From an optimization exercise on the open Yosys and OpenROAD flow, aimed at small area; shortcuts taken in it are not production practice.
Where RTL was checked, it was by simulation tests only, not by an equivalence proof against the original.
The series may have gaps, and a smaller design here may also do less where the tests do not look.
No functional check of the RTL was part of runs 1 to 3, 5 and 12 to 14.

## flow/design.v in outline (module list and top-level ports)
// module convolutional_layer_1: 4322 lines
// module fa_cell: 4 lines
// module ha_cell: 4 lines
module convolutional_layer_1 (
  input signed [7:0] in,
  input clk, en,
  output signed [191:0] out
);
  // ...
==> flow/flow/run.sh <==
#!/bin/bash
# Standard synthesis, then the standard layout with small port buffers.
set -e
bash standard.sh synth > synth.log 2>&1
bash standard.sh BUFFER_PORTS_ARGS="-buffer_cell sky130_fd_sc_hd__buf_1" finish > layout.log 2>&1
==> flow/standard.sh <==
#!/bin/bash
# synth_recipe.tcl (not shown) runs the flow's synth.tcl, then flattens the netlist and writes it again
# the make line also repeats each setting of config.mk as NAME=value (left out here)
make -C /OpenROAD-flow-scripts/flow DESIGN_CONFIG=/design/flow/config.mk WORK_HOME=/design/flow/orfs CLKGATE_MAP_FILE= SYNTH_SCRIPT=/design/flow/synth_recipe.tcl "${@:-finish}"
==> flow/config.mk <==
export PLATFORM = sky130hd
export DESIGN_NAME = convolutional_layer_1
export DESIGN_NICKNAME = convolutional_layer_1
export VERILOG_FILES = /design/flow/design.v
export SDC_FILE = /design/flow/constraint.sdc
export NUM_CORES = 8
export LEC_CHECK = 0
export CAP_MARGIN = 20
export CORE_MARGIN = 2
export CORE_UTILIZATION = 55
export CTS_BUF_LIST = sky130_fd_sc_hd__clkbuf_16
export CTS_CLUSTER_DIAMETER = 100
export CTS_CLUSTER_SIZE = 25
export SLEW_MARGIN = 20
export SYNTH_HIERARCHICAL = 1
export SYNTH_MINIMUM_KEEP_SIZE = 0
==> flow/constraint.sdc <==
create_clock -name core_clock -period 18.0 [get_ports {clk}]
set_input_delay 3.6000 -clock core_clock [delete_from_list [all_inputs] [get_ports {clk}]]
set_output_delay 3.6000 -clock core_clock [all_outputs]
set_load 0.01 [all_outputs]
Run 1, placed cells, one color a class:
Scale: 1 px per um.
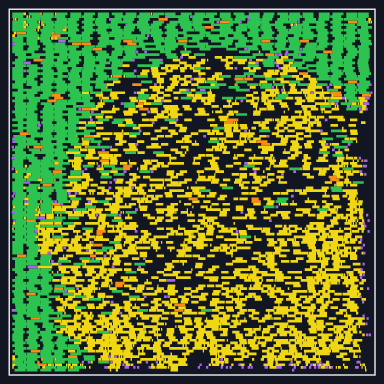
purple -> remaining buffers and delay cells  # cells 235, share of their area 1.9%
green -> registers  # cells 1064, share of their area 43%
orange -> clock drivers and dummy loads  # cells 70, share of their area 2.3%
yellow -> remaining logic cells  # cells 2484, share of their area 53%

Run 1, metal layers overlaid:
Scale: 1 px per um. Two of the layers only.
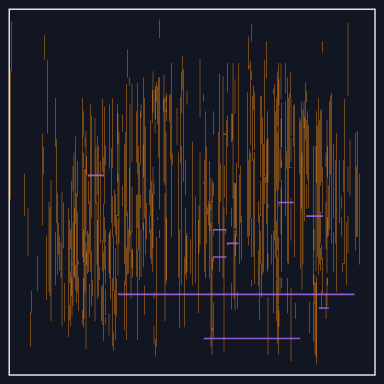
purple -> M5  # wire length 416 um
orange -> M4  # wire length 24.2 mm

Run 1, routing congestion:
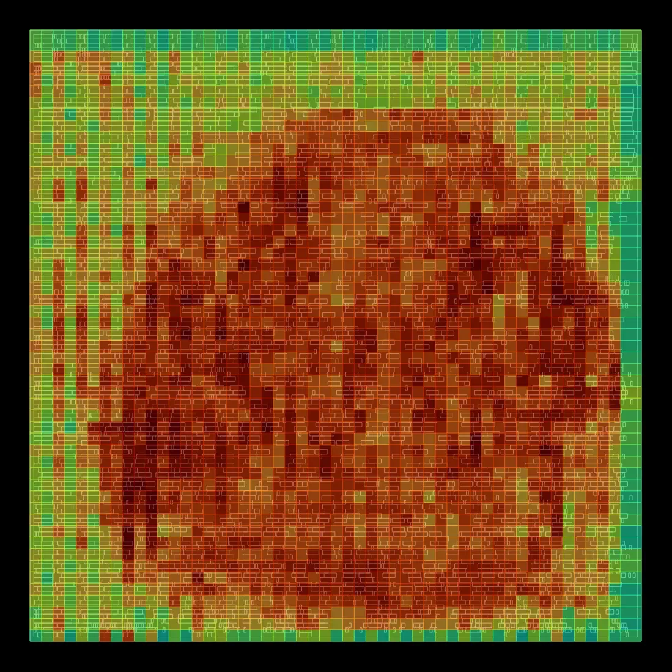
Util after Layout: 59.1%
busiest grt layer: met2
Global Route met1 Usage: 59.1%
Total Routing Usage GR: 45.4%

==> metrics.cfg, run 1 <==
[critical_path]
cp-start-kind=flip-flop
rrSetupSlack_ns=16.59
crit_top_cell=fa_1
slowest_delay_ns=0.71
crit_arrival_ns=14.23
r2r_cells=0
cp.required_ns=14.40
criticalPathCategory=reg -> out
crit_fanout=17
slowest_stage=fa_2

[global_routing]
overflow=0
grt_max_degree=196
grt_pass1_vias=39200

[placement]
dp_hpwl_mm=249
place_area_um2=74600
place_inst=5523
io_buffers=111

[finish]
final_cell_mix=fa_1, edfxtp_1, inv_1
drive_gt1_share_pct=5.76
layout_commonest_cell=fa_1
largest_reg_flops=1064

[die]
die_area_um2=133000
io_pins=202
fp.dieW_um=364
fp-row-count=132
core_um2=129000
die_y_um=364

[routing]
drt_pass1_iterations=5
drtIter0Drc=5764
num_vias=36500
wirelength_mm=290
final_antenna_net_count=0
vias_per_cell=6.50

[synthesis]
yosysTopAreaCellShare_pct=48.2
yosysWarnings=8
synthAdderAreaFrac_pct=51.1
synth_compound_area_share_pct=0
yosysSeqAreaShare_pct=44.8
ys_top_cells_by_area=fa_1, edfxtp_1, ha_1
synthMuxAreaShare_pct=0
ys_ff_latch=1064
syn_area_per_cell_um2=20.1
yosysUniqueCellTypes=18
synth_xor_xnor_area_share_pct=0.116

[worst_hold_path]
hold_class=reg -> reg
whs_path_depth=0

[timing]
setup_viol=0
fmax_mhz=56.1
max-slew-margin-rel_pct=21.8
post-route-min-period_ns=17.83
rsz0062_at_grt=false
min_period_over_period_pct=99.0
max_slew.worst_pin.slew_ns=1.17
skew_ns=0.0421

[clock_tree]
cts-root-buf=clkbuf_16
clk_latency_ns=0.72
cts_buffers=55
clk_pin_slew_ns=0.10
cts-hold-fix-buffers=0
cts_tree=yes

[run_status]
status=finished clean

==> run 1: per-layer routing <==
layer  GRT usage [%]  routed length [um]  vias up
met5               0                 415        -
met4            28.8               24200       18
met3            23.5               44800      839
met2            60.1              118000     3342
met1            59.1              103000    20300
li1                -                   -    12000
==> run 1: cell type report <==
class	count	area [um^2]
repair buffers	235	1420
multi-input cells	2082	37600
clock buffers	55	1380
flip-flops and latches	1064	32000
diodes	16	40.0
inverters	402	1510
well taps	1742	2180
clock inverters	15	297
fillers	9292	52800
==> run 1: logic make-up after synthesis <==
logic type	count (synthesis)
xor+xnor	6
fa+ha+maj	1884
buf+inv	498
flops	1064
other cells	1
simple gates	102
==> run 1: cell usage after synthesis, drive strengths merged <==
library cell	instances
ha	167
fa	1717
xnor2	2
nor2	11
nor2b	26
conb	1
and2b	2
xor2	2
buf	92
clkbuf	4
and2	63
inv	402
xnor3	2
edfxtp	1064
==> run 1: critical path: cells and delay by family (launching register included) <==
kind | cells | cell delay (ns)
adder cells (fa/ha/maj) | 26 | 11.75
buffers and inverters | 7 | 0.83
flip-flops | 1 | 0.56
AND/OR/NAND/NOR | 1 | 0.19
XOR/XNOR | 1 | 0.16
==> run 1: metrics by stage <==
step	hold slack (ns)	setup slack, ns
5_1_grt	0.410	0.0114
3_3_place_gp	0.401	0.714
4_1_cts	0.403	0.101
3_5_place_dp	0.405	0.637
6_report	0.396	0.174
2_1_floorplan	0.400	2.26
==> run 1: repair_timing <==
action                                  in CTS  in global routing
buffers inserted                             1                  0
gates resized for setup                      1                  4
endpoints found under the setup margin      17                 17
Run 1, clock distribution:
Scale: 1 px per um.
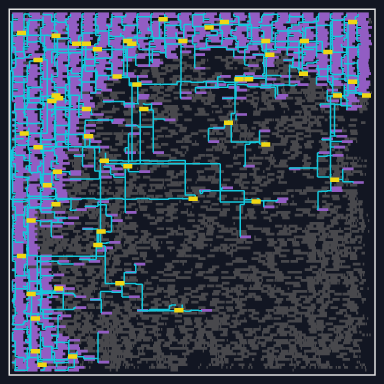

==> run 2: too many edits to list; what changed since run 1 <==
flow/design.v: 4330 -> 4321 lines; modules unchanged: 2
  convolutional_layer_1: edited, 4322 -> 4307 lines
  hold_mux: new, 3 lines
  inv_cell: new, 3 lines
==> module hold_mux as of run 2 <==
module hold_mux (input d, q, e, e_n, output y);
  assign y = (d & e) | (q & e_n);
endmodule
==> module inv_cell as of run 2 <==
module inv_cell (input a, output y);
  assign y = ~a;
endmodule
==> flow/flow/run.sh (replaced) <==
#!/bin/bash
# Standard synthesis and layout with small port buffers; after placement the constant
# output ports of each map share one tie cell.
set -e
bash standard.sh synth > synth.log 2>&1
bash standard.sh BUFFER_PORTS_ARGS="-buffer_cell sky130_fd_sc_hd__buf_1" GPL_KEEP_OVERFLOW=0 place > place.log 2>&1
ODB=orfs/results/sky130hd/convolutional_layer_1/base/3_place.odb openroad -no_init -exit flow/merge_ties.tcl > merge_ties.log 2>&1
bash standard.sh BUFFER_PORTS_ARGS="-buffer_cell sky130_fd_sc_hd__buf_1" GPL_KEEP_OVERFLOW=0 finish > layout.log 2>&1
==> flow/flow/merge_ties.tcl (new file) <==
# Let one tie cell drive all the constant output ports of a map instead of one tie cell each.
read_db $::env(ODB)
set block [[[ord::get_db] getChip] getBlock]
array set keep {}
set removed 0
foreach inst [$block getInsts] {
  if {[[$inst getMaster] getName] ne "sky130_fd_sc_hd__conb_1"} { continue }
  set net "NULL"
  set pin ""
  foreach it [$inst getITerms] {
    set n [$it getNet]
    if {$n ne "NULL" && [[$it getMTerm] getName] in {LO HI}} { set net $n; set pin [[$it getMTerm] getName] }
  }
  if {$net eq "NULL"} { continue }
  set bts [$net getBTerms]
  if {[llength $bts] != 1 || [llength [$net getITerms]] != 1} { continue }
  set name [[lindex $bts 0] getName]
  if {![regexp {^out\[(\d+)\]$} $name -> idx]} { continue }
  set key "$pin[expr {$idx / 32}]"
  if {![info exists keep($key)]} { set keep($key) $net; continue }
  set bt [lindex $bts 0]
  $bt disconnect
  $bt connect $keep($key)
  odb::dbInst_destroy $inst
  odb::dbNet_destroy $net
  incr removed
}
puts "merge_ties: removed $removed tie cells"
write_db $::env(ODB)
Run 2, clock distribution:
Scale: 1 px per um.
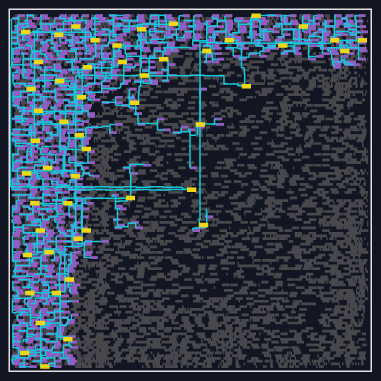
purple -> flip-flops  # count 1064
yellow -> clock-net drivers  # count 51
cyan -> clock wires  # length 9710 um
flops lie = spread over the die
routed clock nets = 52

Run 2, routing congestion:
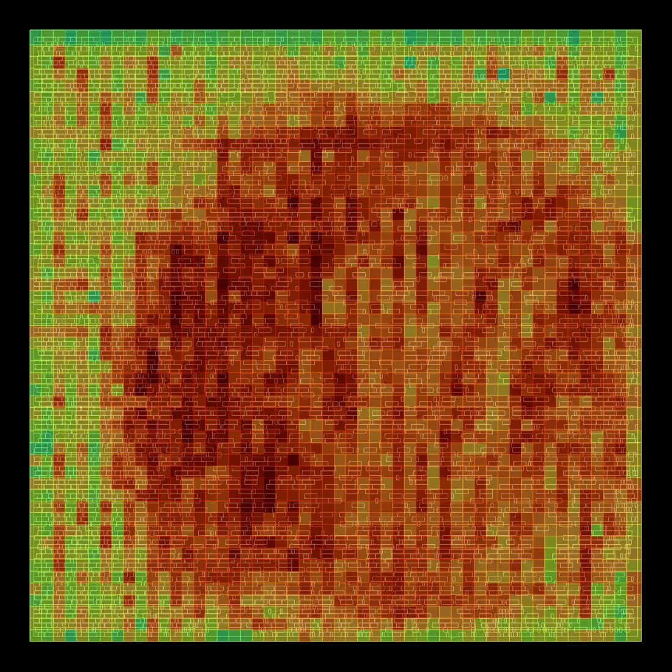
Global Route met1 Usage: 60.0%
WL per Instance: 46.0 um
routing usage on met2: 64.0%
Total Routing Usage GR: 46.0%

==> metrics.cfg, run 2 <==
[synthesis]
yosysSeqAreaShare_pct=30.5  ; -14 points
synth_common_cells=fa_1, a22o_1, dfxtp_1
yosysWarnings=9  ; +1
async_flop_share_pct=0  ; unchanged
netlist_area_um2=69900
synth-edff-count=0  ; -100%
ys_ff_latch=1064  ; unchanged
syn_inst=4678
yosysTopAreaCellShare_pct=48.8  ; +0.65 points
ys_top_cells_by_area=fa_1, dfxtp_1, a22o_1
ys.flop_type=dfxtp_1
yosysMostFrequentCell=fa_1
yosysTopAreaCell=fa_1
yosysUniqueCellTypes=17  ; -1
syn_area_per_cell_um2=15.0  ; -26%

[global_routing]
overflow=0  ; unchanged
antenna_found_initial=9
grt_pass1_wl_mm=393
grt_max_degree=34  ; -83%
grt_pass1_vias=45600  ; +16%

[critical_path]
cp.required_ns=14.40  ; about the same
rrSetupSlack_ns=16.48  ; -0.11 ns
slowest_delay_ns=0.95  ; +0.24 ns
crit_fanout=7  ; -10
crit_top_cell=fa_1
crit_arrival_ns=13.97  ; -0.26 ns
end_kind=output port
cp.depth=30  ; -14%
criticalPathCategory=reg -> out
cp-start-kind=flip-flop
slowest_stage=xor2_1
cp_top_family=adder cells
cp_num_buf_inv=4  ; -3
r2r_cells=1  ; +1

[clock_tree]
cts-hold-fix-buffers=0  ; unchanged
clkSinkCount=1064
cts_tree=yes
cts_buffers=51  ; -7.3%
cts-root-buf=clkbuf_16
clk_latency_ns=0.71  ; about the same
cts_max_level=2
post_cts.repair.setup_buffers=0  ; -1
clk_pin_slew_ns=0.09  ; about the same
cts_resized=0  ; -1
cts.path.max_buffers=3

[worst_hold_path]
hold_class=reg -> reg
whs_path_depth=1  ; +1

[timing]
max-slew-margin-rel_pct=15.7  ; -6.0 points
drv_slew=0
setup_tns_ns=0
rsz0062_at_grt=false
min_period_over_period_pct=97.6  ; -1.4 points
hold_viol=0
post-route-min-period_ns=17.57  ; -0.252 ns
max_slew.worst_pin.slew_ns=1.26  ; +0.0888 ns
skew_ns=0.0416  ; -0.000462 ns
fmax_mhz=56.9  ; +1.4%
setup_viol=0  ; unchanged

[routing]
num_vias=43200  ; +19%
vias_per_cell=6.74  ; +3.6%
drtIter0Drc=5491  ; -4.7%
wirelength_mm=295  ; +1.7%
final_antenna_net_count=0  ; unchanged
drc=0
drt_pass1_iterations=6  ; +1

[placement]
dp_hpwl_mm=249  ; +0.13%
routabilityCongestion=1.13
io_buffers=111  ; unchanged
place_inst=6435  ; +17%

[finish]
final_cell_mix=fa_1, a22o_1, dfxtp_1
nNetsFinal=6622
area_growth_pct=4.84
layout_commonest_cell=fa_1
final_core_util_pct=58.2  ; -0.86 points
final_cells=6417
drive_gt1_share_pct=2.54  ; -3.2 points
largest_reg_flops=1064  ; unchanged

[die]
fp.dieW_um=361  ; -1.0%
die_area_um2=130000  ; -2.0%
die_y_um=361  ; -1.0%
fp-row-count=130  ; -1.5%
start_util_pct=55.6
core_um2=126000  ; -2.5%
io_pins=202  ; unchanged

[flow_run]
maxCapViolations=0

[run_status]
status=finished clean

Run 2, placed cells, one color a class:
Scale: 1 px per um.
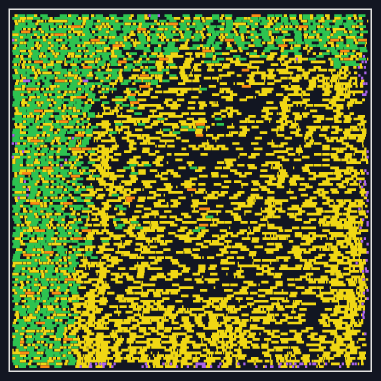
purple -> remaining buffers and delay cells  # cells 115, share of their area 0.69%
yellow -> remaining logic cells  # cells 3523, share of their area 67%
green -> registers  # cells 1064, share of their area 30%
orange -> clock drivers and dummy loads  # cells 60, share of their area 2.1%

run 2: cell count changes after synthesis, sizes merged, moves of 12 or more:
cell    before   now
fa        1717  1705
edfxtp    1064     0
ha         167   152
inv        402   489
a22o         0  1064
dfxtp        0  1064
run 2: cells by family after synthesis:
family,share of synthesized area (%)
other,0.00536
DFF,30.5
buffers and inverters,3.64
and+or+nand+nor,0.948
AOI/OAI and AO/OA,13.3
adders and majority gates,51.5
xor gates and xnor gates,0.106
run 2: final cells by class:
type | count | area, um^2
clock buffer | 52 | 1300
inverter | 489 | 1840
clock inverter | 8 | 160
fill | 9783 | 52600
tap | 1650 | 2060
antenna | 5 | 12.5
sequential | 1064 | 21300
timing repair buffer | 115 | 492
multi-input combinational | 3034 | 46100
run 2: per-layer routing:
layer	global-route usage, %	part of all wire [%]	vias to the layer above
li1	-	-	16000
met3	20.1	13	767
met4	26.3	7.2	8
met1	60.0	38	23400
met2	64.0	42	3005
met5	0	0.015	-
run 2: through the flow:
step,hold slack (ns),cell area (um^2),worst slack (ns)
finish,0.482,73300,0.426
global route,0.489,73300,0.260
CTS,0.481,73300,0.582
detailed placement,0.455,72100,1.29
global placement,0.456,72000,0.214
floorplan,0.443,70300,3.17
Run 2, metal layers overlaid:
Scale: 1 px per um. Two of the layers only.
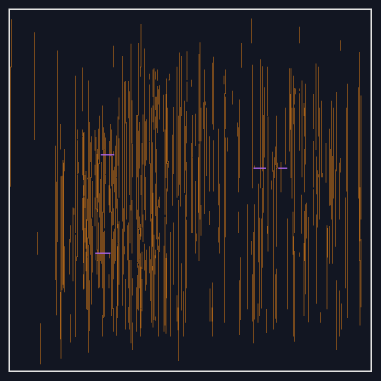

==> run 2 -> run 3 <==
==> flow/flow/run.sh (replaced) <==
#!/bin/bash
# Standard synthesis and layout with small port buffers; after placement the constant
# output ports of each map share one tie cell.
set -e
bash standard.sh synth > synth.log 2>&1
bash standard.sh BUFFER_PORTS_ARGS="-buffer_cell sky130_fd_sc_hd__buf_1" place > place.log 2>&1
ODB=orfs/results/sky130hd/convolutional_layer_1/base/3_place.odb openroad -no_init -exit flow/merge_ties.tcl > merge_ties.log 2>&1
bash standard.sh BUFFER_PORTS_ARGS="-buffer_cell sky130_fd_sc_hd__buf_1" finish > layout.log 2>&1
Run 3, metal layers overlaid:
Scale: 1 px per um. Two of the layers only.
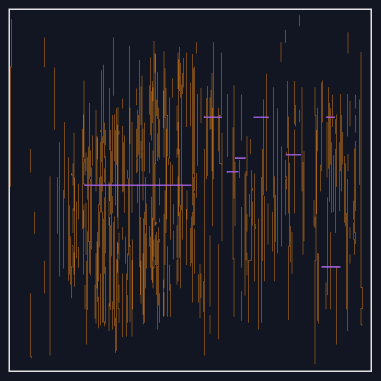
orange -> M4  # wire length 20.2 mm
purple -> M5  # wire length 194 um

Run 3, placed cells, one color a class:
Scale: 1 px per um.
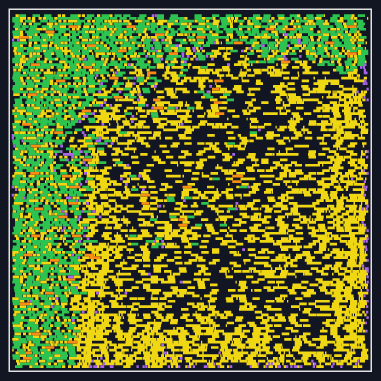
purple -> remaining buffers and delay cells  # cells 234, share of their area 1.9%
green -> registers  # cells 1064, share of their area 30%
yellow -> remaining logic cells  # cells 3523, share of their area 66%
orange -> clock drivers and dummy loads  # cells 63, share of their area 2.1%

Run 3, clock distribution:
Scale: 1 px per um.
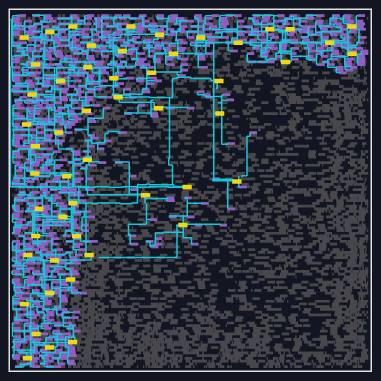
purple -> flip-flops  # count 1064
cyan -> clock wires  # length 10100 um
yellow -> clock-net drivers  # count 52
flops lie = spread over the die

==> metrics.cfg, run 3 <==
[run_status]
status=finished clean

[synthesis]
yosysUniqueCellTypes=17  ; unchanged
yosysTopAreaCellShare_pct=48.8  ; unchanged
yosysTopAreaCell=fa_1
ys_top_cells_by_area=fa_1, dfxtp_1, a22o_1
yosysSeqAreaShare_pct=30.5  ; unchanged
ys_ff_latch=1064  ; unchanged
synth_common_cells=fa_1, a22o_1, dfxtp_1
async_flop_share_pct=0  ; unchanged
netlist_area_um2=69900  ; unchanged
synth-edff-count=0  ; unchanged
yosysWarnings=9  ; unchanged
syn_area_per_cell_um2=15.0  ; unchanged
yosysMostFrequentCell=fa_1
syn_inst=4678  ; unchanged
ys.flop_type=dfxtp_1

[global_routing]
grt_max_degree=35  ; +2.9%
grt_pass1_vias=46600  ; +2.1%
overflow=0  ; unchanged
grt_pass1_wl_mm=397  ; +0.96%
antenna_found_initial=7  ; -2
track_usage_pct=46.3  ; +0.35 points

[critical_path]
cp_top_family=adder cells
end_kind=output port
cp.required_ns=14.40  ; about the same
cp_num_buf_inv=5  ; +1
rrSetupSlack_ns=16.47  ; about the same
cp-start-kind=flip-flop
crit_fanout=14  ; +7
crit_top_cell=fa_1
criticalPathCategory=reg -> out
cp.depth=29  ; -3.3%
slowest_stage=dfxtp_1
slowest_delay_ns=0.91  ; -0.04 ns
r2r_cells=1  ; unchanged
crit_arrival_ns=13.69  ; -0.28 ns

[clock_tree]
clk_pin_slew_ns=0.11  ; +0.02 ns
cts_tree=yes
cts-root-buf=clkbuf_16
cts_max_level=2  ; unchanged
cts_resized=0  ; unchanged
cts.path.max_buffers=3  ; unchanged
cts-hold-fix-buffers=0  ; unchanged
post_cts.repair.setup_buffers=0  ; unchanged
clkSinkCount=1064  ; unchanged
clk_latency_ns=0.71  ; about the same
cts_buffers=52  ; +2.0%

[routing]
vias_per_cell=6.70  ; -0.54%
drt_pass1_iterations=8  ; +2
drtIter0Drc=5390  ; -1.8%
wirelength_mm=297  ; +0.68%
drc=0  ; unchanged
num_vias=43800  ; +1.3%
final_antenna_net_count=0  ; unchanged
wl_per_cell_um=45.4  ; -1.2%

[finish]
area_growth_pct=6.13
fin_area_um2=74200  ; +1.2%
drive_gt1_share_pct=4.48  ; +1.9 points
fillers=9728  ; -0.56%
final_core_util_pct=59.0  ; +0.72 points
layout_commonest_cell=fa_1
nNetsFinal=6742  ; +1.8%
final_cell_mix=fa_1, a22o_1, dfxtp_1
largest_reg_flops=1064  ; unchanged

[timing]
drv_slew=0  ; unchanged
fmax_mhz=57.8  ; +1.7%
setup_slack_ns=0.712  ; +0.286 ns
rsz0062_at_grt=false
hold_viol=0  ; unchanged
skew_ns=0.0506  ; +0.00901 ns
post-route-min-period_ns=17.29  ; -0.286 ns
setup_viol=0  ; unchanged
min_period_over_period_pct=96.0  ; -1.6 points
max-slew-margin-rel_pct=13.5  ; -2.2 points
setup_tns_ns=0  ; unchanged
max_slew.worst_pin.slew_ns=1.30  ; +0.0335 ns

[worst_hold_path]
whs_path_depth=1  ; unchanged
hold_class=reg -> reg

[die]
io_pins=202  ; unchanged
die_area_um2=130000  ; unchanged
fp.dieW_um=361  ; unchanged
fp-row-count=130  ; unchanged
die_y_um=361  ; unchanged
start_util_pct=55.6  ; unchanged
core_um2=126000  ; unchanged

[placement]
io_buffers=111  ; unchanged
place_ws_ns=1.67  ; +0.374 ns
dp_hpwl_mm=252  ; +1.0%
routabilityCongestion=1.14  ; +0.96%
place_area_um2=73000  ; +1.2%

[flow_run]
maxCapViolations=0  ; unchanged

-- run 3: cell counts after synthesis --
Identical to the previous run, type by type.
-- run 3: layout make-up --
type	instances	area, um^2	share of cell area (%)
Tap cell	1650	2060	2.78
Sequential cell	1064	21300	28.7
Clock buffer	52	1300	1.75
Inverter	489	1840	2.47
Clock inverter	11	215	0.290
Multi-Input combinational cell	3034	46100	62.1
Antenna cell	4	10.0	0.0135
Timing Repair Buffer	234	1380	1.85
-- run 3: kinds of logic after synthesis --
| group | after synthesis | share of synthesized area [%] |
|---|---|---|
| adders and majority gates | 1857 | 51.5 |
| DFF | 1064 | 30.5 |
| buffers and inverters | 585 | 3.64 |
| and+or+nand+nor | 102 | 0.948 |
| AOI/OAI and AO/OA | 1064 | 13.3 |
| other | 1 | 0.00536 |
| xor gates and xnor gates | 5 | 0.106 |
-- run 3: per-stage QoR --
step / cells / hold WS, ns
3_5_place_dp: 6554 / 0.455
5_1_grt: 6534 / 0.457
2_1_floorplan: 4767 / 0.443
4_1_cts: 6533 / 0.436
6_report: 6538 / 0.459
3_3_place_gp: 6552 / 0.456
-- run 3: routing by layer --
metal / share of wire, % / GRT usage [%] / routed length, um
met2: 42 / 64.8 / 124000
met5: 0.065 / 0.592 / 194
met4: 6.8 / 24.5 / 20200
met1: 38 / 62.0 / 114000
met3: 13 / 18.9 / 39200
Run 3, routing congestion:
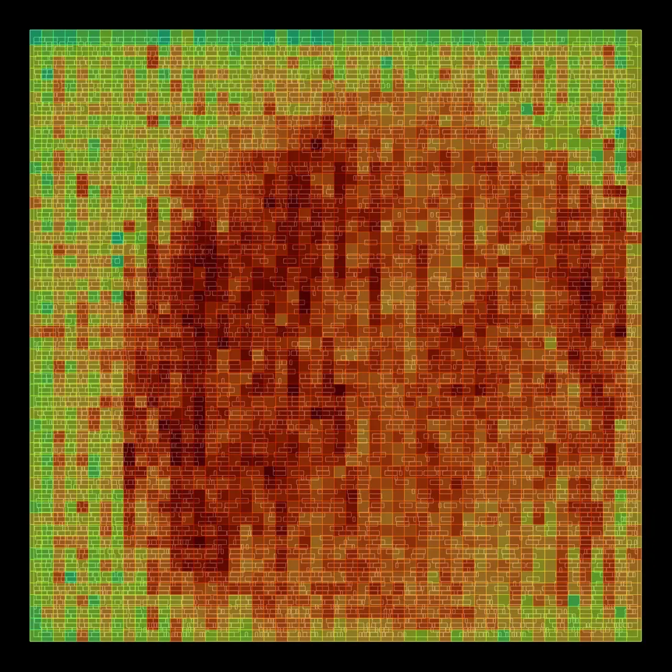

==> run 3 -> run 4 <==
--- a/flow/design.v
+++ b/flow/design.v
@@ -6,9 +6,9 @@
   reg [7:0] u [0:132];
   integer i;
   genvar g, b;
-  wire [33:0] en_n, en_p;
+  wire [16:0] en_n, en_p;
   generate
-    for (g = 0; g < 34; g = g + 1) begin : sel
+    for (g = 0; g < 17; g = g + 1) begin : sel
       inv_cell in0 (.a(en), .y(en_n[g]));
       inv_cell in1 (.a(en_n[g]), .y(en_p[g]));
     end
@@ -23,7 +23,7 @@
       end
       for (b = 0; b < 8; b = b + 1) begin : bt
         wire y;
-        hold_mux h (.d(prv[g][b]), .q(u[g][b]), .e(en_p[g / 4]), .e_n(en_n[g / 4]), .y(y));
+        hold_mux h (.d(prv[g][b]), .q(u[g][b]), .e(en_p[g / 8]), .e_n(en_n[g / 8]), .y(y));
         assign nxt[g][b] = y;
       end
     end
Run 4, routing congestion:
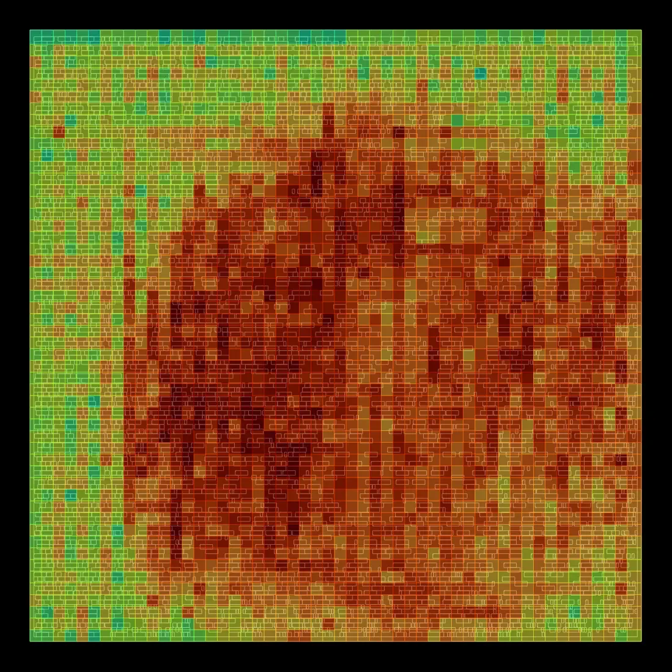
Util after Layout: 59.0%
Total Routing Usage GR: 44.4%
Global Route met1 Usage: 57.7%

Run 4, metal layers overlaid:
Scale: 1 px per um. Two of the layers only.
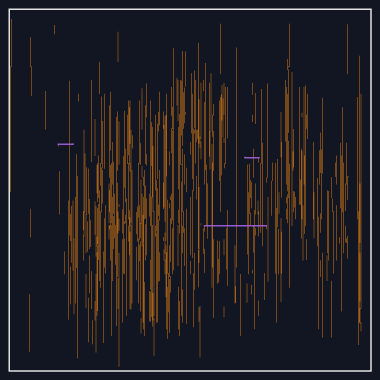
purple -> M5  # wire length 90.2 um
orange -> M4  # wire length 20.3 mm

Run 4, clock distribution:
Scale: 1 px per um.
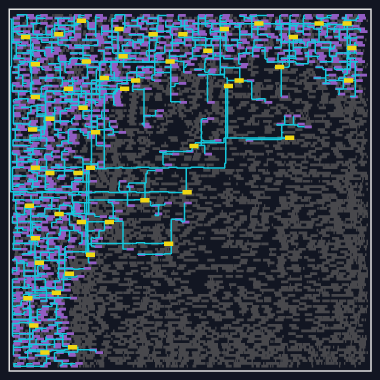
yellow -> clock-net drivers  # count 52
purple -> flip-flops  # count 1064
cyan -> clock wires  # length 10700 um
flops lie = spread over the die
routed clock nets = 53

==> metrics.cfg, run 4 <==
[synthesis]
synth-edff-count=0  ; unchanged
yosysUniqueCellTypes=17  ; unchanged
syn_inst=4644  ; -0.73%
yosysTopAreaCell=fa_1
yosysTopAreaCellShare_pct=48.9  ; +0.089 points
async_flop_share_pct=0  ; unchanged
yosysSeqAreaShare_pct=30.5  ; +0.056 points
ys.flop_type=dfxtp_1
syn_area_per_cell_um2=15.0  ; +0.55%
ys_top_cells_by_area=fa_1, dfxtp_1, a22o_1
synth_common_cells=fa_1, a22o_1, dfxtp_1
ys_ff_latch=1064  ; unchanged
netlist_area_um2=69800  ; -0.18%
yosysMostFrequentCell=fa_1
yosysWarnings=9  ; unchanged

[global_routing]
overflow=0  ; unchanged
antenna_found_initial=7  ; unchanged
grt_pass1_vias=45000  ; -3.4%
grt_max_degree=66  ; +89%
grt_pass1_wl_mm=382  ; -3.7%

[finish]
layout_commonest_cell=fa_1
area_growth_pct=6.20  ; about the same
drive_gt1_share_pct=5.23  ; +0.74 points
final_cell_mix=fa_1, a22o_1, dfxtp_1
nNetsFinal=6717  ; -0.37%
largest_reg_flops=1064  ; unchanged
fillers=9856  ; +1.3%
final_cells=6514  ; -0.37%

[routing]
drt_pass1_iterations=6  ; -2
num_vias=43300  ; -1.1%
wirelength_mm=284  ; -4.2%
drc=0  ; unchanged
wl_per_cell_um=43.7  ; -3.9%
drtIter0Drc=5403  ; +0.24%
final_antenna_net_count=0  ; unchanged

[clock_tree]
cts_resized=0  ; unchanged
clk_pin_slew_ns=0.10  ; about the same
cts.path.max_buffers=3  ; unchanged
clkSinkCount=1064  ; unchanged
cts_buffers=52  ; unchanged
clk_latency_ns=0.71  ; about the same
cts-root-buf=clkbuf_16
cts_max_level=2  ; unchanged
cts_tree=yes
cts-hold-fix-buffers=0  ; unchanged

[critical_path]
criticalPathCategory=reg -> out
end_kind=output port
slowest_stage=fa_1
crit_top_cell=fa_1
cp_num_buf_inv=5  ; unchanged
cp.depth=31  ; +6.9%
r2r_cells=1  ; unchanged
rrSetupSlack_ns=16.56  ; +0.09 ns
crit_fanout=14  ; unchanged
cp_top_family=adder cells
crit_arrival_ns=13.67  ; -0.02 ns

[flow_run]
maxCapViolations=0  ; unchanged

[die]
die_area_um2=130000  ; -0.18%
start_util_pct=55.5  ; about the same
core_um2=126000  ; -0.13%
io_pins=202  ; unchanged
fp.dieW_um=360  ; about the same

[run_status]
status=finished clean

[placement]
dp_hpwl_mm=239  ; -5.0%
place_inst=6529  ; -0.38%
io_buffers=111  ; unchanged
routabilityCongestion=1.15  ; +1.2%

[timing]
hold_viol=0  ; unchanged
min_period_over_period_pct=95.9  ; -0.11 points
setup_viol=0  ; unchanged
setup_tns_ns=0  ; unchanged
fmax_mhz=57.9  ; +0.12%
max-slew-margin-rel_pct=22.3  ; +8.8 points
post-route-min-period_ns=17.27  ; -0.0199 ns
drv_slew=0  ; unchanged
rsz0062_at_grt=false
skew_ns=0.0572  ; +0.00652 ns

[worst_hold_path]
hold_class=reg -> reg
whs_path_depth=1  ; unchanged

run 4: metrics by stage:
stage / setup slack, ns / instance area [um^2] / util [%] / hold slack (ns)
finish: 0.732 / 74100 / 59.0 / 0.460
global route: 0.498 / 74100 / 59.0 / 0.468
CTS: 0.795 / 74100 / 58.9 / 0.440
detailed placement: 1.57 / 72900 / 58.0 / 0.455
global placement: 1.66 / 72900 / 58.0 / 0.456
floorplan: 3.17 / 70100 / - / 0.443
run 4: cell families after synthesis:
family          Yosys count  synth area share [%]
compound gates         1064                  13.3
flops                  1064                  30.5
buf+inv                 551                  3.47
xor+xnor                  5                 0.106
simple gates            102                 0.950
other cells               1               0.00537
fa+ha+maj              1857                  51.6
run 4: per-layer routing:
| layer | track usage (%) | share of wire, % |
|---|---|---|
| met5 | 0 | 0.032 |
| met4 | 25.0 | 7.1 |
| met3 | 21.6 | 15 |
| met2 | 60.7 | 41 |
| met1 | 57.7 | 37 |
run 4: final cells by class:
type	count	area (um^2)	area share (%)
clock buffer	52	1300	1.76
antenna	5	12.5	0.0169
inverter	455	1710	2.30
sequential	1064	21300	28.7
multi-input combinational	3034	46100	62.2
tap	1650	2060	2.78
clock inverter	11	206	0.278
timing repair buffer	243	1420	1.92
Run 4, placed cells, one color a class:
Scale: 1 px per um.
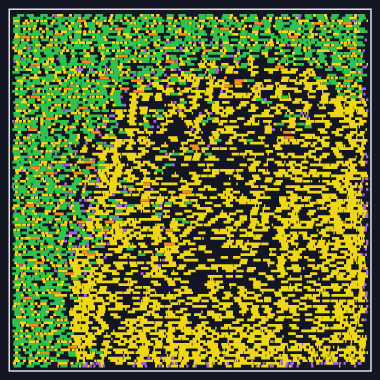

--- run 5: outline of the changes from run 4 ---
flow/design.v: 4321 -> 4320 lines; modules unchanged: 4
  convolutional_layer_1: edited, 4307 -> 4306 lines
==> flow/flow/run.sh (replaced) <==
#!/bin/bash
# Standard synthesis and layout with small port buffers; after placement the constant
# output ports of each map share one tie cell.
set -e
bash standard.sh synth > synth.log 2>&1
bash standard.sh BUFFER_PORTS_ARGS="-buffer_cell sky130_fd_sc_hd__buf_1" GPL_KEEP_OVERFLOW=0 place > place.log 2>&1
ODB=orfs/results/sky130hd/convolutional_layer_1/base/3_place.odb openroad -no_init -exit flow/merge_ties.tcl > merge_ties.log 2>&1
bash standard.sh BUFFER_PORTS_ARGS="-buffer_cell sky130_fd_sc_hd__buf_1" GPL_KEEP_OVERFLOW=0 finish > layout.log 2>&1
Run 5, placed cells, one color a class:
Scale: 1 px per um.
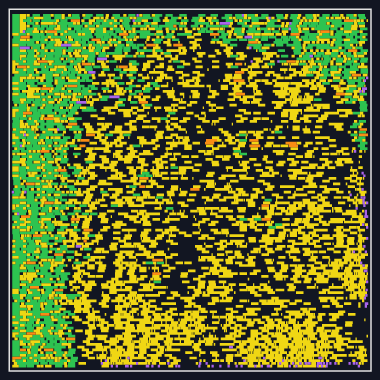
orange -> clock drivers and dummy loads  # cells 70, share of their area 2.3%
green -> registers  # cells 1064, share of their area 30%
purple -> remaining buffers and delay cells  # cells 122, share of their area 0.92%
yellow -> remaining logic cells  # cells 3534, share of their area 67%

Run 5, routing congestion:
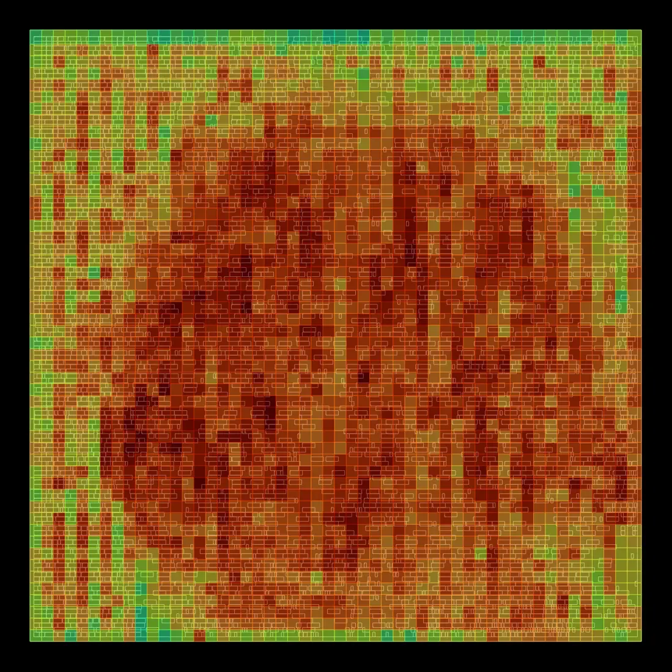
Global Route met1 Usage: 61.3%
Total Routing Usage GR: 48.2%
WL per Instance: 48.1 um
routing usage on met2: 69.9%
Util after Layout: 58.5%

==> metrics.cfg, run 5 <==
[die]
start_util_pct=55.5  ; about the same
die_y_um=360
fp-row-count=130
io_pins=202  ; unchanged
fp.dieW_um=360  ; about the same
die_area_um2=130000  ; about the same
core_um2=126000  ; unchanged

[timing]
skew_ns=0.0442  ; -0.0130 ns
rsz0062_at_grt=false
hold_viol=0  ; unchanged
post-route-min-period_ns=17.76  ; +0.490 ns
setup_viol=0  ; unchanged
min_period_over_period_pct=98.7  ; +2.7 points
fmax_mhz=56.3  ; -2.8%
max-slew-margin-rel_pct=14.1  ; -8.2 points
max_slew.worst_pin.slew_ns=1.29
drv_slew=0  ; unchanged
setup_tns_ns=0  ; unchanged

[synthesis]
ys.flop_type=dfxtp_1
yosysSeqAreaShare_pct=30.5  ; about the same
ys_top_cells_by_area=fa_1, dfxtp_1, a22o_1
synth_common_cells=fa_1, a22o_1, dfxtp_1
syn_inst=4689  ; +0.97%
synth-edff-count=0  ; unchanged
netlist_area_um2=69800  ; about the same
yosysWarnings=9  ; unchanged
yosysTopAreaCellShare_pct=48.5  ; -0.36 points
yosysMostFrequentCell=fa_1
ys_ff_latch=1064  ; unchanged
yosysUniqueCellTypes=18  ; +1
syn_area_per_cell_um2=14.9  ; -0.99%
async_flop_share_pct=0  ; unchanged
yosysTopAreaCell=fa_1

[critical_path]
criticalPathCategory=reg -> out
crit_top_cell=fa_1
crit_fanout=14  ; unchanged
slowest_stage=fa_1
slowest_delay_ns=1.20
cp.required_ns=14.40
rrSetupSlack_ns=16.45  ; -0.11 ns
cp-start-kind=flip-flop
crit_arrival_ns=14.16  ; +0.49 ns
r2r_cells=1  ; unchanged
end_kind=output port

[worst_hold_path]
whs_path_depth=1  ; unchanged
hold_class=reg -> reg

[routing]
num_vias=44400  ; +2.6%
drtIter0Drc=5757  ; +6.6%
drc=0  ; unchanged
wirelength_mm=310  ; +9.0%
drt_pass1_iterations=5  ; -1
vias_per_cell=6.89
final_antenna_net_count=0  ; unchanged

[global_routing]
antenna_found_initial=11  ; +4
grt_max_degree=34  ; -48%
grt_pass1_wl_mm=411  ; +7.7%
overflow=0  ; unchanged
grt_pass1_vias=46800  ; +4.1%

[finish]
multi_input_area_um2=45900  ; -0.44%
final_cell_mix=fa_1, a22o_1, dfxtp_1
fin_area_um2=73600  ; -0.77%
fillers=9400  ; -4.6%
area_growth_pct=5.41
seq_area_um2=21300  ; about the same
layout_commonest_cell=fa_1
nNetsFinal=6634  ; -1.2%
largest_reg_flops=1064  ; unchanged
drive_gt1_share_pct=2.86  ; -2.4 points

[clock_tree]
cts_buffers=55  ; +5.8%
cts_max_level=2  ; unchanged
cts-root-buf=clkbuf_16
cts_tree=yes
cts.path.max_buffers=3  ; unchanged
clk_latency_ns=0.73  ; +0.02 ns
clkSinkCount=1064  ; unchanged
clk_pin_slew_ns=0.10  ; about the same

[placement]
io_buffers=111  ; unchanged
dp_hpwl_mm=261  ; +9.3%
place_area_um2=72200  ; -1.0%
routabilityCongestion=1.15  ; -0.56%

[flow_run]
maxCapViolations=0  ; unchanged

[run_status]
status=finished clean

Run 5, clock distribution:
Scale: 1 px per um.
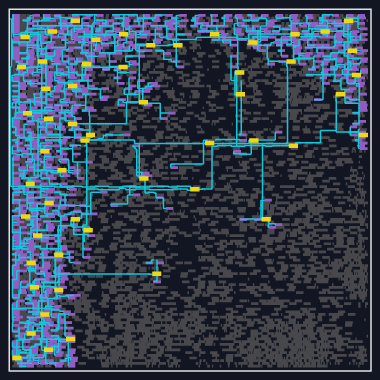
yellow -> clock-net drivers  # count 55
cyan -> clock wires  # length 10600 um
purple -> flip-flops  # count 1064
flops lie = spread over the die
routed clock nets = 56

==> run 5: cell types whose count changed after synthesis, moves of 3 or more <==
cell	before	now
and2_1	38	47
and2_2	6	3
and2_4	20	10
fa_1	1705	1692
ha_1	152	155
inv_1	455	508
nor2b_2	0	5
==> run 5: stage by stage <==
| stage | std cells | hold WS, ns | util, % | worst slack [ns] |
|---|---|---|---|---|
| floorplan | 4778 | 0.443 | - | 2.61 |
| global placement | 6443 | 0.456 | 57.2 | 0.369 |
| detailed placement | 6453 | 0.455 | 57.4 | 0.921 |
| CTS | 6439 | 0.475 | 58.5 | 0.119 |
| global route | 6440 | 0.498 | 58.5 | 0.0283 |
| finish | 6448 | 0.481 | 58.5 | 0.242 |
==> run 5: final cells by class <==
class | instances | share of cell area, %
multi-input combinational | 3026 | 62.4
clock inverter | 15 | 0.398
antenna | 8 | 0.0272
clock buffer | 55 | 1.87
inverter | 508 | 2.59
timing repair buffer | 122 | 0.898
sequential | 1064 | 29.0
tap | 1650 | 2.81
==> run 5: cell families after synthesis <==
| kind of cell | after synthesis | synth area share [%] |
|---|---|---|
| xor+xnor | 7 | 0.131 |
| buf+inv | 604 | 3.75 |
| compound gates | 1064 | 13.4 |
| simple gates | 102 | 0.930 |
| fa+ha+maj | 1847 | 51.3 |
| other cells | 1 | 0.00537 |
| flops | 1064 | 30.5 |
==> run 5: layer usage <==
layer  GRT usage, %  vias to the layer above  wire length (um)
met5          0.296                        -               528
met1           61.3                    24100            113000
met2           69.9                     3338            134000
met3           19.8                      881             40100
li1               -                    16100                 -
met4           27.7                       14             22600
==> run 5: timing repair <==
action                                  4_1_cts  5_1_grt
endpoints found under the setup margin        0       14
buffers inserted                              0        0
resized for setup                             0        2
hold buffers                                  0        0
==> run 5: critical path, delay by kind of cell (launching register included) <==
kind / cells / cell delay, ns
DFF: 1 / 0.52
xor gates and xnor gates: 1 / 0.49
adders and majority gates: 25 / 11.74
and+or+nand+nor: 1 / 0.21
buffers and inverters: 6 / 0.45
Run 5, metal layers overlaid:
Scale: 1 px per um. Two of the layers only.
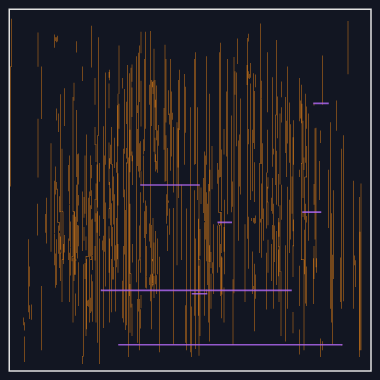

## Run 6: large edit since run 5, in outline
flow/design.v: 4320 -> 4293 lines; modules unchanged: 4
  convolutional_layer_1: edited, 4306 -> 4279 lines
--- a/flow/config.mk
+++ b/flow/config.mk
@@ -8,5 +8,5 @@
 export CAP_MARGIN = 20
 export CORE_MARGIN = 2
-export CORE_UTILIZATION = 55
+export CORE_UTILIZATION = 62
 export CTS_BUF_LIST = sky130_fd_sc_hd__clkbuf_16
 export CTS_CLUSTER_DIAMETER = 100
Run 6, metal layers overlaid:
Scale: 1.5 px per um. Two of the layers only.
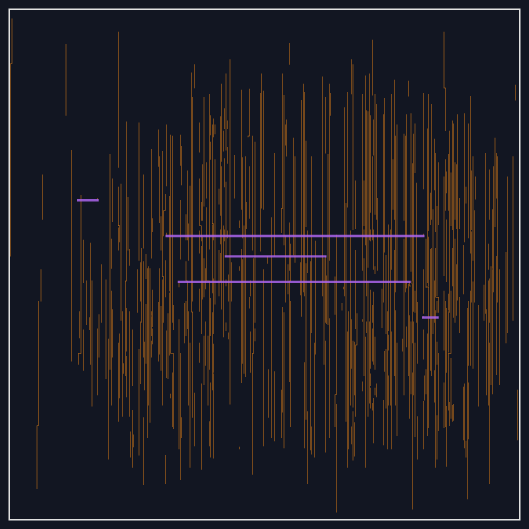
purple -> M5  # wire length 413 um
orange -> M4  # wire length 23.1 mm

Run 6, routing congestion:
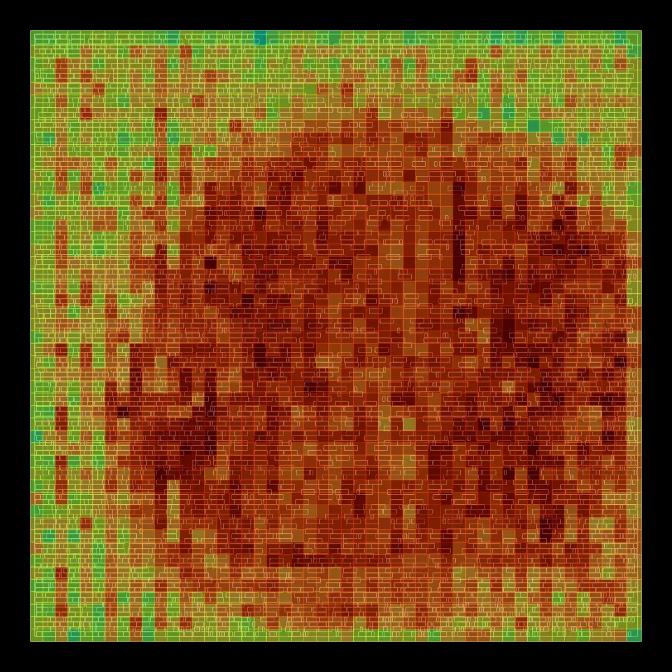
Util after Layout: 65.1%
Total Routing Usage GR: 49.1%
Global Route met1 Usage: 61.2%
routing usage on met2: 68.2%

Run 6, clock distribution:
Scale: 1.5 px per um.
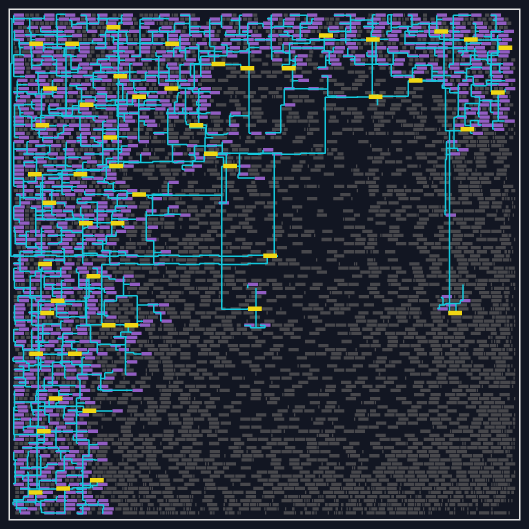
yellow -> clock-net drivers  # count 50
purple -> flip-flops  # count 1064
cyan -> clock wires  # length 9780 um
routed clock nets = 51
flops lie = spread over the die

==> metrics.cfg, run 6 <==
[timing]
setup_slack_ns=0.363  ; +0.121 ns
post-route-min-period_ns=17.64  ; -0.121 ns
min_period_over_period_pct=98.0  ; -0.67 points
max_slew.worst_pin.slew_ns=1.25  ; -0.0355 ns
skew_ns=0.0480  ; +0.00383 ns
rsz0062_at_grt=false
drv_slew=0  ; unchanged
setup_viol=0  ; unchanged
max-slew-margin-rel_pct=16.5  ; +2.4 points
setup_tns_ns=0  ; unchanged
hold_viol=0  ; unchanged
fmax_mhz=56.7  ; +0.68%

[flow_run]
maxCapViolations=0  ; unchanged

[clock_tree]
clkSinkCount=1064  ; unchanged
clk_latency_ns=0.71  ; -0.02 ns
cts_max_level=2  ; unchanged
post_cts.repair.setup_buffers=0  ; unchanged
cts_buffers=50  ; -9.1%
cts_resized=0  ; unchanged
cts.path.max_buffers=3  ; unchanged
clk_pin_slew_ns=0.10  ; about the same
cts_tree=yes
cts-hold-fix-buffers=0  ; unchanged
cts-root-buf=clkbuf_16

[routing]
wl_met3_mm=40.6  ; +1.2%
wirelength_mm=279  ; -10%
drc=0  ; unchanged
num_vias=43400  ; -2.3%
vias_per_cell=6.95  ; +0.84%
wl_met2_mm=116  ; -13%
drt-met1-wl_mm=98.7  ; -13%
drt_pass1_iterations=6  ; +1
final_antenna_net_count=0  ; unchanged
wl_per_cell_um=44.6  ; -7.2%
drtIter0Drc=5418  ; -5.9%
top_layer=met5

[die]
core_um2=112000  ; -11%
fp.dieW_um=339  ; -5.8%
start_util_pct=62.2  ; +6.7 points
io_pins=202  ; unchanged
die_y_um=339  ; -5.8%
die_area_um2=115000  ; -11%
fp-row-count=123  ; -5.4%

[synthesis]
syn_area_per_cell_um2=15.0  ; +0.50%
yosysUniqueCellTypes=16  ; -2
ys_top_cells_by_area=fa_1, dfxtp_1, a22o_1
ys.flop_type=dfxtp_1
netlist_area_um2=69700  ; -0.12%
syn_inst=4660  ; -0.62%
yosysTopAreaCell=fa_1
yosysMostFrequentCell=fa_1
ys_ff_latch=1064  ; unchanged
yosysSeqAreaShare_pct=30.6  ; +0.036 points
yosysTopAreaCellShare_pct=48.6  ; +0.057 points
synth_common_cells=fa_1, a22o_1, dfxtp_1
yosysWarnings=9  ; unchanged
async_flop_share_pct=0  ; unchanged
synth-edff-count=0  ; unchanged

[placement]
dp_hpwl_mm=235  ; -9.9%
routabilityCongestion=1.17  ; +2.2%
io_buffers=111  ; unchanged
place_ws_ns=0.812  ; -0.110 ns

[global_routing]
grt_pass1_vias=45900  ; -1.9%
grt_pass1_wl_mm=374  ; -9.1%
overflow=0  ; unchanged
grt_max_degree=34  ; unchanged
antenna_found_initial=9  ; -2

[critical_path]
slowest_stage=dfxtp_1
crit_arrival_ns=14.04  ; -0.12 ns
r2r_cells=1  ; unchanged
criticalPathCategory=reg -> out
cp.required_ns=14.40  ; about the same
end_kind=output port
cp-start-kind=flip-flop
slowest_delay_ns=0.94  ; -0.26 ns
crit_top_cell=fa_1
crit_fanout=17  ; +3
rrSetupSlack_ns=16.47  ; +0.02 ns

[worst_hold_path]
hold_class=reg -> reg
whs_path_depth=1  ; unchanged

[finish]
drive_gt1_share_pct=2.30  ; -0.56 points
layout_commonest_cell=fa_1
largest_reg_flops=1064  ; unchanged
final_cell_mix=fa_1, a22o_1, dfxtp_1
fillers=7926  ; -16%
nNetsFinal=6595  ; -0.59%
area_growth_pct=4.58

[run_status]
status=finished clean

-- run 6: cell count changes after synthesis, moves of 3 or more --
cell | before | now
inv_1 | 508 | 481
nor2b_2 | 5 | 0
and2_1 | 47 | 56
and2_2 | 3 | 0
and2_4 | 10 | 20
nor2_1 | 12 | 1
-- run 6: final cells by class --
class	count	area, um^2	area share, %
Timing Repair Buffer	117	539	0.740
Clock buffer	50	1250	1.72
Clock inverter	8	158	0.216
Antenna cell	6	15.0	0.0206
Tap cell	1500	1880	2.57
Inverter	481	1810	2.48
Multi-Input combinational cell	3024	45900	63.0
Sequential cell	1064	21300	29.2
-- run 6: layer usage --
layer | up-vias | GRT usage (%)
met1 | 23300 | 61.2
met2 | 3229 | 68.2
met3 | 906 | 24.3
met4 | 10 | 31.5
li1 | 16000 | -
met5 | - | 0.408
-- run 6: worst max-delay path: cells and delay by family (launching register included) --
kind,cells,cell delay (ns)
buffers and inverters,4,0.36
DFF,1,0.94
xor gates and xnor gates,1,0.69
adders and majority gates,23,10.91
and+or+nand+nor,1,0.44
-- run 6: kinds of logic after synthesis --
logic type / after synthesis / share of synthesized area [%]
compound gates: 1064 / 13.4
xor+xnor: 5 / 0.106
fa+ha+maj: 1847 / 51.4
buf+inv: 577 / 3.61
flops: 1064 / 30.6
other cells: 1 / 0.00538
simple gates: 102 / 0.984
-- run 6: stage by stage --
step	utilization [%]	hold slack, ns	cells	instance area, um^2
after floorplan	-	0.443	4749	70000
after global placement	63.9	0.456	6264	71600
after detailed placement	64.0	0.455	6268	71700
after CTS	65.0	0.457	6242	72800
after global routing	65.1	0.473	6244	72900
final	65.1	0.467	6250	72900
Run 6, placed cells, one color a class:
Scale: 1 px per um.
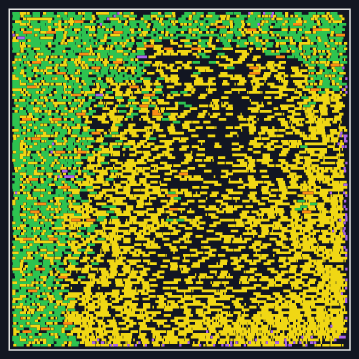

==> run 6 -> run 7 <==
--- a/flow/config.mk
+++ b/flow/config.mk
@@ -7,10 +7,10 @@
 export LEC_CHECK = 0
 export CAP_MARGIN = 20
 export CORE_MARGIN = 2
-export CORE_UTILIZATION = 62
+export CORE_UTILIZATION = 55
 export CTS_BUF_LIST = sky130_fd_sc_hd__clkbuf_16
 export CTS_CLUSTER_DIAMETER = 100
-export CTS_CLUSTER_SIZE = 25
+export CTS_CLUSTER_SIZE = 30
 export SLEW_MARGIN = 20
 export SYNTH_HIERARCHICAL = 1
 export SYNTH_MINIMUM_KEEP_SIZE = 0
Run 7, placed cells, one color a class:
Scale: 1 px per um.
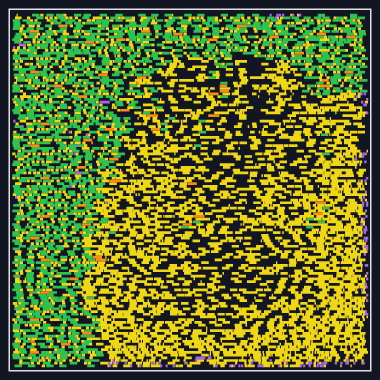
orange -> clock drivers and dummy loads  # cells 57, share of their area 1.9%
green -> registers  # cells 1064, share of their area 30%
yellow -> remaining logic cells  # cells 3505, share of their area 67%
purple -> remaining buffers and delay cells  # cells 116, share of their area 0.73%

Run 7, clock distribution:
Scale: 1 px per um.
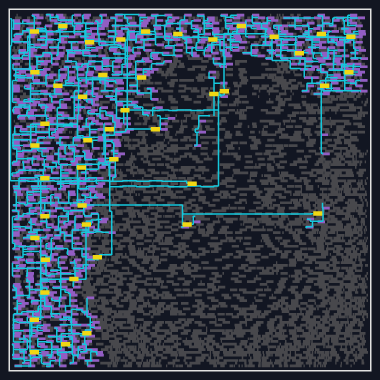
yellow -> clock-net drivers  # count 45
purple -> flip-flops  # count 1064
cyan -> clock wires  # length 10300 um
flops lie = spread over the die

Run 7, metal layers overlaid:
Scale: 1 px per um. Two of the layers only.
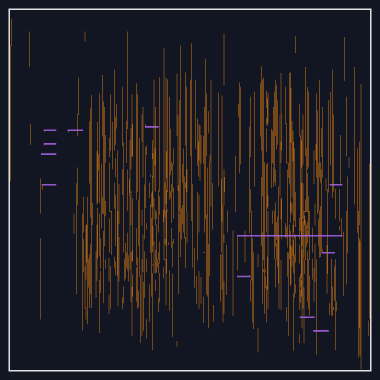
orange -> M4  # wire length 20.9 mm
purple -> M5  # wire length 241 um

==> metrics.cfg, run 7 <==
[clock_tree]
cts_resized=0  ; unchanged
clkSinkCount=1064  ; unchanged
clk_pin_slew_ns=0.11  ; about the same
cts_tree=yes
cts.path.max_buffers=3  ; unchanged
cts-hold-fix-buffers=0  ; unchanged
clk_latency_ns=0.70  ; about the same
cts_buffers=45  ; -10%
cts_max_level=2  ; unchanged
post_cts.repair.setup_buffers=0  ; unchanged
cts-root-buf=clkbuf_16

[finish]
final_cell_mix=fa_1, a22o_1, dfxtp_1
largest_reg_flops=1064  ; unchanged
drive_gt1_share_pct=2.26  ; -0.041 points
fillers=10100  ; +28%
nNetsFinal=6589  ; -0.091%
area_growth_pct=4.77
final_core_util_pct=58.1  ; -7.0 points
layout_commonest_cell=fa_1

[timing]
max_slew.worst_pin.slew_ns=1.29  ; +0.0382 ns
fmax_mhz=57.2  ; +0.86%
setup_slack_ns=0.513  ; +0.150 ns
max-slew-margin-rel_pct=13.9  ; -2.6 points
setup_viol=0  ; unchanged
skew_ns=0.0404  ; -0.00763 ns
hold_viol=0  ; unchanged
setup_tns_ns=0  ; unchanged
rsz0062_at_grt=false
drv_slew=0  ; unchanged
post-route-min-period_ns=17.49  ; -0.150 ns
min_period_over_period_pct=97.2  ; -0.84 points

[placement]
routabilityCongestion=1.16  ; -0.75%
io_buffers=111  ; unchanged
dp_hpwl_mm=231  ; -2.0%
place_ws_ns=0.916  ; +0.104 ns

[synthesis]
ys_top_cells_by_area=fa_1, dfxtp_1, a22o_1
yosysTopAreaCell=fa_1
yosysSeqAreaShare_pct=30.6  ; unchanged
yosysUniqueCellTypes=16  ; unchanged
async_flop_share_pct=0  ; unchanged
ys.flop_type=dfxtp_1
synth_common_cells=fa_1, a22o_1, dfxtp_1
synth-edff-count=0  ; unchanged
ys_ff_latch=1064  ; unchanged
netlist_area_um2=69700  ; unchanged
yosysTopAreaCellShare_pct=48.6  ; unchanged
yosysWarnings=9  ; unchanged
yosysMostFrequentCell=fa_1
syn_inst=4660  ; unchanged
syn_area_per_cell_um2=15.0  ; unchanged

[critical_path]
cp_num_buf_inv=6  ; +2
slowest_delay_ns=0.87  ; -0.07 ns
crit_top_cell=fa_1
slowest_stage=fa_1
cp.required_ns=14.40  ; about the same
end_kind=output port
cp_top_family=adder cells
cp.depth=33  ; +14%
cp-start-kind=flip-flop
crit_arrival_ns=13.89  ; -0.15 ns
r2r_cells=1  ; unchanged
criticalPathCategory=reg -> out
crit_fanout=17  ; unchanged

[routing]
drc=0  ; unchanged
wl_per_cell_um=42.5  ; -4.7%
num_vias=42000  ; -3.2%
drtIter0Drc=4948  ; -8.7%
final_antenna_net_count=0  ; unchanged
wirelength_mm=272  ; -2.5%
vias_per_cell=6.57  ; -5.5%
drt_pass1_iterations=6  ; unchanged

[worst_hold_path]
hold_class=reg -> reg
whs_path_depth=1  ; unchanged

[die]
start_util_pct=55.4  ; -6.8 points
die_y_um=360  ; +6.1%
core_um2=126000  ; +12%
fp.dieW_um=360  ; +6.1%
die_area_um2=130000  ; +13%
io_pins=202  ; unchanged

[global_routing]
track_usage_pct=42.5  ; -6.7 points
grt_pass1_wl_mm=366  ; -2.1%
grt_max_degree=34  ; unchanged
grt_pass1_vias=44600  ; -2.9%
overflow=0  ; unchanged
antenna_found_initial=18  ; +9

[flow_run]
maxCapViolations=0  ; unchanged

[run_status]
status=finished clean

-- run 7: cell count changes in the layout (fill, tap and decap cells not counted), sizes merged --
cell / before / now
clkbuf: 50 / 45
clkinv: 6 / 11
inv: 483 / 481
buf: 117 / 116
clkinvlp: 0 / 1
diode: 6 / 5
-- run 7: cells by family after synthesis --
family	share of synthesized area, %
AO/OA/AOI/OAI	13.4
adder cells (fa/ha/maj)	51.4
XOR/XNOR	0.106
flip-flops	30.6
buffers and inverters	3.61
AND/OR/NAND/NOR	0.984
other	0.00538
-- run 7: cell type report --
cell class	count	area, um^2	share of cell area [%]
multi-input cells	3024	45900	62.9
flip-flops and latches	1064	21300	29.2
clock buffers	45	1130	1.54
repair buffers	116	519	0.711
well taps	1650	2060	2.83
diodes	5	12.5	0.0171
inverters	481	1810	2.47
clock inverters	12	248	0.339
-- run 7: metal layers --
metal	global-route usage (%)	vias up	part of all wire (%)
met3	21.2	888	14
li1	-	16000	-
met5	0.629	-	0.089
met4	25.7	24	7.7
met1	53.7	22400	37
met2	58.3	2738	41
-- run 7: per-stage QoR --
stage	cells	area [um^2]	hold WS, ns
finish	6397	73000	0.465
global route	6392	73000	0.499
CTS	6391	73000	0.478
floorplan	4749	70000	0.443
detailed placement	6418	71900	0.455
global placement	6414	71800	0.456
Run 7, routing congestion:
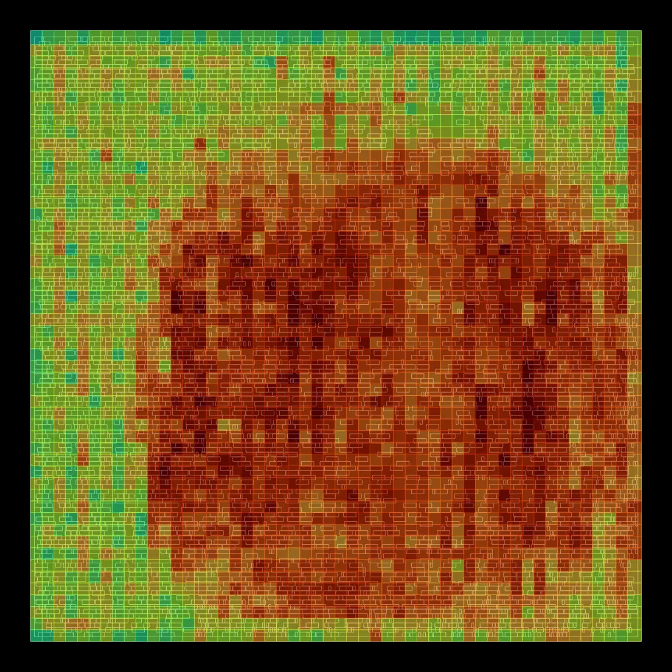

==> run 7 -> run 8 <==
--- a/flow/config.mk
+++ b/flow/config.mk
@@ -5,6 +5,7 @@
 export SDC_FILE = /design/flow/constraint.sdc
 export NUM_CORES = 8
 export LEC_CHECK = 0
+export ABC_AREA = 1
 export CAP_MARGIN = 20
 export CORE_MARGIN = 2
 export CORE_UTILIZATION = 55
Run 8, routing congestion:
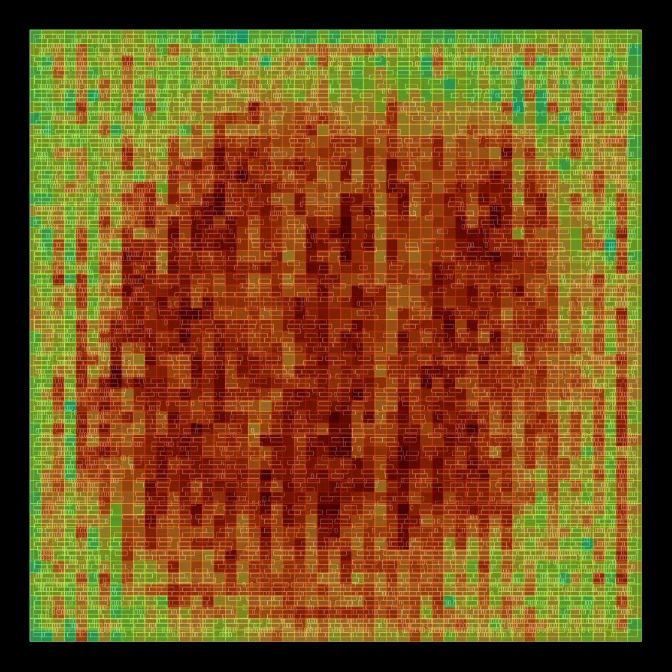
Util after Layout: 58.0%
WL per Instance: 33.9 um

Run 8, clock distribution:
Scale: 1 px per um.
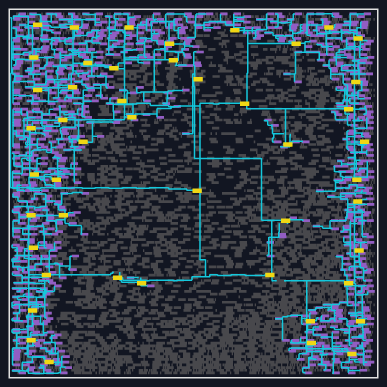
cyan -> clock wires  # length 11100 um
purple -> flip-flops  # count 1064
yellow -> clock-net drivers  # count 47
routed clock nets = 48

==> metrics.cfg, run 8 <==
[synthesis]
syn_area_per_cell_um2=10.5  ; -30%
yosysSeqAreaShare_pct=29.4  ; -1.2 points
async_flop_share_pct=0  ; unchanged
yosysTopAreaCell=fa_1
synth-edff-count=0  ; unchanged
ys_ff_latch=1064  ; unchanged
yosysTopAreaCellShare_pct=46.7  ; -1.9 points
syn_inst=6897  ; +48%
netlist_area_um2=72500  ; +4.0%
yosysWarnings=9  ; unchanged
yosysMostFrequentCell=nand2_1
yosysUniqueCellTypes=14  ; -2

[routing]
drc=0  ; unchanged
num_vias=50000  ; +19%
drtIter0Drc=5703  ; +15%
final_antenna_net_count=0  ; unchanged

[timing]
fmax_mhz=56.9  ; -0.43%
setup_viol=0  ; unchanged
post-route-min-period_ns=17.56  ; +0.0753 ns
max_slew.worst_pin.slew_ns=1.24  ; -0.0458 ns
drv_slew=0  ; unchanged

[die]
start_util_pct=55.3  ; -0.16 points
io_pins=202  ; unchanged
die_area_um2=135000  ; +3.9%
core_um2=131000  ; +4.3%

[critical_path]
criticalPathCategory=reg -> out
cp-start-kind=flip-flop
slowest_stage=fa_1
crit_fanout=17  ; unchanged
cp.required_ns=14.40  ; about the same
slowest_delay_ns=1.15  ; +0.28 ns
r2r_cells=2  ; +1

[finish]
nNetsFinal=8831  ; +34%
drive_gt1_share_pct=1.42  ; -0.84 points
final_cell_mix=nand2_1, fa_1, dfxtp_1
fillers=11100  ; +9.7%
layout_commonest_cell=nand2_1
largest_reg_flops=1064  ; unchanged

[run_status]
status=finished clean

[global_routing]
grt_pass1_wl_mm=403  ; +10%
antenna_found_initial=13  ; -5
grt_max_degree=34  ; unchanged
track_usage_pct=44.7  ; +2.2 points

[clock_tree]
clkSinkCount=1064  ; unchanged
clk_pin_slew_ns=0.11  ; about the same
cts_buffers=47  ; +4.4%
cts_max_level=2  ; unchanged

[placement]
io_buffers=111  ; unchanged
routabilityCongestion=1.14  ; -2.2%
dp_hpwl_mm=253  ; +9.5%

[worst_hold_path]
whs_path_depth=2  ; +1

[flow_run]
maxCapViolations=0  ; unchanged

Run 8, placed cells, one color a class:
Scale: 1 px per um.
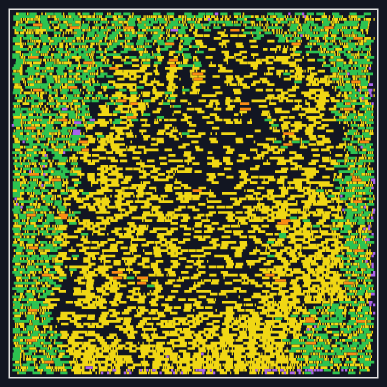
orange -> clock drivers and dummy loads  # cells 61, share of their area 2.0%
green -> registers  # cells 1064, share of their area 29%
yellow -> remaining logic cells  # cells 5741, share of their area 68%
purple -> remaining buffers and delay cells  # cells 120, share of their area 0.78%

==> run 8: cell types whose count changed in the layout (fill, tap and decap cells not counted), sizes merged, moves of 4 or more <==
cell / change
and2: -76
buf: +4
nor2b: -25
nor2: +101
a22o: -1064
nand2: +3202
inv: +102
==> run 8: cells by family after synthesis <==
kind of cell | synth area share [%]
and+or+nand+nor | 17.1
adders and majority gates | 49.4
DFF | 29.4
buffers and inverters | 4.02
xor gates and xnor gates | 0.0673
other | 0.00517
==> run 8: worst max-delay path, delay by kind of cell, from the launching register on <==
kind / cells / cell delay [ns]
and+or+nand+nor: 1 / 0.12
adders and majority gates: 25 / 11.40
DFF: 1 / 0.59
xor gates and xnor gates: 1 / 0.71
buffers and inverters: 4 / 0.38
==> run 8: timing repair <==
item,CTS,global route
setup endpoints to repair,0,18
buffers inserted,0,2
resized for setup,0,1
hold buffers,0,0
==> run 8: cell type report <==
type	instances	area, um^2	area share [%]
multi-input cells	5162	48300	63.5
flip-flops and latches	1064	21300	28.0
well taps	1755	2200	2.89
inverters	579	2180	2.86
clock buffers	47	1180	1.55
repair buffers	120	576	0.756
clock inverters	14	323	0.424
diodes	6	15.0	0.0197
==> run 8: metal layers <==
layer / up-vias / global-route usage (%) / wire length, um
li1: 20500 / - / -
met3: 860 / 16.5 / 35000
met1: 25800 / 56.3 / 109000
met5: - / 0 / 67
met2: 2853 / 65.5 / 128000
met4: 10 / 28.6 / 23800
==> run 8: stage by stage <==
| step | cells | setup slack (ns) | area, um^2 |
|---|---|---|---|
| 2_1_floorplan | 6986 | 2.66 | 72800 |
| 3_3_place_gp | 8755 | 0.830 | 74700 |
| 3_5_place_dp | 8760 | 1.05 | 74800 |
| 4_1_cts | 8737 | 0.276 | 76000 |
| 5_1_grt | 8741 | 0.130 | 76100 |
| 6_report | 8747 | 0.438 | 76100 |
Run 8, metal layers overlaid:
Scale: 1 px per um. Two of the layers only.
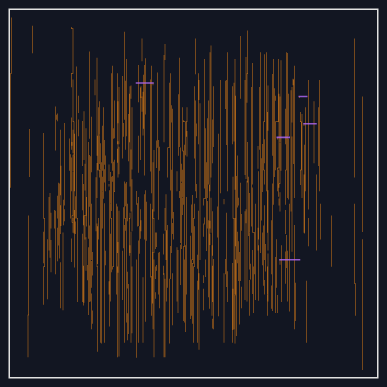

==> run 8 -> run 9 <==
--- a/flow/config.mk
+++ b/flow/config.mk
@@ -5,10 +5,9 @@
 export SDC_FILE = /design/flow/constraint.sdc
 export NUM_CORES = 8
 export LEC_CHECK = 0
-export ABC_AREA = 1
 export CAP_MARGIN = 20
 export CORE_MARGIN = 2
-export CORE_UTILIZATION = 55
+export CORE_UTILIZATION = 62
 export CTS_BUF_LIST = sky130_fd_sc_hd__clkbuf_16
 export CTS_CLUSTER_DIAMETER = 100
 export CTS_CLUSTER_SIZE = 30
Run 9, metal layers overlaid:
Scale: 1.5 px per um. Two of the layers only.
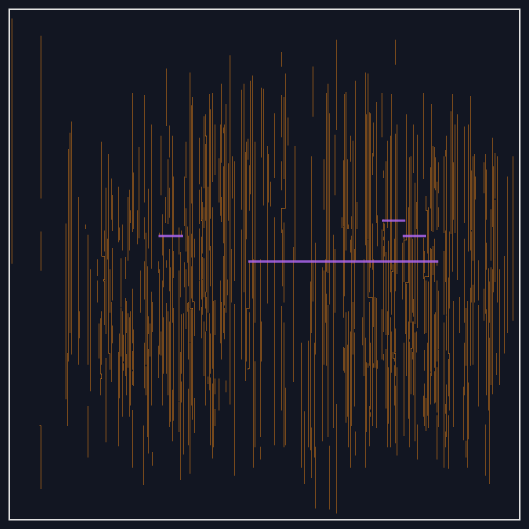
orange -> M4  # wire length 23.5 mm
purple -> M5  # wire length 167 um

Run 9, placed cells, one color a class:
Scale: 1 px per um.
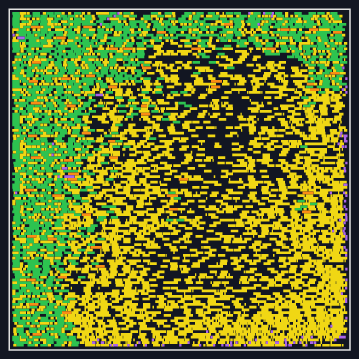
green -> registers  # cells 1064, share of their area 30%
purple -> remaining buffers and delay cells  # cells 116, share of their area 0.72%
orange -> clock drivers and dummy loads  # cells 55, share of their area 1.9%
yellow -> remaining logic cells  # cells 3505, share of their area 67%

==> metrics.cfg, run 9 <==
[die]
core_um2=112000  ; -15%
die_area_um2=115000  ; -15%
io_pins=202  ; unchanged
start_util_pct=62.2  ; +6.9 points

[placement]
routabilityCongestion=1.17  ; +3.0%
dp_hpwl_mm=235  ; -6.8%
place_ws_ns=0.812  ; -0.235 ns
place_inst=6268  ; -28%

[timing]
setup_viol=0  ; unchanged
fmax_mhz=56.4  ; -0.90%
post-route-min-period_ns=17.72  ; +0.159 ns
drv_slew=0  ; unchanged
setup_slack_ns=0.278  ; -0.159 ns
max_slew.worst_pin.slew_ns=1.21  ; -0.0359 ns
max-slew-margin-rel_pct=19.4

[clock_tree]
cts-root-buf=clkbuf_16
clkSinkCount=1064  ; unchanged
post_cts.repair.setup_buffers=0  ; unchanged
clk_pin_slew_ns=0.11  ; about the same
cts_max_level=2  ; unchanged
cts_resized=0  ; unchanged
cts_buffers=44  ; -6.4%
cts-hold-fix-buffers=0  ; unchanged

[synthesis]
ys.flop_type=dfxtp_1
synth-edff-count=0  ; unchanged
yosysUniqueCellTypes=16  ; +2
yosysTopAreaCell=fa_1
yosysTopAreaCellShare_pct=48.6  ; +1.9 points
syn_area_per_cell_um2=15.0  ; +42%
async_flop_share_pct=0  ; unchanged
netlist_area_um2=69700  ; -3.8%
ys_ff_latch=1064  ; unchanged
yosysMostFrequentCell=fa_1

[finish]
largest_reg_flops=1064  ; unchanged
layout_commonest_cell=fa_1
nNetsFinal=6588  ; -25%
fillers=7924  ; -29%
drive_gt1_share_pct=2.24  ; +0.82 points
final_cells=6252  ; -29%
final_cell_mix=fa_1, a22o_1, dfxtp_1

[run_status]
status=finished clean

[global_routing]
antenna_found_initial=11  ; -2
grt_pass1_wl_mm=373  ; -7.3%
grt_max_degree=34  ; unchanged

[flow_run]
maxCapViolations=0  ; unchanged

[critical_path]
r2r_cells=1  ; -1
slowest_stage=fa_1
criticalPathCategory=reg -> out
cp-start-kind=flip-flop
slowest_delay_ns=1.23  ; +0.08 ns
cp.required_ns=14.40  ; about the same
crit_fanout=18  ; +1

[worst_hold_path]
whs_path_depth=1  ; -1

[routing]
drc=0  ; unchanged
drtIter0Drc=5261  ; -7.8%
final_antenna_net_count=0  ; unchanged

Run 9, routing congestion:
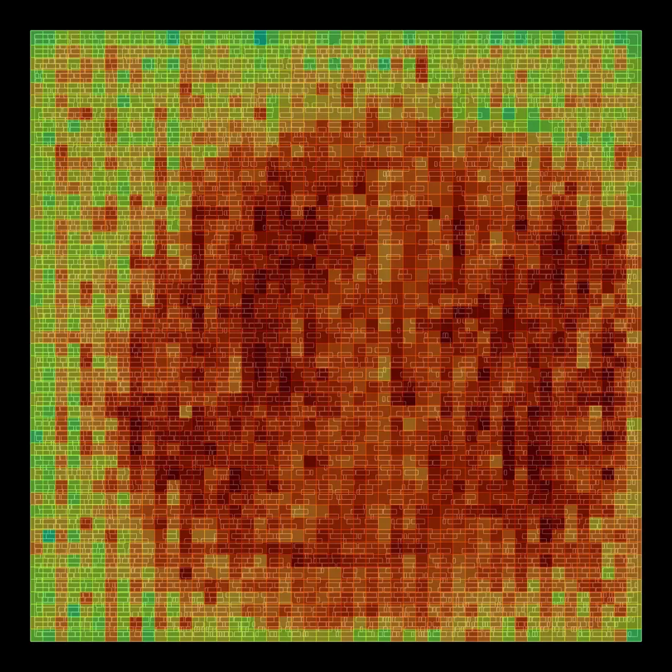
Global Route met1 Usage: 60.9%
WL per Instance: 44.5 um
Total Routing Usage GR: 49.1%

[run 9: routing by layer]
| metal | track usage (%) | wire length [um] | share of wire [%] |
|---|---|---|---|
| met5 | 0.776 | 167 | 0.060 |
| met4 | 32.0 | 23500 | 8.4 |
| met3 | 24.7 | 40700 | 15 |
| met2 | 67.9 | 115000 | 41 |
| met1 | 60.9 | 98800 | 35 |
[run 9: worst max-delay path: cells and delay by family, from the launching register on]
family,cells,cell delay (ns)
AND/OR/NAND/NOR,1,0.46
adder cells (fa/ha/maj),22,11.21
flip-flops,1,0.65
XOR/XNOR,1,0.70
buffers and inverters,4,0.35
[run 9: logic make-up after synthesis]
logic type	count (synthesis)	synth area share, %
fa+ha+maj	1847	51.4
buf+inv	577	3.61
xor+xnor	5	0.106
flops	1064	30.6
simple gates	102	0.984
compound gates	1064	13.4
other cells	1	0.00538
[run 9: area by class of cell]
class	count	area, um^2	share of cell area [%]
clock buffer	44	1100	1.51
antenna	12	30.0	0.0412
sequential	1064	21300	29.3
multi-input combinational	3024	45900	63.1
tap	1500	1880	2.58
clock inverter	11	219	0.301
timing repair buffer	116	512	0.703
inverter	481	1810	2.48
[run 9: metrics by stage]
stage	area [um^2]	util, %
after floorplan	70000	-
after global placement	71600	63.9
after detailed placement	71700	64.0
after CTS	72700	64.9
after global routing	72800	65.0
final	72800	65.0
Run 9, clock distribution:
Scale: 1.5 px per um.
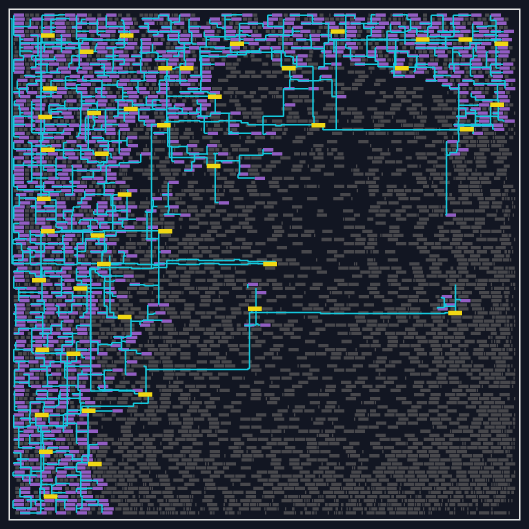

==> run 9 -> run 10 <==
--- a/flow/config.mk
+++ b/flow/config.mk
@@ -7,10 +7,10 @@
 export LEC_CHECK = 0
 export CAP_MARGIN = 20
 export CORE_MARGIN = 2
-export CORE_UTILIZATION = 62
+export CORE_UTILIZATION = 55
 export CTS_BUF_LIST = sky130_fd_sc_hd__clkbuf_16
 export CTS_CLUSTER_DIAMETER = 100
-export CTS_CLUSTER_SIZE = 30
+export CTS_CLUSTER_SIZE = 25
 export SLEW_MARGIN = 20
 export SYNTH_HIERARCHICAL = 1
 export SYNTH_MINIMUM_KEEP_SIZE = 0
Run 10, clock distribution:
Scale: 1 px per um.
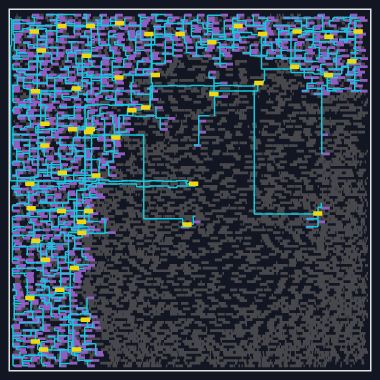
cyan -> clock wires  # length 10400 um
yellow -> clock-net drivers  # count 51
purple -> flip-flops  # count 1064
flops lie = spread over the die
routed clock nets = 52

Run 10, placed cells, one color a class:
Scale: 1 px per um.
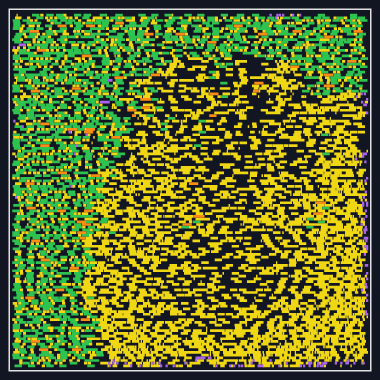
yellow -> remaining logic cells  # cells 3505, share of their area 67%
green -> registers  # cells 1064, share of their area 30%
orange -> clock drivers and dummy loads  # cells 60, share of their area 2.1%
purple -> remaining buffers and delay cells  # cells 116, share of their area 0.73%

==> metrics.cfg, run 10 <==
[run_status]
status=finished clean

[finish]
drive_gt1_share_pct=2.32  ; +0.082 points
layout_commonest_cell=fa_1
final_core_util_pct=58.2  ; -6.8 points
largest_reg_flops=1064  ; unchanged

[timing]
drv_slew=0  ; unchanged
post-route-min-period_ns=17.51  ; -0.216 ns
setup_viol=0  ; unchanged
max_slew.worst_pin.slew_ns=1.33  ; +0.127 ns
max-slew-margin-rel_pct=10.9  ; -8.5 points

[placement]
place_ws_ns=0.916  ; +0.104 ns
routabilityCongestion=1.16  ; -0.75%
dp_hpwl_mm=231  ; -2.0%

[critical_path]
r2r_cells=1  ; unchanged
cp.required_ns=14.40  ; about the same
crit_fanout=12  ; -6
cp-start-kind=flip-flop
slowest_stage=fa_1
criticalPathCategory=reg -> out
slowest_delay_ns=0.72  ; -0.51 ns

[routing]
drtIter0Drc=4981  ; -5.3%
drc=0  ; unchanged

[synthesis]
syn_area_per_cell_um2=15.0  ; unchanged
synth-edff-count=0  ; unchanged
yosysUniqueCellTypes=16  ; unchanged
async_flop_share_pct=0  ; unchanged
yosysTopAreaCell=fa_1
yosysMostFrequentCell=fa_1
netlist_area_um2=69700  ; unchanged
ys_ff_latch=1064  ; unchanged

[die]
die_area_um2=130000  ; +13%
io_pins=202  ; unchanged
start_util_pct=55.4  ; -6.8 points

[clock_tree]
cts_max_level=2  ; unchanged
cts_resized=0  ; unchanged
cts_buffers=51  ; +16%
post_cts.repair.setup_buffers=0  ; unchanged
clk_pin_slew_ns=0.10  ; about the same
cts-hold-fix-buffers=0  ; unchanged

[global_routing]
grt_max_degree=34  ; unchanged
track_usage_pct=42.5  ; -6.6 points
grt_pass1_wl_mm=367  ; -1.8%

[worst_hold_path]
whs_path_depth=1  ; unchanged

Run 10, metal layers overlaid:
Scale: 1 px per um. Two of the layers only.
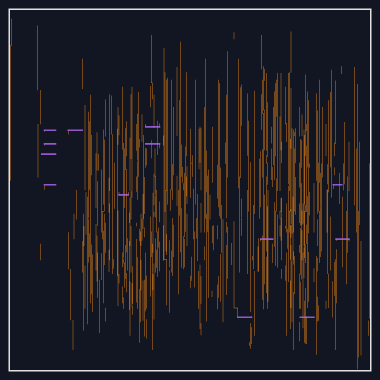
purple -> M5  # wire length 158 um
orange -> M4  # wire length 20.4 mm

==> run 10: final cells by class <==
cell class | instances | area [um^2] | share of cell area (%)
multi-input combinational | 3024 | 45900 | 62.8
sequential | 1064 | 21300 | 29.1
tap | 1650 | 2060 | 2.82
inverter | 481 | 1810 | 2.47
clock buffer | 52 | 1300 | 1.78
timing repair buffer | 116 | 519 | 0.710
clock inverter | 8 | 184 | 0.251
antenna | 5 | 12.5 | 0.0171
==> run 10: cells by family after synthesis <==
| group | synth area share, % |
|---|---|
| simple gates | 0.984 |
| xor+xnor | 0.106 |
| flops | 30.6 |
| compound gates | 13.4 |
| other cells | 0.00538 |
| fa+ha+maj | 51.4 |
| buf+inv | 3.61 |
==> run 10: worst max-delay path: cells and delay by family, from the launching register on <==
kind	cells	cell delay, ns
fa+ha+maj	26	11.74
flops	1	0.46
buf+inv	3	0.44
xor+xnor	1	0.34
simple gates	1	0.18
==> run 10: metal layers <==
layer | part of all wire, % | global-route usage (%)
met4 | 7.5 | 25.0
met2 | 41 | 58.8
met3 | 14 | 20.9
met5 | 0.058 | 0.148
met1 | 37 | 54.0
==> run 10: stage by stage <==
step | cell area, um^2 | cells
2_1_floorplan | 70000 | 4749
3_3_place_gp | 71800 | 6414
3_5_place_dp | 71900 | 6418
4_1_cts | 73100 | 6394
5_1_grt | 73100 | 6395
6_report | 73100 | 6400
Run 10, routing congestion:
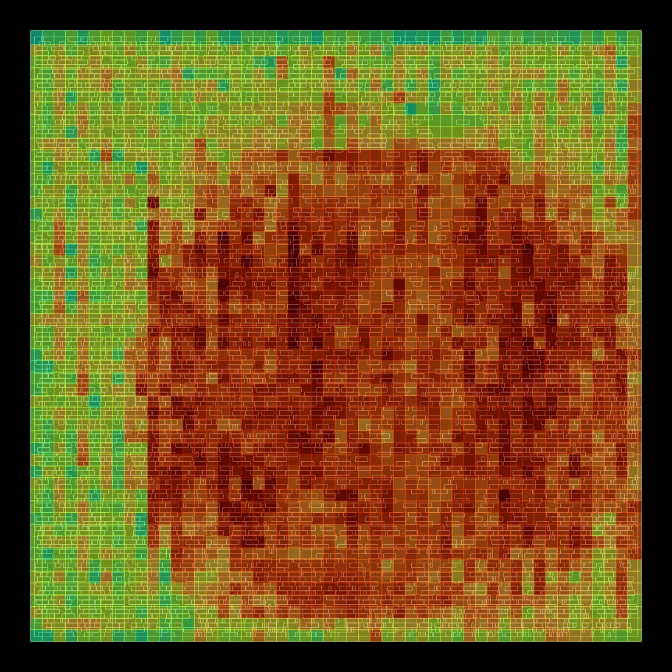

==> run 10 -> run 11 <==
--- a/flow/config.mk
+++ b/flow/config.mk
@@ -9,8 +9,8 @@
 export CORE_MARGIN = 2
 export CORE_UTILIZATION = 55
 export CTS_BUF_LIST = sky130_fd_sc_hd__clkbuf_16
-export CTS_CLUSTER_DIAMETER = 100
-export CTS_CLUSTER_SIZE = 25
+export CTS_CLUSTER_DIAMETER = 90
+export CTS_CLUSTER_SIZE = 28
 export SLEW_MARGIN = 20
 export SYNTH_HIERARCHICAL = 1
 export SYNTH_MINIMUM_KEEP_SIZE = 0
Run 11, routing congestion:
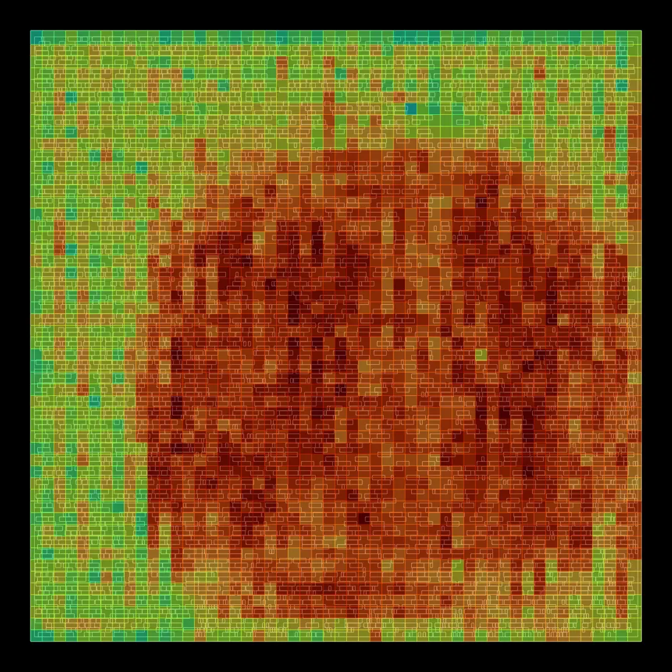
Total Routing Usage GR: 42.5%
M3 GR Usage: 20.7%

Run 11, placed cells, one color a class:
Scale: 1 px per um.
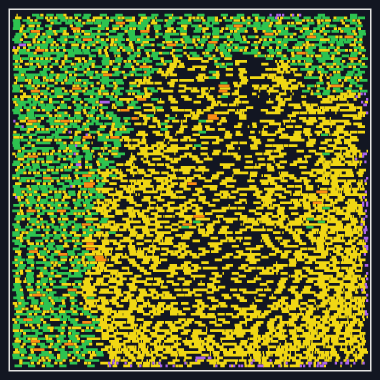
yellow -> remaining logic cells  # cells 3505, share of their area 67%
orange -> clock drivers and dummy loads  # cells 58, share of their area 2.0%
purple -> remaining buffers and delay cells  # cells 116, share of their area 0.73%
green -> registers  # cells 1064, share of their area 30%

Run 11, clock distribution:
Scale: 1 px per um.
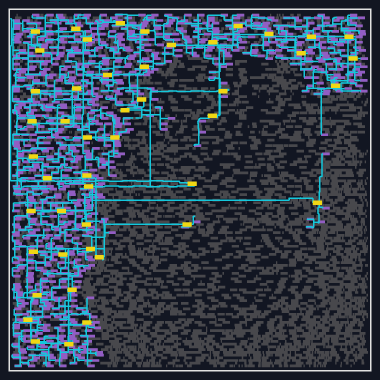
cyan -> clock wires  # length 10300 um
yellow -> clock-net drivers  # count 47
purple -> flip-flops  # count 1064
flops lie = spread over the die
routed clock nets = 48

==> metrics.cfg, run 11 <==
[critical_path]
criticalPathCategory=reg -> out
crit_fanout=17  ; +5
cp_top_family=adder cells
slowest_delay_ns=1.04  ; +0.32 ns
r2r_cells=1  ; unchanged
cp.required_ns=14.40  ; about the same
cp.depth=32  ; +3.2%
cp-start-kind=flip-flop
slowest_stage=dfxtp_1

[synthesis]
syn_area_per_cell_um2=15.0  ; unchanged
ys_top_cells_by_area=fa_1, dfxtp_1, a22o_1
ys_ff_latch=1064  ; unchanged
yosysMostFrequentCell=fa_1
async_flop_share_pct=0  ; unchanged
yosysTopAreaCell=fa_1
synth-edff-count=0  ; unchanged
yosysUniqueCellTypes=16  ; unchanged
netlist_area_um2=69700  ; unchanged

[die]
start_util_pct=55.4  ; unchanged
die_area_um2=130000  ; unchanged
io_pins=202  ; unchanged

[clock_tree]
clk_pin_slew_ns=0.10  ; about the same
cts_resized=0  ; unchanged
cts_buffers=47  ; -7.8%
cts-hold-fix-buffers=0  ; unchanged
post_cts.repair.setup_buffers=0  ; unchanged
cts_max_level=2  ; unchanged

[routing]
vias_per_cell=6.56
drc=0  ; unchanged
drtIter0Drc=5062  ; +1.6%

[global_routing]
grt_max_degree=34  ; unchanged
grt_pass1_wl_mm=366  ; -0.20%

[worst_hold_path]
whs_path_depth=1  ; unchanged
hold_class=reg -> reg

[finish]
seq_area_um2=21300  ; about the same
multi_input_area_um2=45900  ; unchanged
final_core_util_pct=58.1  ; about the same
drive_gt1_share_pct=2.30  ; -0.020 points
layout_commonest_cell=fa_1

[timing]
hold_viol=0
max_slew.worst_pin.slew_ns=1.31  ; -0.0265 ns
max-slew-margin-rel_pct=12.7  ; +1.8 points
post-route-min-period_ns=17.48  ; -0.0224 ns

[placement]
dp_hpwl_mm=231  ; unchanged
routabilityCongestion=1.16  ; unchanged

[run_status]
status=finished clean

[run 11: cell counts after synthesis]
Identical to the previous run, type by type.
[run 11: area by class of cell]
class | instances | share of cell area, %
Inverter | 481 | 2.47
Clock buffer | 47 | 1.61
Clock inverter | 11 | 0.349
Multi-Input combinational cell | 3024 | 62.9
Antenna cell | 2 | 0.00685
Tap cell | 1650 | 2.82
Sequential cell | 1064 | 29.2
Timing Repair Buffer | 116 | 0.710
[run 11: routing by layer]
metal	wire length (um)	part of all wire [%]	track usage, %	vias up
met3	38500	14	20.7	877
met2	111000	41	58.4	2605
met4	20900	7.7	25.6	34
met5	277	0.10	0.370	-
li1	-	-	-	16000
met1	101000	37	54.0	22500
[run 11: cell families (layout without fill, tap and decap cells)]
group / count (synthesis) / count (layout) / synth area share (%)
xor gates and xnor gates: 5 / 5 / 0.106
DFF: 1064 / 1064 / 30.6
and+or+nand+nor: 102 / 102 / 0.984
other: 1 / 8 / 0.00538
AOI/OAI and AO/OA: 1064 / 1064 / 13.4
buffers and inverters: 577 / 655 / 3.61
adders and majority gates: 1847 / 1847 / 51.4
[run 11: stage by stage]
stage | area, um^2 | hold WS, ns | std cells | worst slack, ns
detailed placement | 71900 | 0.455 | 6418 | 0.916
finish | 73100 | 0.484 | 6395 | 0.517
CTS | 73100 | 0.469 | 6392 | 0.154
floorplan | 70000 | 0.443 | 4749 | 2.50
global placement | 71800 | 0.456 | 6414 | 0.518
global route | 73100 | 0.497 | 6393 | 0.132
Run 11, metal layers overlaid:
Scale: 1 px per um. Two of the layers only.
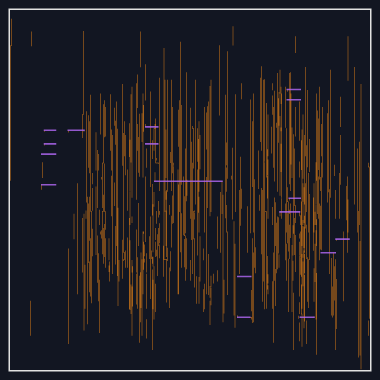

==> run 12: too many edits to list; what changed since run 11 <==
flow/design.v: 4293 -> 4715 lines; modules unchanged: 2
  convolutional_layer_1: edited, 4279 -> 4707 lines
  removed: hold_mux, inv_cell
==> flow/run.sh (new file) <==
#!/bin/bash
# synth_recipe.tcl (not shown) runs the flow's synth.tcl, then flattens the netlist and writes it again
# the make line also repeats each setting of config.mk as NAME=value (left out here)
make -C /OpenROAD-flow-scripts/flow DESIGN_CONFIG=/design/flow/config.mk WORK_HOME=/design/flow/orfs CLKGATE_MAP_FILE= SYNTH_SCRIPT=/design/flow/synth_recipe.tcl finish
--- a/flow/config.mk
+++ b/flow/config.mk
@@ -8,8 +8,5 @@
 export CAP_MARGIN = 20
 export CORE_MARGIN = 2
-export CORE_UTILIZATION = 55
-export CTS_BUF_LIST = sky130_fd_sc_hd__clkbuf_16
-export CTS_CLUSTER_DIAMETER = 90
-export CTS_CLUSTER_SIZE = 28
+export CORE_UTILIZATION = 45
 export SLEW_MARGIN = 20
 export SYNTH_HIERARCHICAL = 1
removed: flow/flow/run.sh
removed: flow/flow/merge_ties.tcl
removed: flow/standard.sh
Run 12, metal layers overlaid:
Scale: 1 px per um. Two of the layers only.
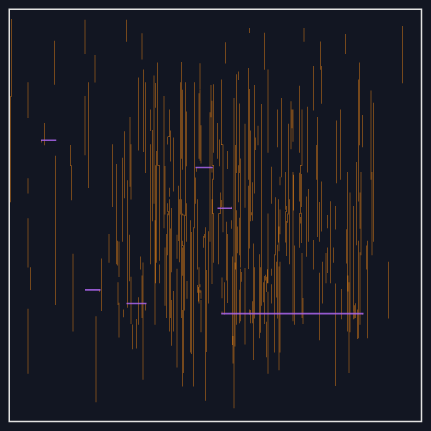
purple -> M5  # wire length 215 um
orange -> M4  # wire length 15500 um

Run 12, placed cells, one color a class:
Scale: 1 px per um.
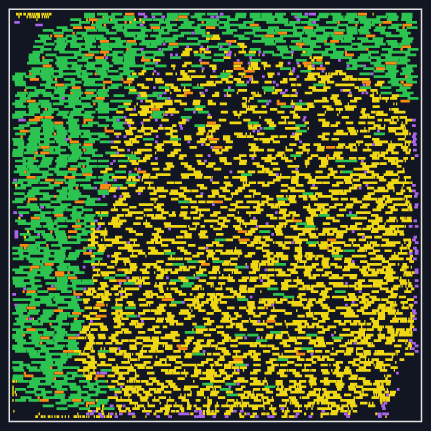
purple -> remaining buffers and delay cells  # cells 312, share of their area 3.3%
yellow -> remaining logic cells  # cells 2725, share of their area 53%
orange -> clock drivers and dummy loads  # cells 203, share of their area 4.4%
green -> registers  # cells 1064, share of their area 40%

==> metrics.cfg, run 12 <==
[run_status]
status=finished clean

[timing]
fmax_mhz=56.6
timing.hold.ws_ns=0.379  ; -0.105 ns
post-route-min-period_ns=17.66  ; +0.177 ns
max-slew-margin-rel_pct=24.3  ; +12 points
min_period_over_period_pct=98.1
hold_viol=0  ; unchanged
drv_slew=0
max_slew.worst_pin.slew_ns=1.14  ; -0.172 ns
skew_ns=0.0453
setup_viol=0

[synthesis]
synth-edff-count=1064  ; +1064
async_flop_share_pct=0  ; unchanged
yosysTopAreaCell=fa_1
yosysSeqAreaShare_pct=42.9
yosysUniqueCellTypes=18  ; +2
syn_inst=3795
netlist_area_um2=74500  ; +6.8%
yosysWarnings=8
ys.flop_type=edfxtp_1
syn_area_per_cell_um2=19.6  ; +31%
yosysTopAreaCellShare_pct=48.6
ys_top_cells_by_area=fa_1, edfxtp_1, ha_1
ys_ff_latch=1064  ; unchanged
yosysMostFrequentCell=fa_1
synth_common_cells=fa_1, edfxtp_1, inv_1

[placement]
io_buffers=111
routabilityCongestion=1.06  ; -9.0%
dp_hpwl_mm=243  ; +5.2%

[die]
start_util_pct=45.2  ; -10 points
core_um2=165000
fp.dieW_um=411
die_area_um2=169000  ; +30%
io_pins=202  ; unchanged
fp-row-count=149
die_y_um=411

[routing]
drtIter0Drc=4638  ; -8.4%
num_vias=36100
drt_pass1_iterations=5
wirelength_mm=281
final_antenna_net_count=0
drc=0  ; unchanged
vias_per_cell=5.56  ; -15%

[finish]
final_cell_mix=fa_1, edfxtp_1, inv_1
drive_gt1_share_pct=10.1  ; +7.8 points
largest_reg_flops=1064
area_growth_pct=11.5
layout_commonest_cell=fa_1
nNetsFinal=6260

[global_routing]
grt_pass1_wl_mm=367  ; +0.20%
overflow=0
grt_max_degree=179  ; +430%
antenna_found_initial=14
grt_pass1_vias=40000

[critical_path]
cp_top_family=adder cells
cp.depth=33  ; +3.1%
rrSetupSlack_ns=16.53
criticalPathCategory=reg -> out
end_kind=output port
crit_top_cell=fa_1
r2r_cells=1  ; unchanged
crit_arrival_ns=14.06
slowest_delay_ns=0.61  ; -0.43 ns
cp_num_buf_inv=4
cp-start-kind=flip-flop
slowest_stage=fa_1
cp.required_ns=14.40  ; about the same
crit_fanout=8  ; -9

[worst_hold_path]
hold_class=reg -> reg
whs_path_depth=0  ; -1

[clock_tree]
cts.path.max_buffers=3
cts_buffers=109  ; +130%
cts-root-buf=clkbuf_16
cts_tree=yes
clkSinkCount=1064
clk_latency_ns=0.75
cts_max_level=3  ; +1
clk_pin_slew_ns=0.06  ; -0.04 ns
cts-hold-fix-buffers=0  ; unchanged

[flow_run]
maxCapViolations=0

Run 12, routing congestion:
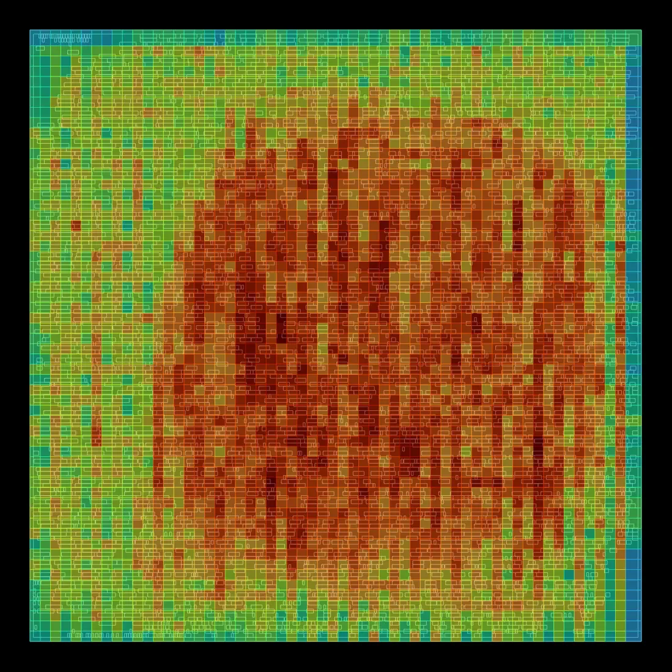
Total Routing Usage GR: 34.2%
WL per Instance: 43.3 um
M3 GR Usage: 10.4%
Util after Layout: 50.5%

[run 12: per-stage QoR]
step | instances | cell area, um^2 | setup TNS (ns) | worst slack, ns
after floorplan | 3884 | 74800 | 0 | 2.14
final | 6498 | 83100 | 0 | 0.340
after CTS | 6472 | 82800 | 0 | 0.00155
after global placement | 6258 | 79200 | 0 | 0.580
after global routing | 6493 | 83000 | -0.0260 | -0.00972
after detailed placement | 6258 | 79200 | 0 | 0.505
[run 12: cell type report]
| cell class | instances | area [um^2] |
|---|---|---|
| clock inverter | 73 | 679 |
| antenna | 5 | 12.5 |
| inverter | 479 | 1800 |
| clock buffer | 130 | 2830 |
| multi-input combinational | 2246 | 40400 |
| tap | 2189 | 2740 |
| sequential | 1064 | 32000 |
| fill | 13500 | 81600 |
| timing repair buffer | 312 | 2660 |
[run 12: kinds of logic after synthesis]
family / Yosys count / share of synthesized area [%]
and+or+nand+nor: 102 / 0.949
adders and majority gates: 2038 / 52.5
buffers and inverters: 574 / 3.40
other: 1 / 0.00504
DFF: 1064 / 42.9
xor gates and xnor gates: 16 / 0.279
[run 12: timing repair]
action | CTS | global route
pin swaps | 2 | 9
gates cloned | 0 | 0
setup buffers | 11 | 21
setup endpoints to repair | 34 | 34
gates resized for setup | 5 | 17
[run 12: per-layer routing]
layer / GRT usage (%) / wire, um / share of wire, % / vias up
met5: 0 / 215 / 0.076 / -
met2: 51.0 / 127000 / 45 / 1989
met4: 15.7 / 15500 / 5.5 / 12
li1: - / - / - / 13000
met1: 46.6 / 111000 / 39 / 20500
met3: 10.4 / 27900 / 9.9 / 568
Run 12, clock distribution:
Scale: 1 px per um.
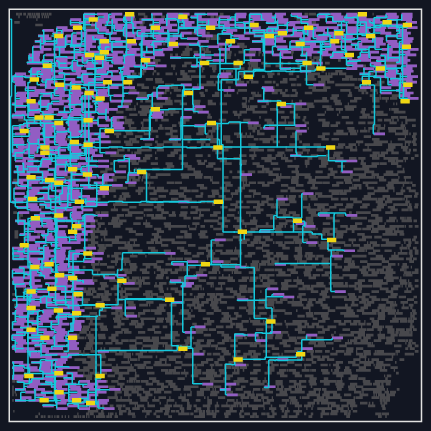

==> run 12 -> run 13 <==
--- a/flow/config.mk
+++ b/flow/config.mk
@@ -8,6 +8,7 @@
 export CAP_MARGIN = 20
 export CORE_MARGIN = 2
 export CORE_UTILIZATION = 45
+export CTS_BUF_LIST = sky130_fd_sc_hd__clkbuf_8
 export SLEW_MARGIN = 20
 export SYNTH_HIERARCHICAL = 1
 export SYNTH_MINIMUM_KEEP_SIZE = 0
Run 13, clock distribution:
Scale: 1 px per um.
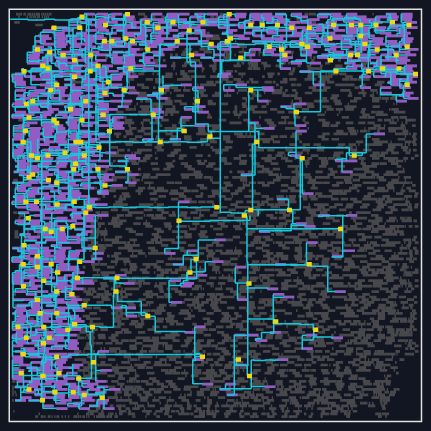
cyan -> clock wires  # length 15300 um
yellow -> clock-net drivers  # count 177
purple -> flip-flops  # count 1064
routed clock nets = 178
flops lie = spread over the die

Run 13, metal layers overlaid:
Scale: 1 px per um. Two of the layers only.
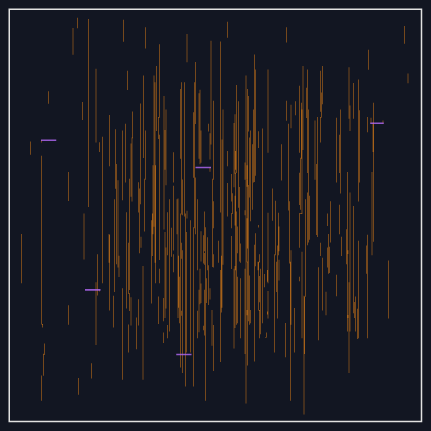
purple -> M5  # wire length 67.2 um
orange -> M4  # wire length 16300 um

==> metrics.cfg, run 13 <==
[run_status]
status=finished clean

[critical_path]
end_kind=output port
rrSetupSlack_ns=16.45  ; -0.08 ns
cp.required_ns=14.40  ; about the same
criticalPathCategory=reg -> out
slowest_stage=fa_1
crit_arrival_ns=14.09  ; +0.03 ns
crit_fanout=8  ; unchanged
cp-start-kind=flip-flop
r2r_cells=0  ; -1

[clock_tree]
clkSinkCount=1064  ; unchanged
clk_pin_slew_ns=0.06  ; about the same
clk_latency_ns=0.93  ; +0.18 ns
cts_max_level=4  ; +1
cts_buffers=177  ; +62%
cts.path.max_buffers=3  ; unchanged

[synthesis]
yosysWarnings=8  ; unchanged
synth_common_cells=fa_1, edfxtp_1, inv_1
syn_inst=3795  ; unchanged
ys_ff_latch=1064  ; unchanged
async_flop_share_pct=0  ; unchanged
syn_area_per_cell_um2=19.6  ; unchanged
synth_xor_xnor_area_share_pct=0.279  ; unchanged
synth_top_family_by_area=adder cells
synthMuxAreaShare_pct=0  ; unchanged
netlist_area_um2=74500  ; unchanged
yosysTopAreaCell=fa_1
yosysTopAreaCellShare_pct=48.6  ; unchanged
synth_compound_area_share_pct=0  ; unchanged
ys.flop_type=edfxtp_1
yosysSeqAreaShare_pct=42.9  ; unchanged
synth-edff-count=1064  ; unchanged
ys_top_cells_by_area=fa_1, edfxtp_1, ha_1
yosysMostFrequentCell=fa_1
yosysUniqueCellTypes=18  ; unchanged
synth-simple-area-share_pct=0.949  ; unchanged

[finish]
drive_gt1_share_pct=11.8  ; +1.7 points
final_cell_mix=fa_1, edfxtp_1, inv_1
nNetsFinal=6338  ; +1.2%
fin_area_um2=83100  ; about the same
area_growth_pct=11.6  ; about the same
fillers=13600  ; +0.61%
layout_commonest_cell=fa_1
largest_reg_flops=1064  ; unchanged

[timing]
skew_ns=0.104  ; +0.0590 ns
min_period_over_period_pct=98.3  ; +0.14 points
post-route-min-period_ns=17.69  ; +0.0247 ns
hold_viol=0  ; unchanged
drv_slew=0  ; unchanged
timing.hold.ws_ns=0.344  ; -0.0344 ns
max-slew-margin-rel_pct=23.0  ; -1.3 points
max_slew.worst_pin.slew_ns=1.15  ; +0.0188 ns
setup_viol=0  ; unchanged
fmax_mhz=56.5  ; -0.14%

[die]
core_um2=165000  ; unchanged
fp.dieW_um=411  ; unchanged
die_y_um=411  ; unchanged
start_util_pct=45.2  ; unchanged
die_area_um2=169000  ; unchanged
io_pins=202  ; unchanged
fp-row-count=149  ; unchanged

[routing]
num_vias=36900  ; +2.2%
final_antenna_net_count=0  ; unchanged
vias_per_cell=5.57  ; +0.11%
drtIter0Drc=4477  ; -3.5%
wirelength_mm=283  ; +0.51%
drc=0  ; unchanged
drt_pass1_iterations=7  ; +2

[global_routing]
grt_pass1_wl_mm=369  ; +0.62%
antenna_found_initial=23  ; +9
grt_max_degree=179  ; unchanged
grt_pass1_vias=40700  ; +1.9%
overflow=0  ; unchanged

[placement]
dp_hpwl_mm=243  ; unchanged
io_buffers=111  ; unchanged
routabilityCongestion=1.06  ; unchanged
place_area_um2=79200  ; unchanged

[worst_hold_path]
whs_path_depth=0  ; unchanged
hold_class=reg -> reg

[flow_run]
maxCapViolations=0  ; unchanged

Run 13, routing congestion:
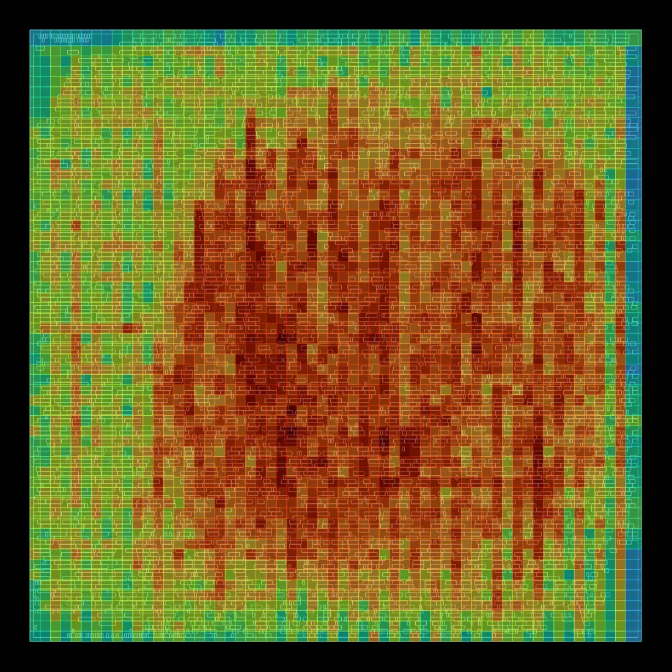
Global Route met1 Usage: 46.4%
Total Routing Usage GR: 34.4%
WL per Instance: 42.6 um
M3 GR Usage: 11.1%

[run 13: logic make-up (layout without fill, tap and decap cells)]
family,Yosys count,after routing
other cells,1,96
xor+xnor,16,16
simple gates,102,102
fa+ha+maj,2038,2038
buf+inv,574,1128
flops,1064,1064
[run 13: per-layer routing]
layer / GRT usage, % / wire, um / up-vias
li1: - / - / 13200
met1: 46.4 / 109000 / 21000
met2: 51.0 / 127000 / 2113
met3: 11.1 / 30200 / 601
met4: 16.6 / 16300 / 10
met5: 0 / 67 / -
[run 13: cell type report]
class	instances	area, um^2	area share [%]
repair buffers	322	2760	3.31
flip-flops and latches	1064	32000	38.4
inverters	479	1800	2.16
clock buffers	180	2480	2.98
diodes	6	15.0	0.0181
multi-input cells	2246	40400	48.6
well taps	2189	2740	3.30
clock inverters	147	952	1.15
[run 13: through the flow]
| step | instances | utilization (%) | setup TNS (ns) | setup WS (ns) |
|---|---|---|---|---|
| 2_1_floorplan | 3884 | - | 0 | 2.14 |
| 3_3_place_gp | 6258 | 48.1 | 0 | 0.580 |
| 3_5_place_dp | 6258 | 48.1 | 0 | 0.505 |
| 4_1_cts | 6606 | 50.3 | 0 | 0.0455 |
| 5_1_grt | 6629 | 50.5 | -0.0563 | -0.0247 |
| 6_report | 6633 | 50.5 | 0 | 0.315 |
[run 13: worst max-delay path: cells and delay by family (launching register included)]
kind | cells | cell delay [ns]
xor+xnor | 2 | 0.39
flops | 1 | 0.46
buf+inv | 4 | 0.82
fa+ha+maj | 25 | 11.29
simple gates | 1 | 0.15
[run 13: repair_timing]
action | CTS | global route
endpoints found under the setup margin | 34 | 34
cloned | 0 | 0
buffers inserted | 21 | 21
gates resized for setup | 15 | 17
pin swaps | 7 | 4
hold buffers | 0 | 0
Run 13, placed cells, one color a class:
Scale: 1 px per um.
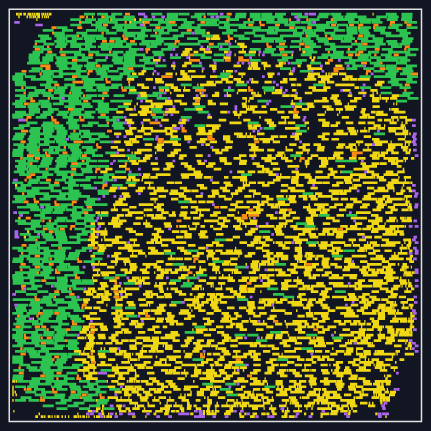

==> run 13 -> run 14 <==
--- a/flow/config.mk
+++ b/flow/config.mk
@@ -8,7 +8,8 @@
 export CAP_MARGIN = 20
 export CORE_MARGIN = 2
 export CORE_UTILIZATION = 45
-export CTS_BUF_LIST = sky130_fd_sc_hd__clkbuf_8
+export CTS_BUF_LIST = sky130_fd_sc_hd__clkbuf_4
+export CTS_CLUSTER_SIZE = 30
 export SLEW_MARGIN = 20
 export SYNTH_HIERARCHICAL = 1
 export SYNTH_MINIMUM_KEEP_SIZE = 0
Run 14, placed cells, one color a class:
Scale: 1 px per um.
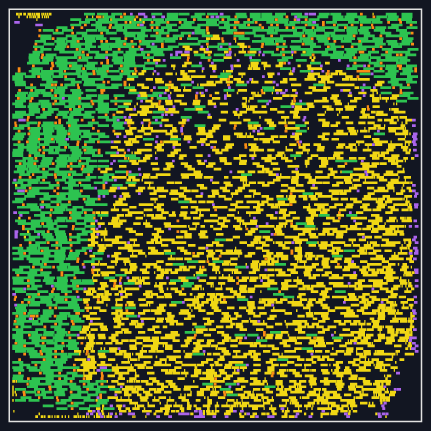
purple -> remaining buffers and delay cells  # cells 335, share of their area 3.6%
orange -> clock drivers and dummy loads  # cells 477, share of their area 4.3%
green -> registers  # cells 1064, share of their area 40%
yellow -> remaining logic cells  # cells 2725, share of their area 53%

Run 14, metal layers overlaid:
Scale: 1 px per um. Two of the layers only.
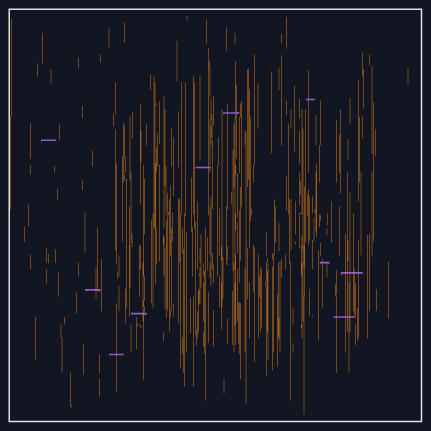
orange -> M4  # wire length 17100 um
purple -> M5  # wire length 138 um

Run 14, clock distribution:
Scale: 1 px per um.
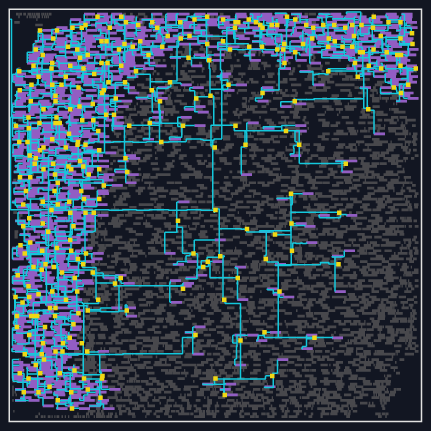
yellow -> clock-net drivers  # count 299
cyan -> clock wires  # length 16200 um
purple -> flip-flops  # count 1064
flops lie = spread over the die

==> metrics.cfg, run 14 <==
[run_status]
status=finished clean

[clock_tree]
cts_buffers=299  ; +69%
clk_latency_ns=1.21  ; +0.28 ns
cts_tree=yes
clk_pin_slew_ns=0.06  ; about the same
cts-root-buf=clkbuf_4
cts_max_level=5  ; +1
clkSinkCount=1064  ; unchanged
cts.path.max_buffers=4  ; +1
cts-hold-fix-buffers=0  ; unchanged

[finish]
final_cell_mix=fa_1, edfxtp_1, inv_1
final_core_util_pct=50.7  ; +0.16 points
multi_input_area_um2=40600  ; +0.34%
largest_reg_flops=1064  ; unchanged
seq_area_um2=32000  ; unchanged
fillers=13700  ; +0.65%
drive_gt1_share_pct=17.0  ; +5.2 points
area_growth_pct=12.0
layout_commonest_cell=fa_1
nNetsFinal=6473  ; +2.1%

[timing]
setup_tns_ns=0  ; unchanged
max-slew-margin-rel_pct=22.8  ; -0.17 points
drv_slew=0  ; unchanged
min_period_over_period_pct=97.9  ; -0.34 points
fmax_mhz=56.7  ; +0.35%
skew_ns=0.147  ; +0.0428 ns
max_slew.worst_pin.slew_ns=1.16  ; +0.00251 ns
timing.hold.ws_ns=0.339  ; -0.00537 ns
post-route-min-period_ns=17.62  ; -0.0611 ns
setup_viol=0  ; unchanged
hold_viol=0  ; unchanged

[synthesis]
yosysTopAreaCell=fa_1
ys_top_cells_by_area=fa_1, edfxtp_1, ha_1
yosysWarnings=8  ; unchanged
synth-edff-count=1064  ; unchanged
synth_common_cells=fa_1, edfxtp_1, inv_1
async_flop_share_pct=0  ; unchanged
syn_inst=3795  ; unchanged
yosysSeqAreaShare_pct=42.9  ; unchanged
yosysTopAreaCellShare_pct=48.6  ; unchanged
yosysUniqueCellTypes=18  ; unchanged
yosysMostFrequentCell=fa_1
netlist_area_um2=74500  ; unchanged
syn_area_per_cell_um2=19.6  ; unchanged
ys.flop_type=edfxtp_1
ys_ff_latch=1064  ; unchanged

[die]
core_um2=165000  ; unchanged
io_pins=202  ; unchanged
die_area_um2=169000  ; unchanged
fp-row-count=149  ; unchanged
start_util_pct=45.2  ; unchanged
die_y_um=411  ; unchanged
fp.dieW_um=411  ; unchanged

[global_routing]
grt_max_degree=179  ; unchanged
grt_pass1_wl_mm=370  ; +0.44%
antenna_found_initial=22  ; -4.3%
track_usage_pct=34.5  ; +0.12 points
overflow=0  ; unchanged
grt_pass1_vias=41800  ; +2.7%

[worst_hold_path]
whs_path_depth=0  ; unchanged
hold_class=reg -> reg

[critical_path]
r2r_cells=0  ; unchanged
cp-start-kind=flip-flop
crit_top_cell=fa_1
slowest_delay_ns=0.77
crit_arrival_ns=14.02  ; -0.07 ns
end_kind=output port
slowest_stage=fa_1
rrSetupSlack_ns=16.46  ; about the same
criticalPathCategory=reg -> out
crit_fanout=5  ; -3
cp.required_ns=14.40  ; about the same

[routing]
drt_pass1_iterations=6  ; -1
wl_per_cell_um=41.7  ; -2.2%
num_vias=37600  ; +1.9%
drtIter0Drc=4352  ; -2.8%
vias_per_cell=5.53  ; -0.64%
wirelength_mm=283  ; +0.29%
drc=0  ; unchanged
final_antenna_net_count=0  ; unchanged

[flow_run]
maxCapViolations=0  ; unchanged

[placement]
io_buffers=111  ; unchanged
routabilityCongestion=1.06  ; unchanged
dp_hpwl_mm=243  ; unchanged

==> run 14: worst max-delay path, delay by kind of cell, from the launching register on <==
| kind | cells | cell delay (ns) |
|---|---|---|
| flip-flops | 1 | 0.43 |
| buffers and inverters | 7 | 0.95 |
| AND/OR/NAND/NOR | 1 | 0.12 |
| XOR/XNOR | 2 | 0.41 |
| adder cells (fa/ha/maj) | 25 | 10.91 |
==> run 14: logic make-up after synthesis <==
family	Yosys count	share of synthesized area, %
flops	1064	42.9
simple gates	102	0.949
fa+ha+maj	2038	52.5
other cells	1	0.00504
buf+inv	574	3.40
xor+xnor	16	0.279
==> run 14: layer usage <==
| metal | track usage [%] | vias up | routed length [um] |
|---|---|---|---|
| met5 | 0 | - | 138 |
| met4 | 18.3 | 20 | 17100 |
| met3 | 11.9 | 692 | 30600 |
| met2 | 50.5 | 2234 | 126000 |
| met1 | 45.9 | 21000 | 110000 |
| li1 | - | 13600 | - |
==> run 14: area by class of cell <==
class                   count  share of cell area, %
clock buffers             421                   3.79
flip-flops and latches   1064                   38.3
well taps                2189                   3.28
inverters                 479                   2.16
multi-input cells        2246                   48.6
diodes                     10                 0.0300
clock inverters            56                  0.320
repair buffers            335                   3.45
==> run 14: through the flow <==
stage | worst slack [ns] | area (um^2) | instances
after global placement | 0.580 | 79200 | 6258
after detailed placement | 0.505 | 79200 | 6258
after CTS | -0.0213 | 83200 | 6781
after floorplan | 2.14 | 74800 | 3884
final | 0.376 | 83400 | 6800
after global routing | -0.0164 | 83400 | 6795
==> run 14: what timing repair did <==
item | in CTS | in global routing
buffers inserted | 46 | 9
endpoints found under the setup margin | 43 | 45
pin swaps | 23 | 15
resized for setup | 84 | 34

## afterwards: timing with drivers on the ports
The results above use ideal ports. As a check the final layouts listed here were re-extracted and re-timed, cells and wires unchanged. Step 1 (the two cells are an assumption about what drives the block):
set clk [get_ports {clk}]
set_driving_cell -lib_cell sky130_fd_sc_hd__clkbuf_16 $clk
set_driving_cell -lib_cell sky130_fd_sc_hd__buf_2 [delete_from_list [all_inputs] $clk]
Step 2 also shifts input and output timing later by t, the mid clock arrival at the registers, as if the neighbouring blocks saw the same clock. a / b / c = no drivers / after step 1 / after step 2; a / b = the first two.
run | t (ns) | setup WS [ns] | worst setup path after step 2 | latest minus earliest clock arrival (ns) | worst slew at a driven data input, ns
run 1 | 0.776 | 0.174 / 0.093 / 0.869 | register to output | 0.048 / 0.048 | 0.04
run 2 | 0.764 | 0.426 / 0.347 / 1.111 | register to output | 0.041 / 0.041 | 0.04
run 3 | 0.760 | 0.712 / 0.635 / 1.395 | register to output | 0.063 / 0.063 | 0.03
run 4 | 0.758 | 0.732 / 0.654 / 1.412 | register to output | 0.062 / 0.061 | 0.08
run 5 | 0.790 | 0.242 / 0.160 / 0.950 | register to output | 0.048 / 0.047 | 0.06
run 6 | 0.753 | 0.363 / 0.286 / 1.039 | register to output | 0.062 / 0.062 | 0.06
run 7 | 0.756 | 0.513 / 0.439 / 1.195 | register to output | 0.045 / 0.045 | 0.09
run 8 | 0.778 | 0.438 / 0.358 / 1.137 | register to output | 0.115 / 0.115 | 0.07
run 9 | 0.763 | 0.278 / 0.200 / 0.963 | register to output | 0.082 / 0.082 | 0.06
run 10 | 0.758 | 0.494 / 0.418 / 1.176 | register to output | 0.061 / 0.061 | 0.08
run 11 | 0.748 | 0.517 / 0.443 / 1.191 | register to output | 0.038 / 0.038 | 0.09
run 12 | 0.812 | 0.340 / 0.258 / 1.071 | register to output | 0.060 / 0.059 | 0.06
run 13 | 0.960 | 0.315 / 0.235 / 1.195 | register to output | 0.116 / 0.117 | 0.06
run 14 | 1.220 | 0.376 / 0.299 / 1.519 | register to output | 0.152 / 0.152 | 0.06
After both steps every run listed still meets setup and hold.
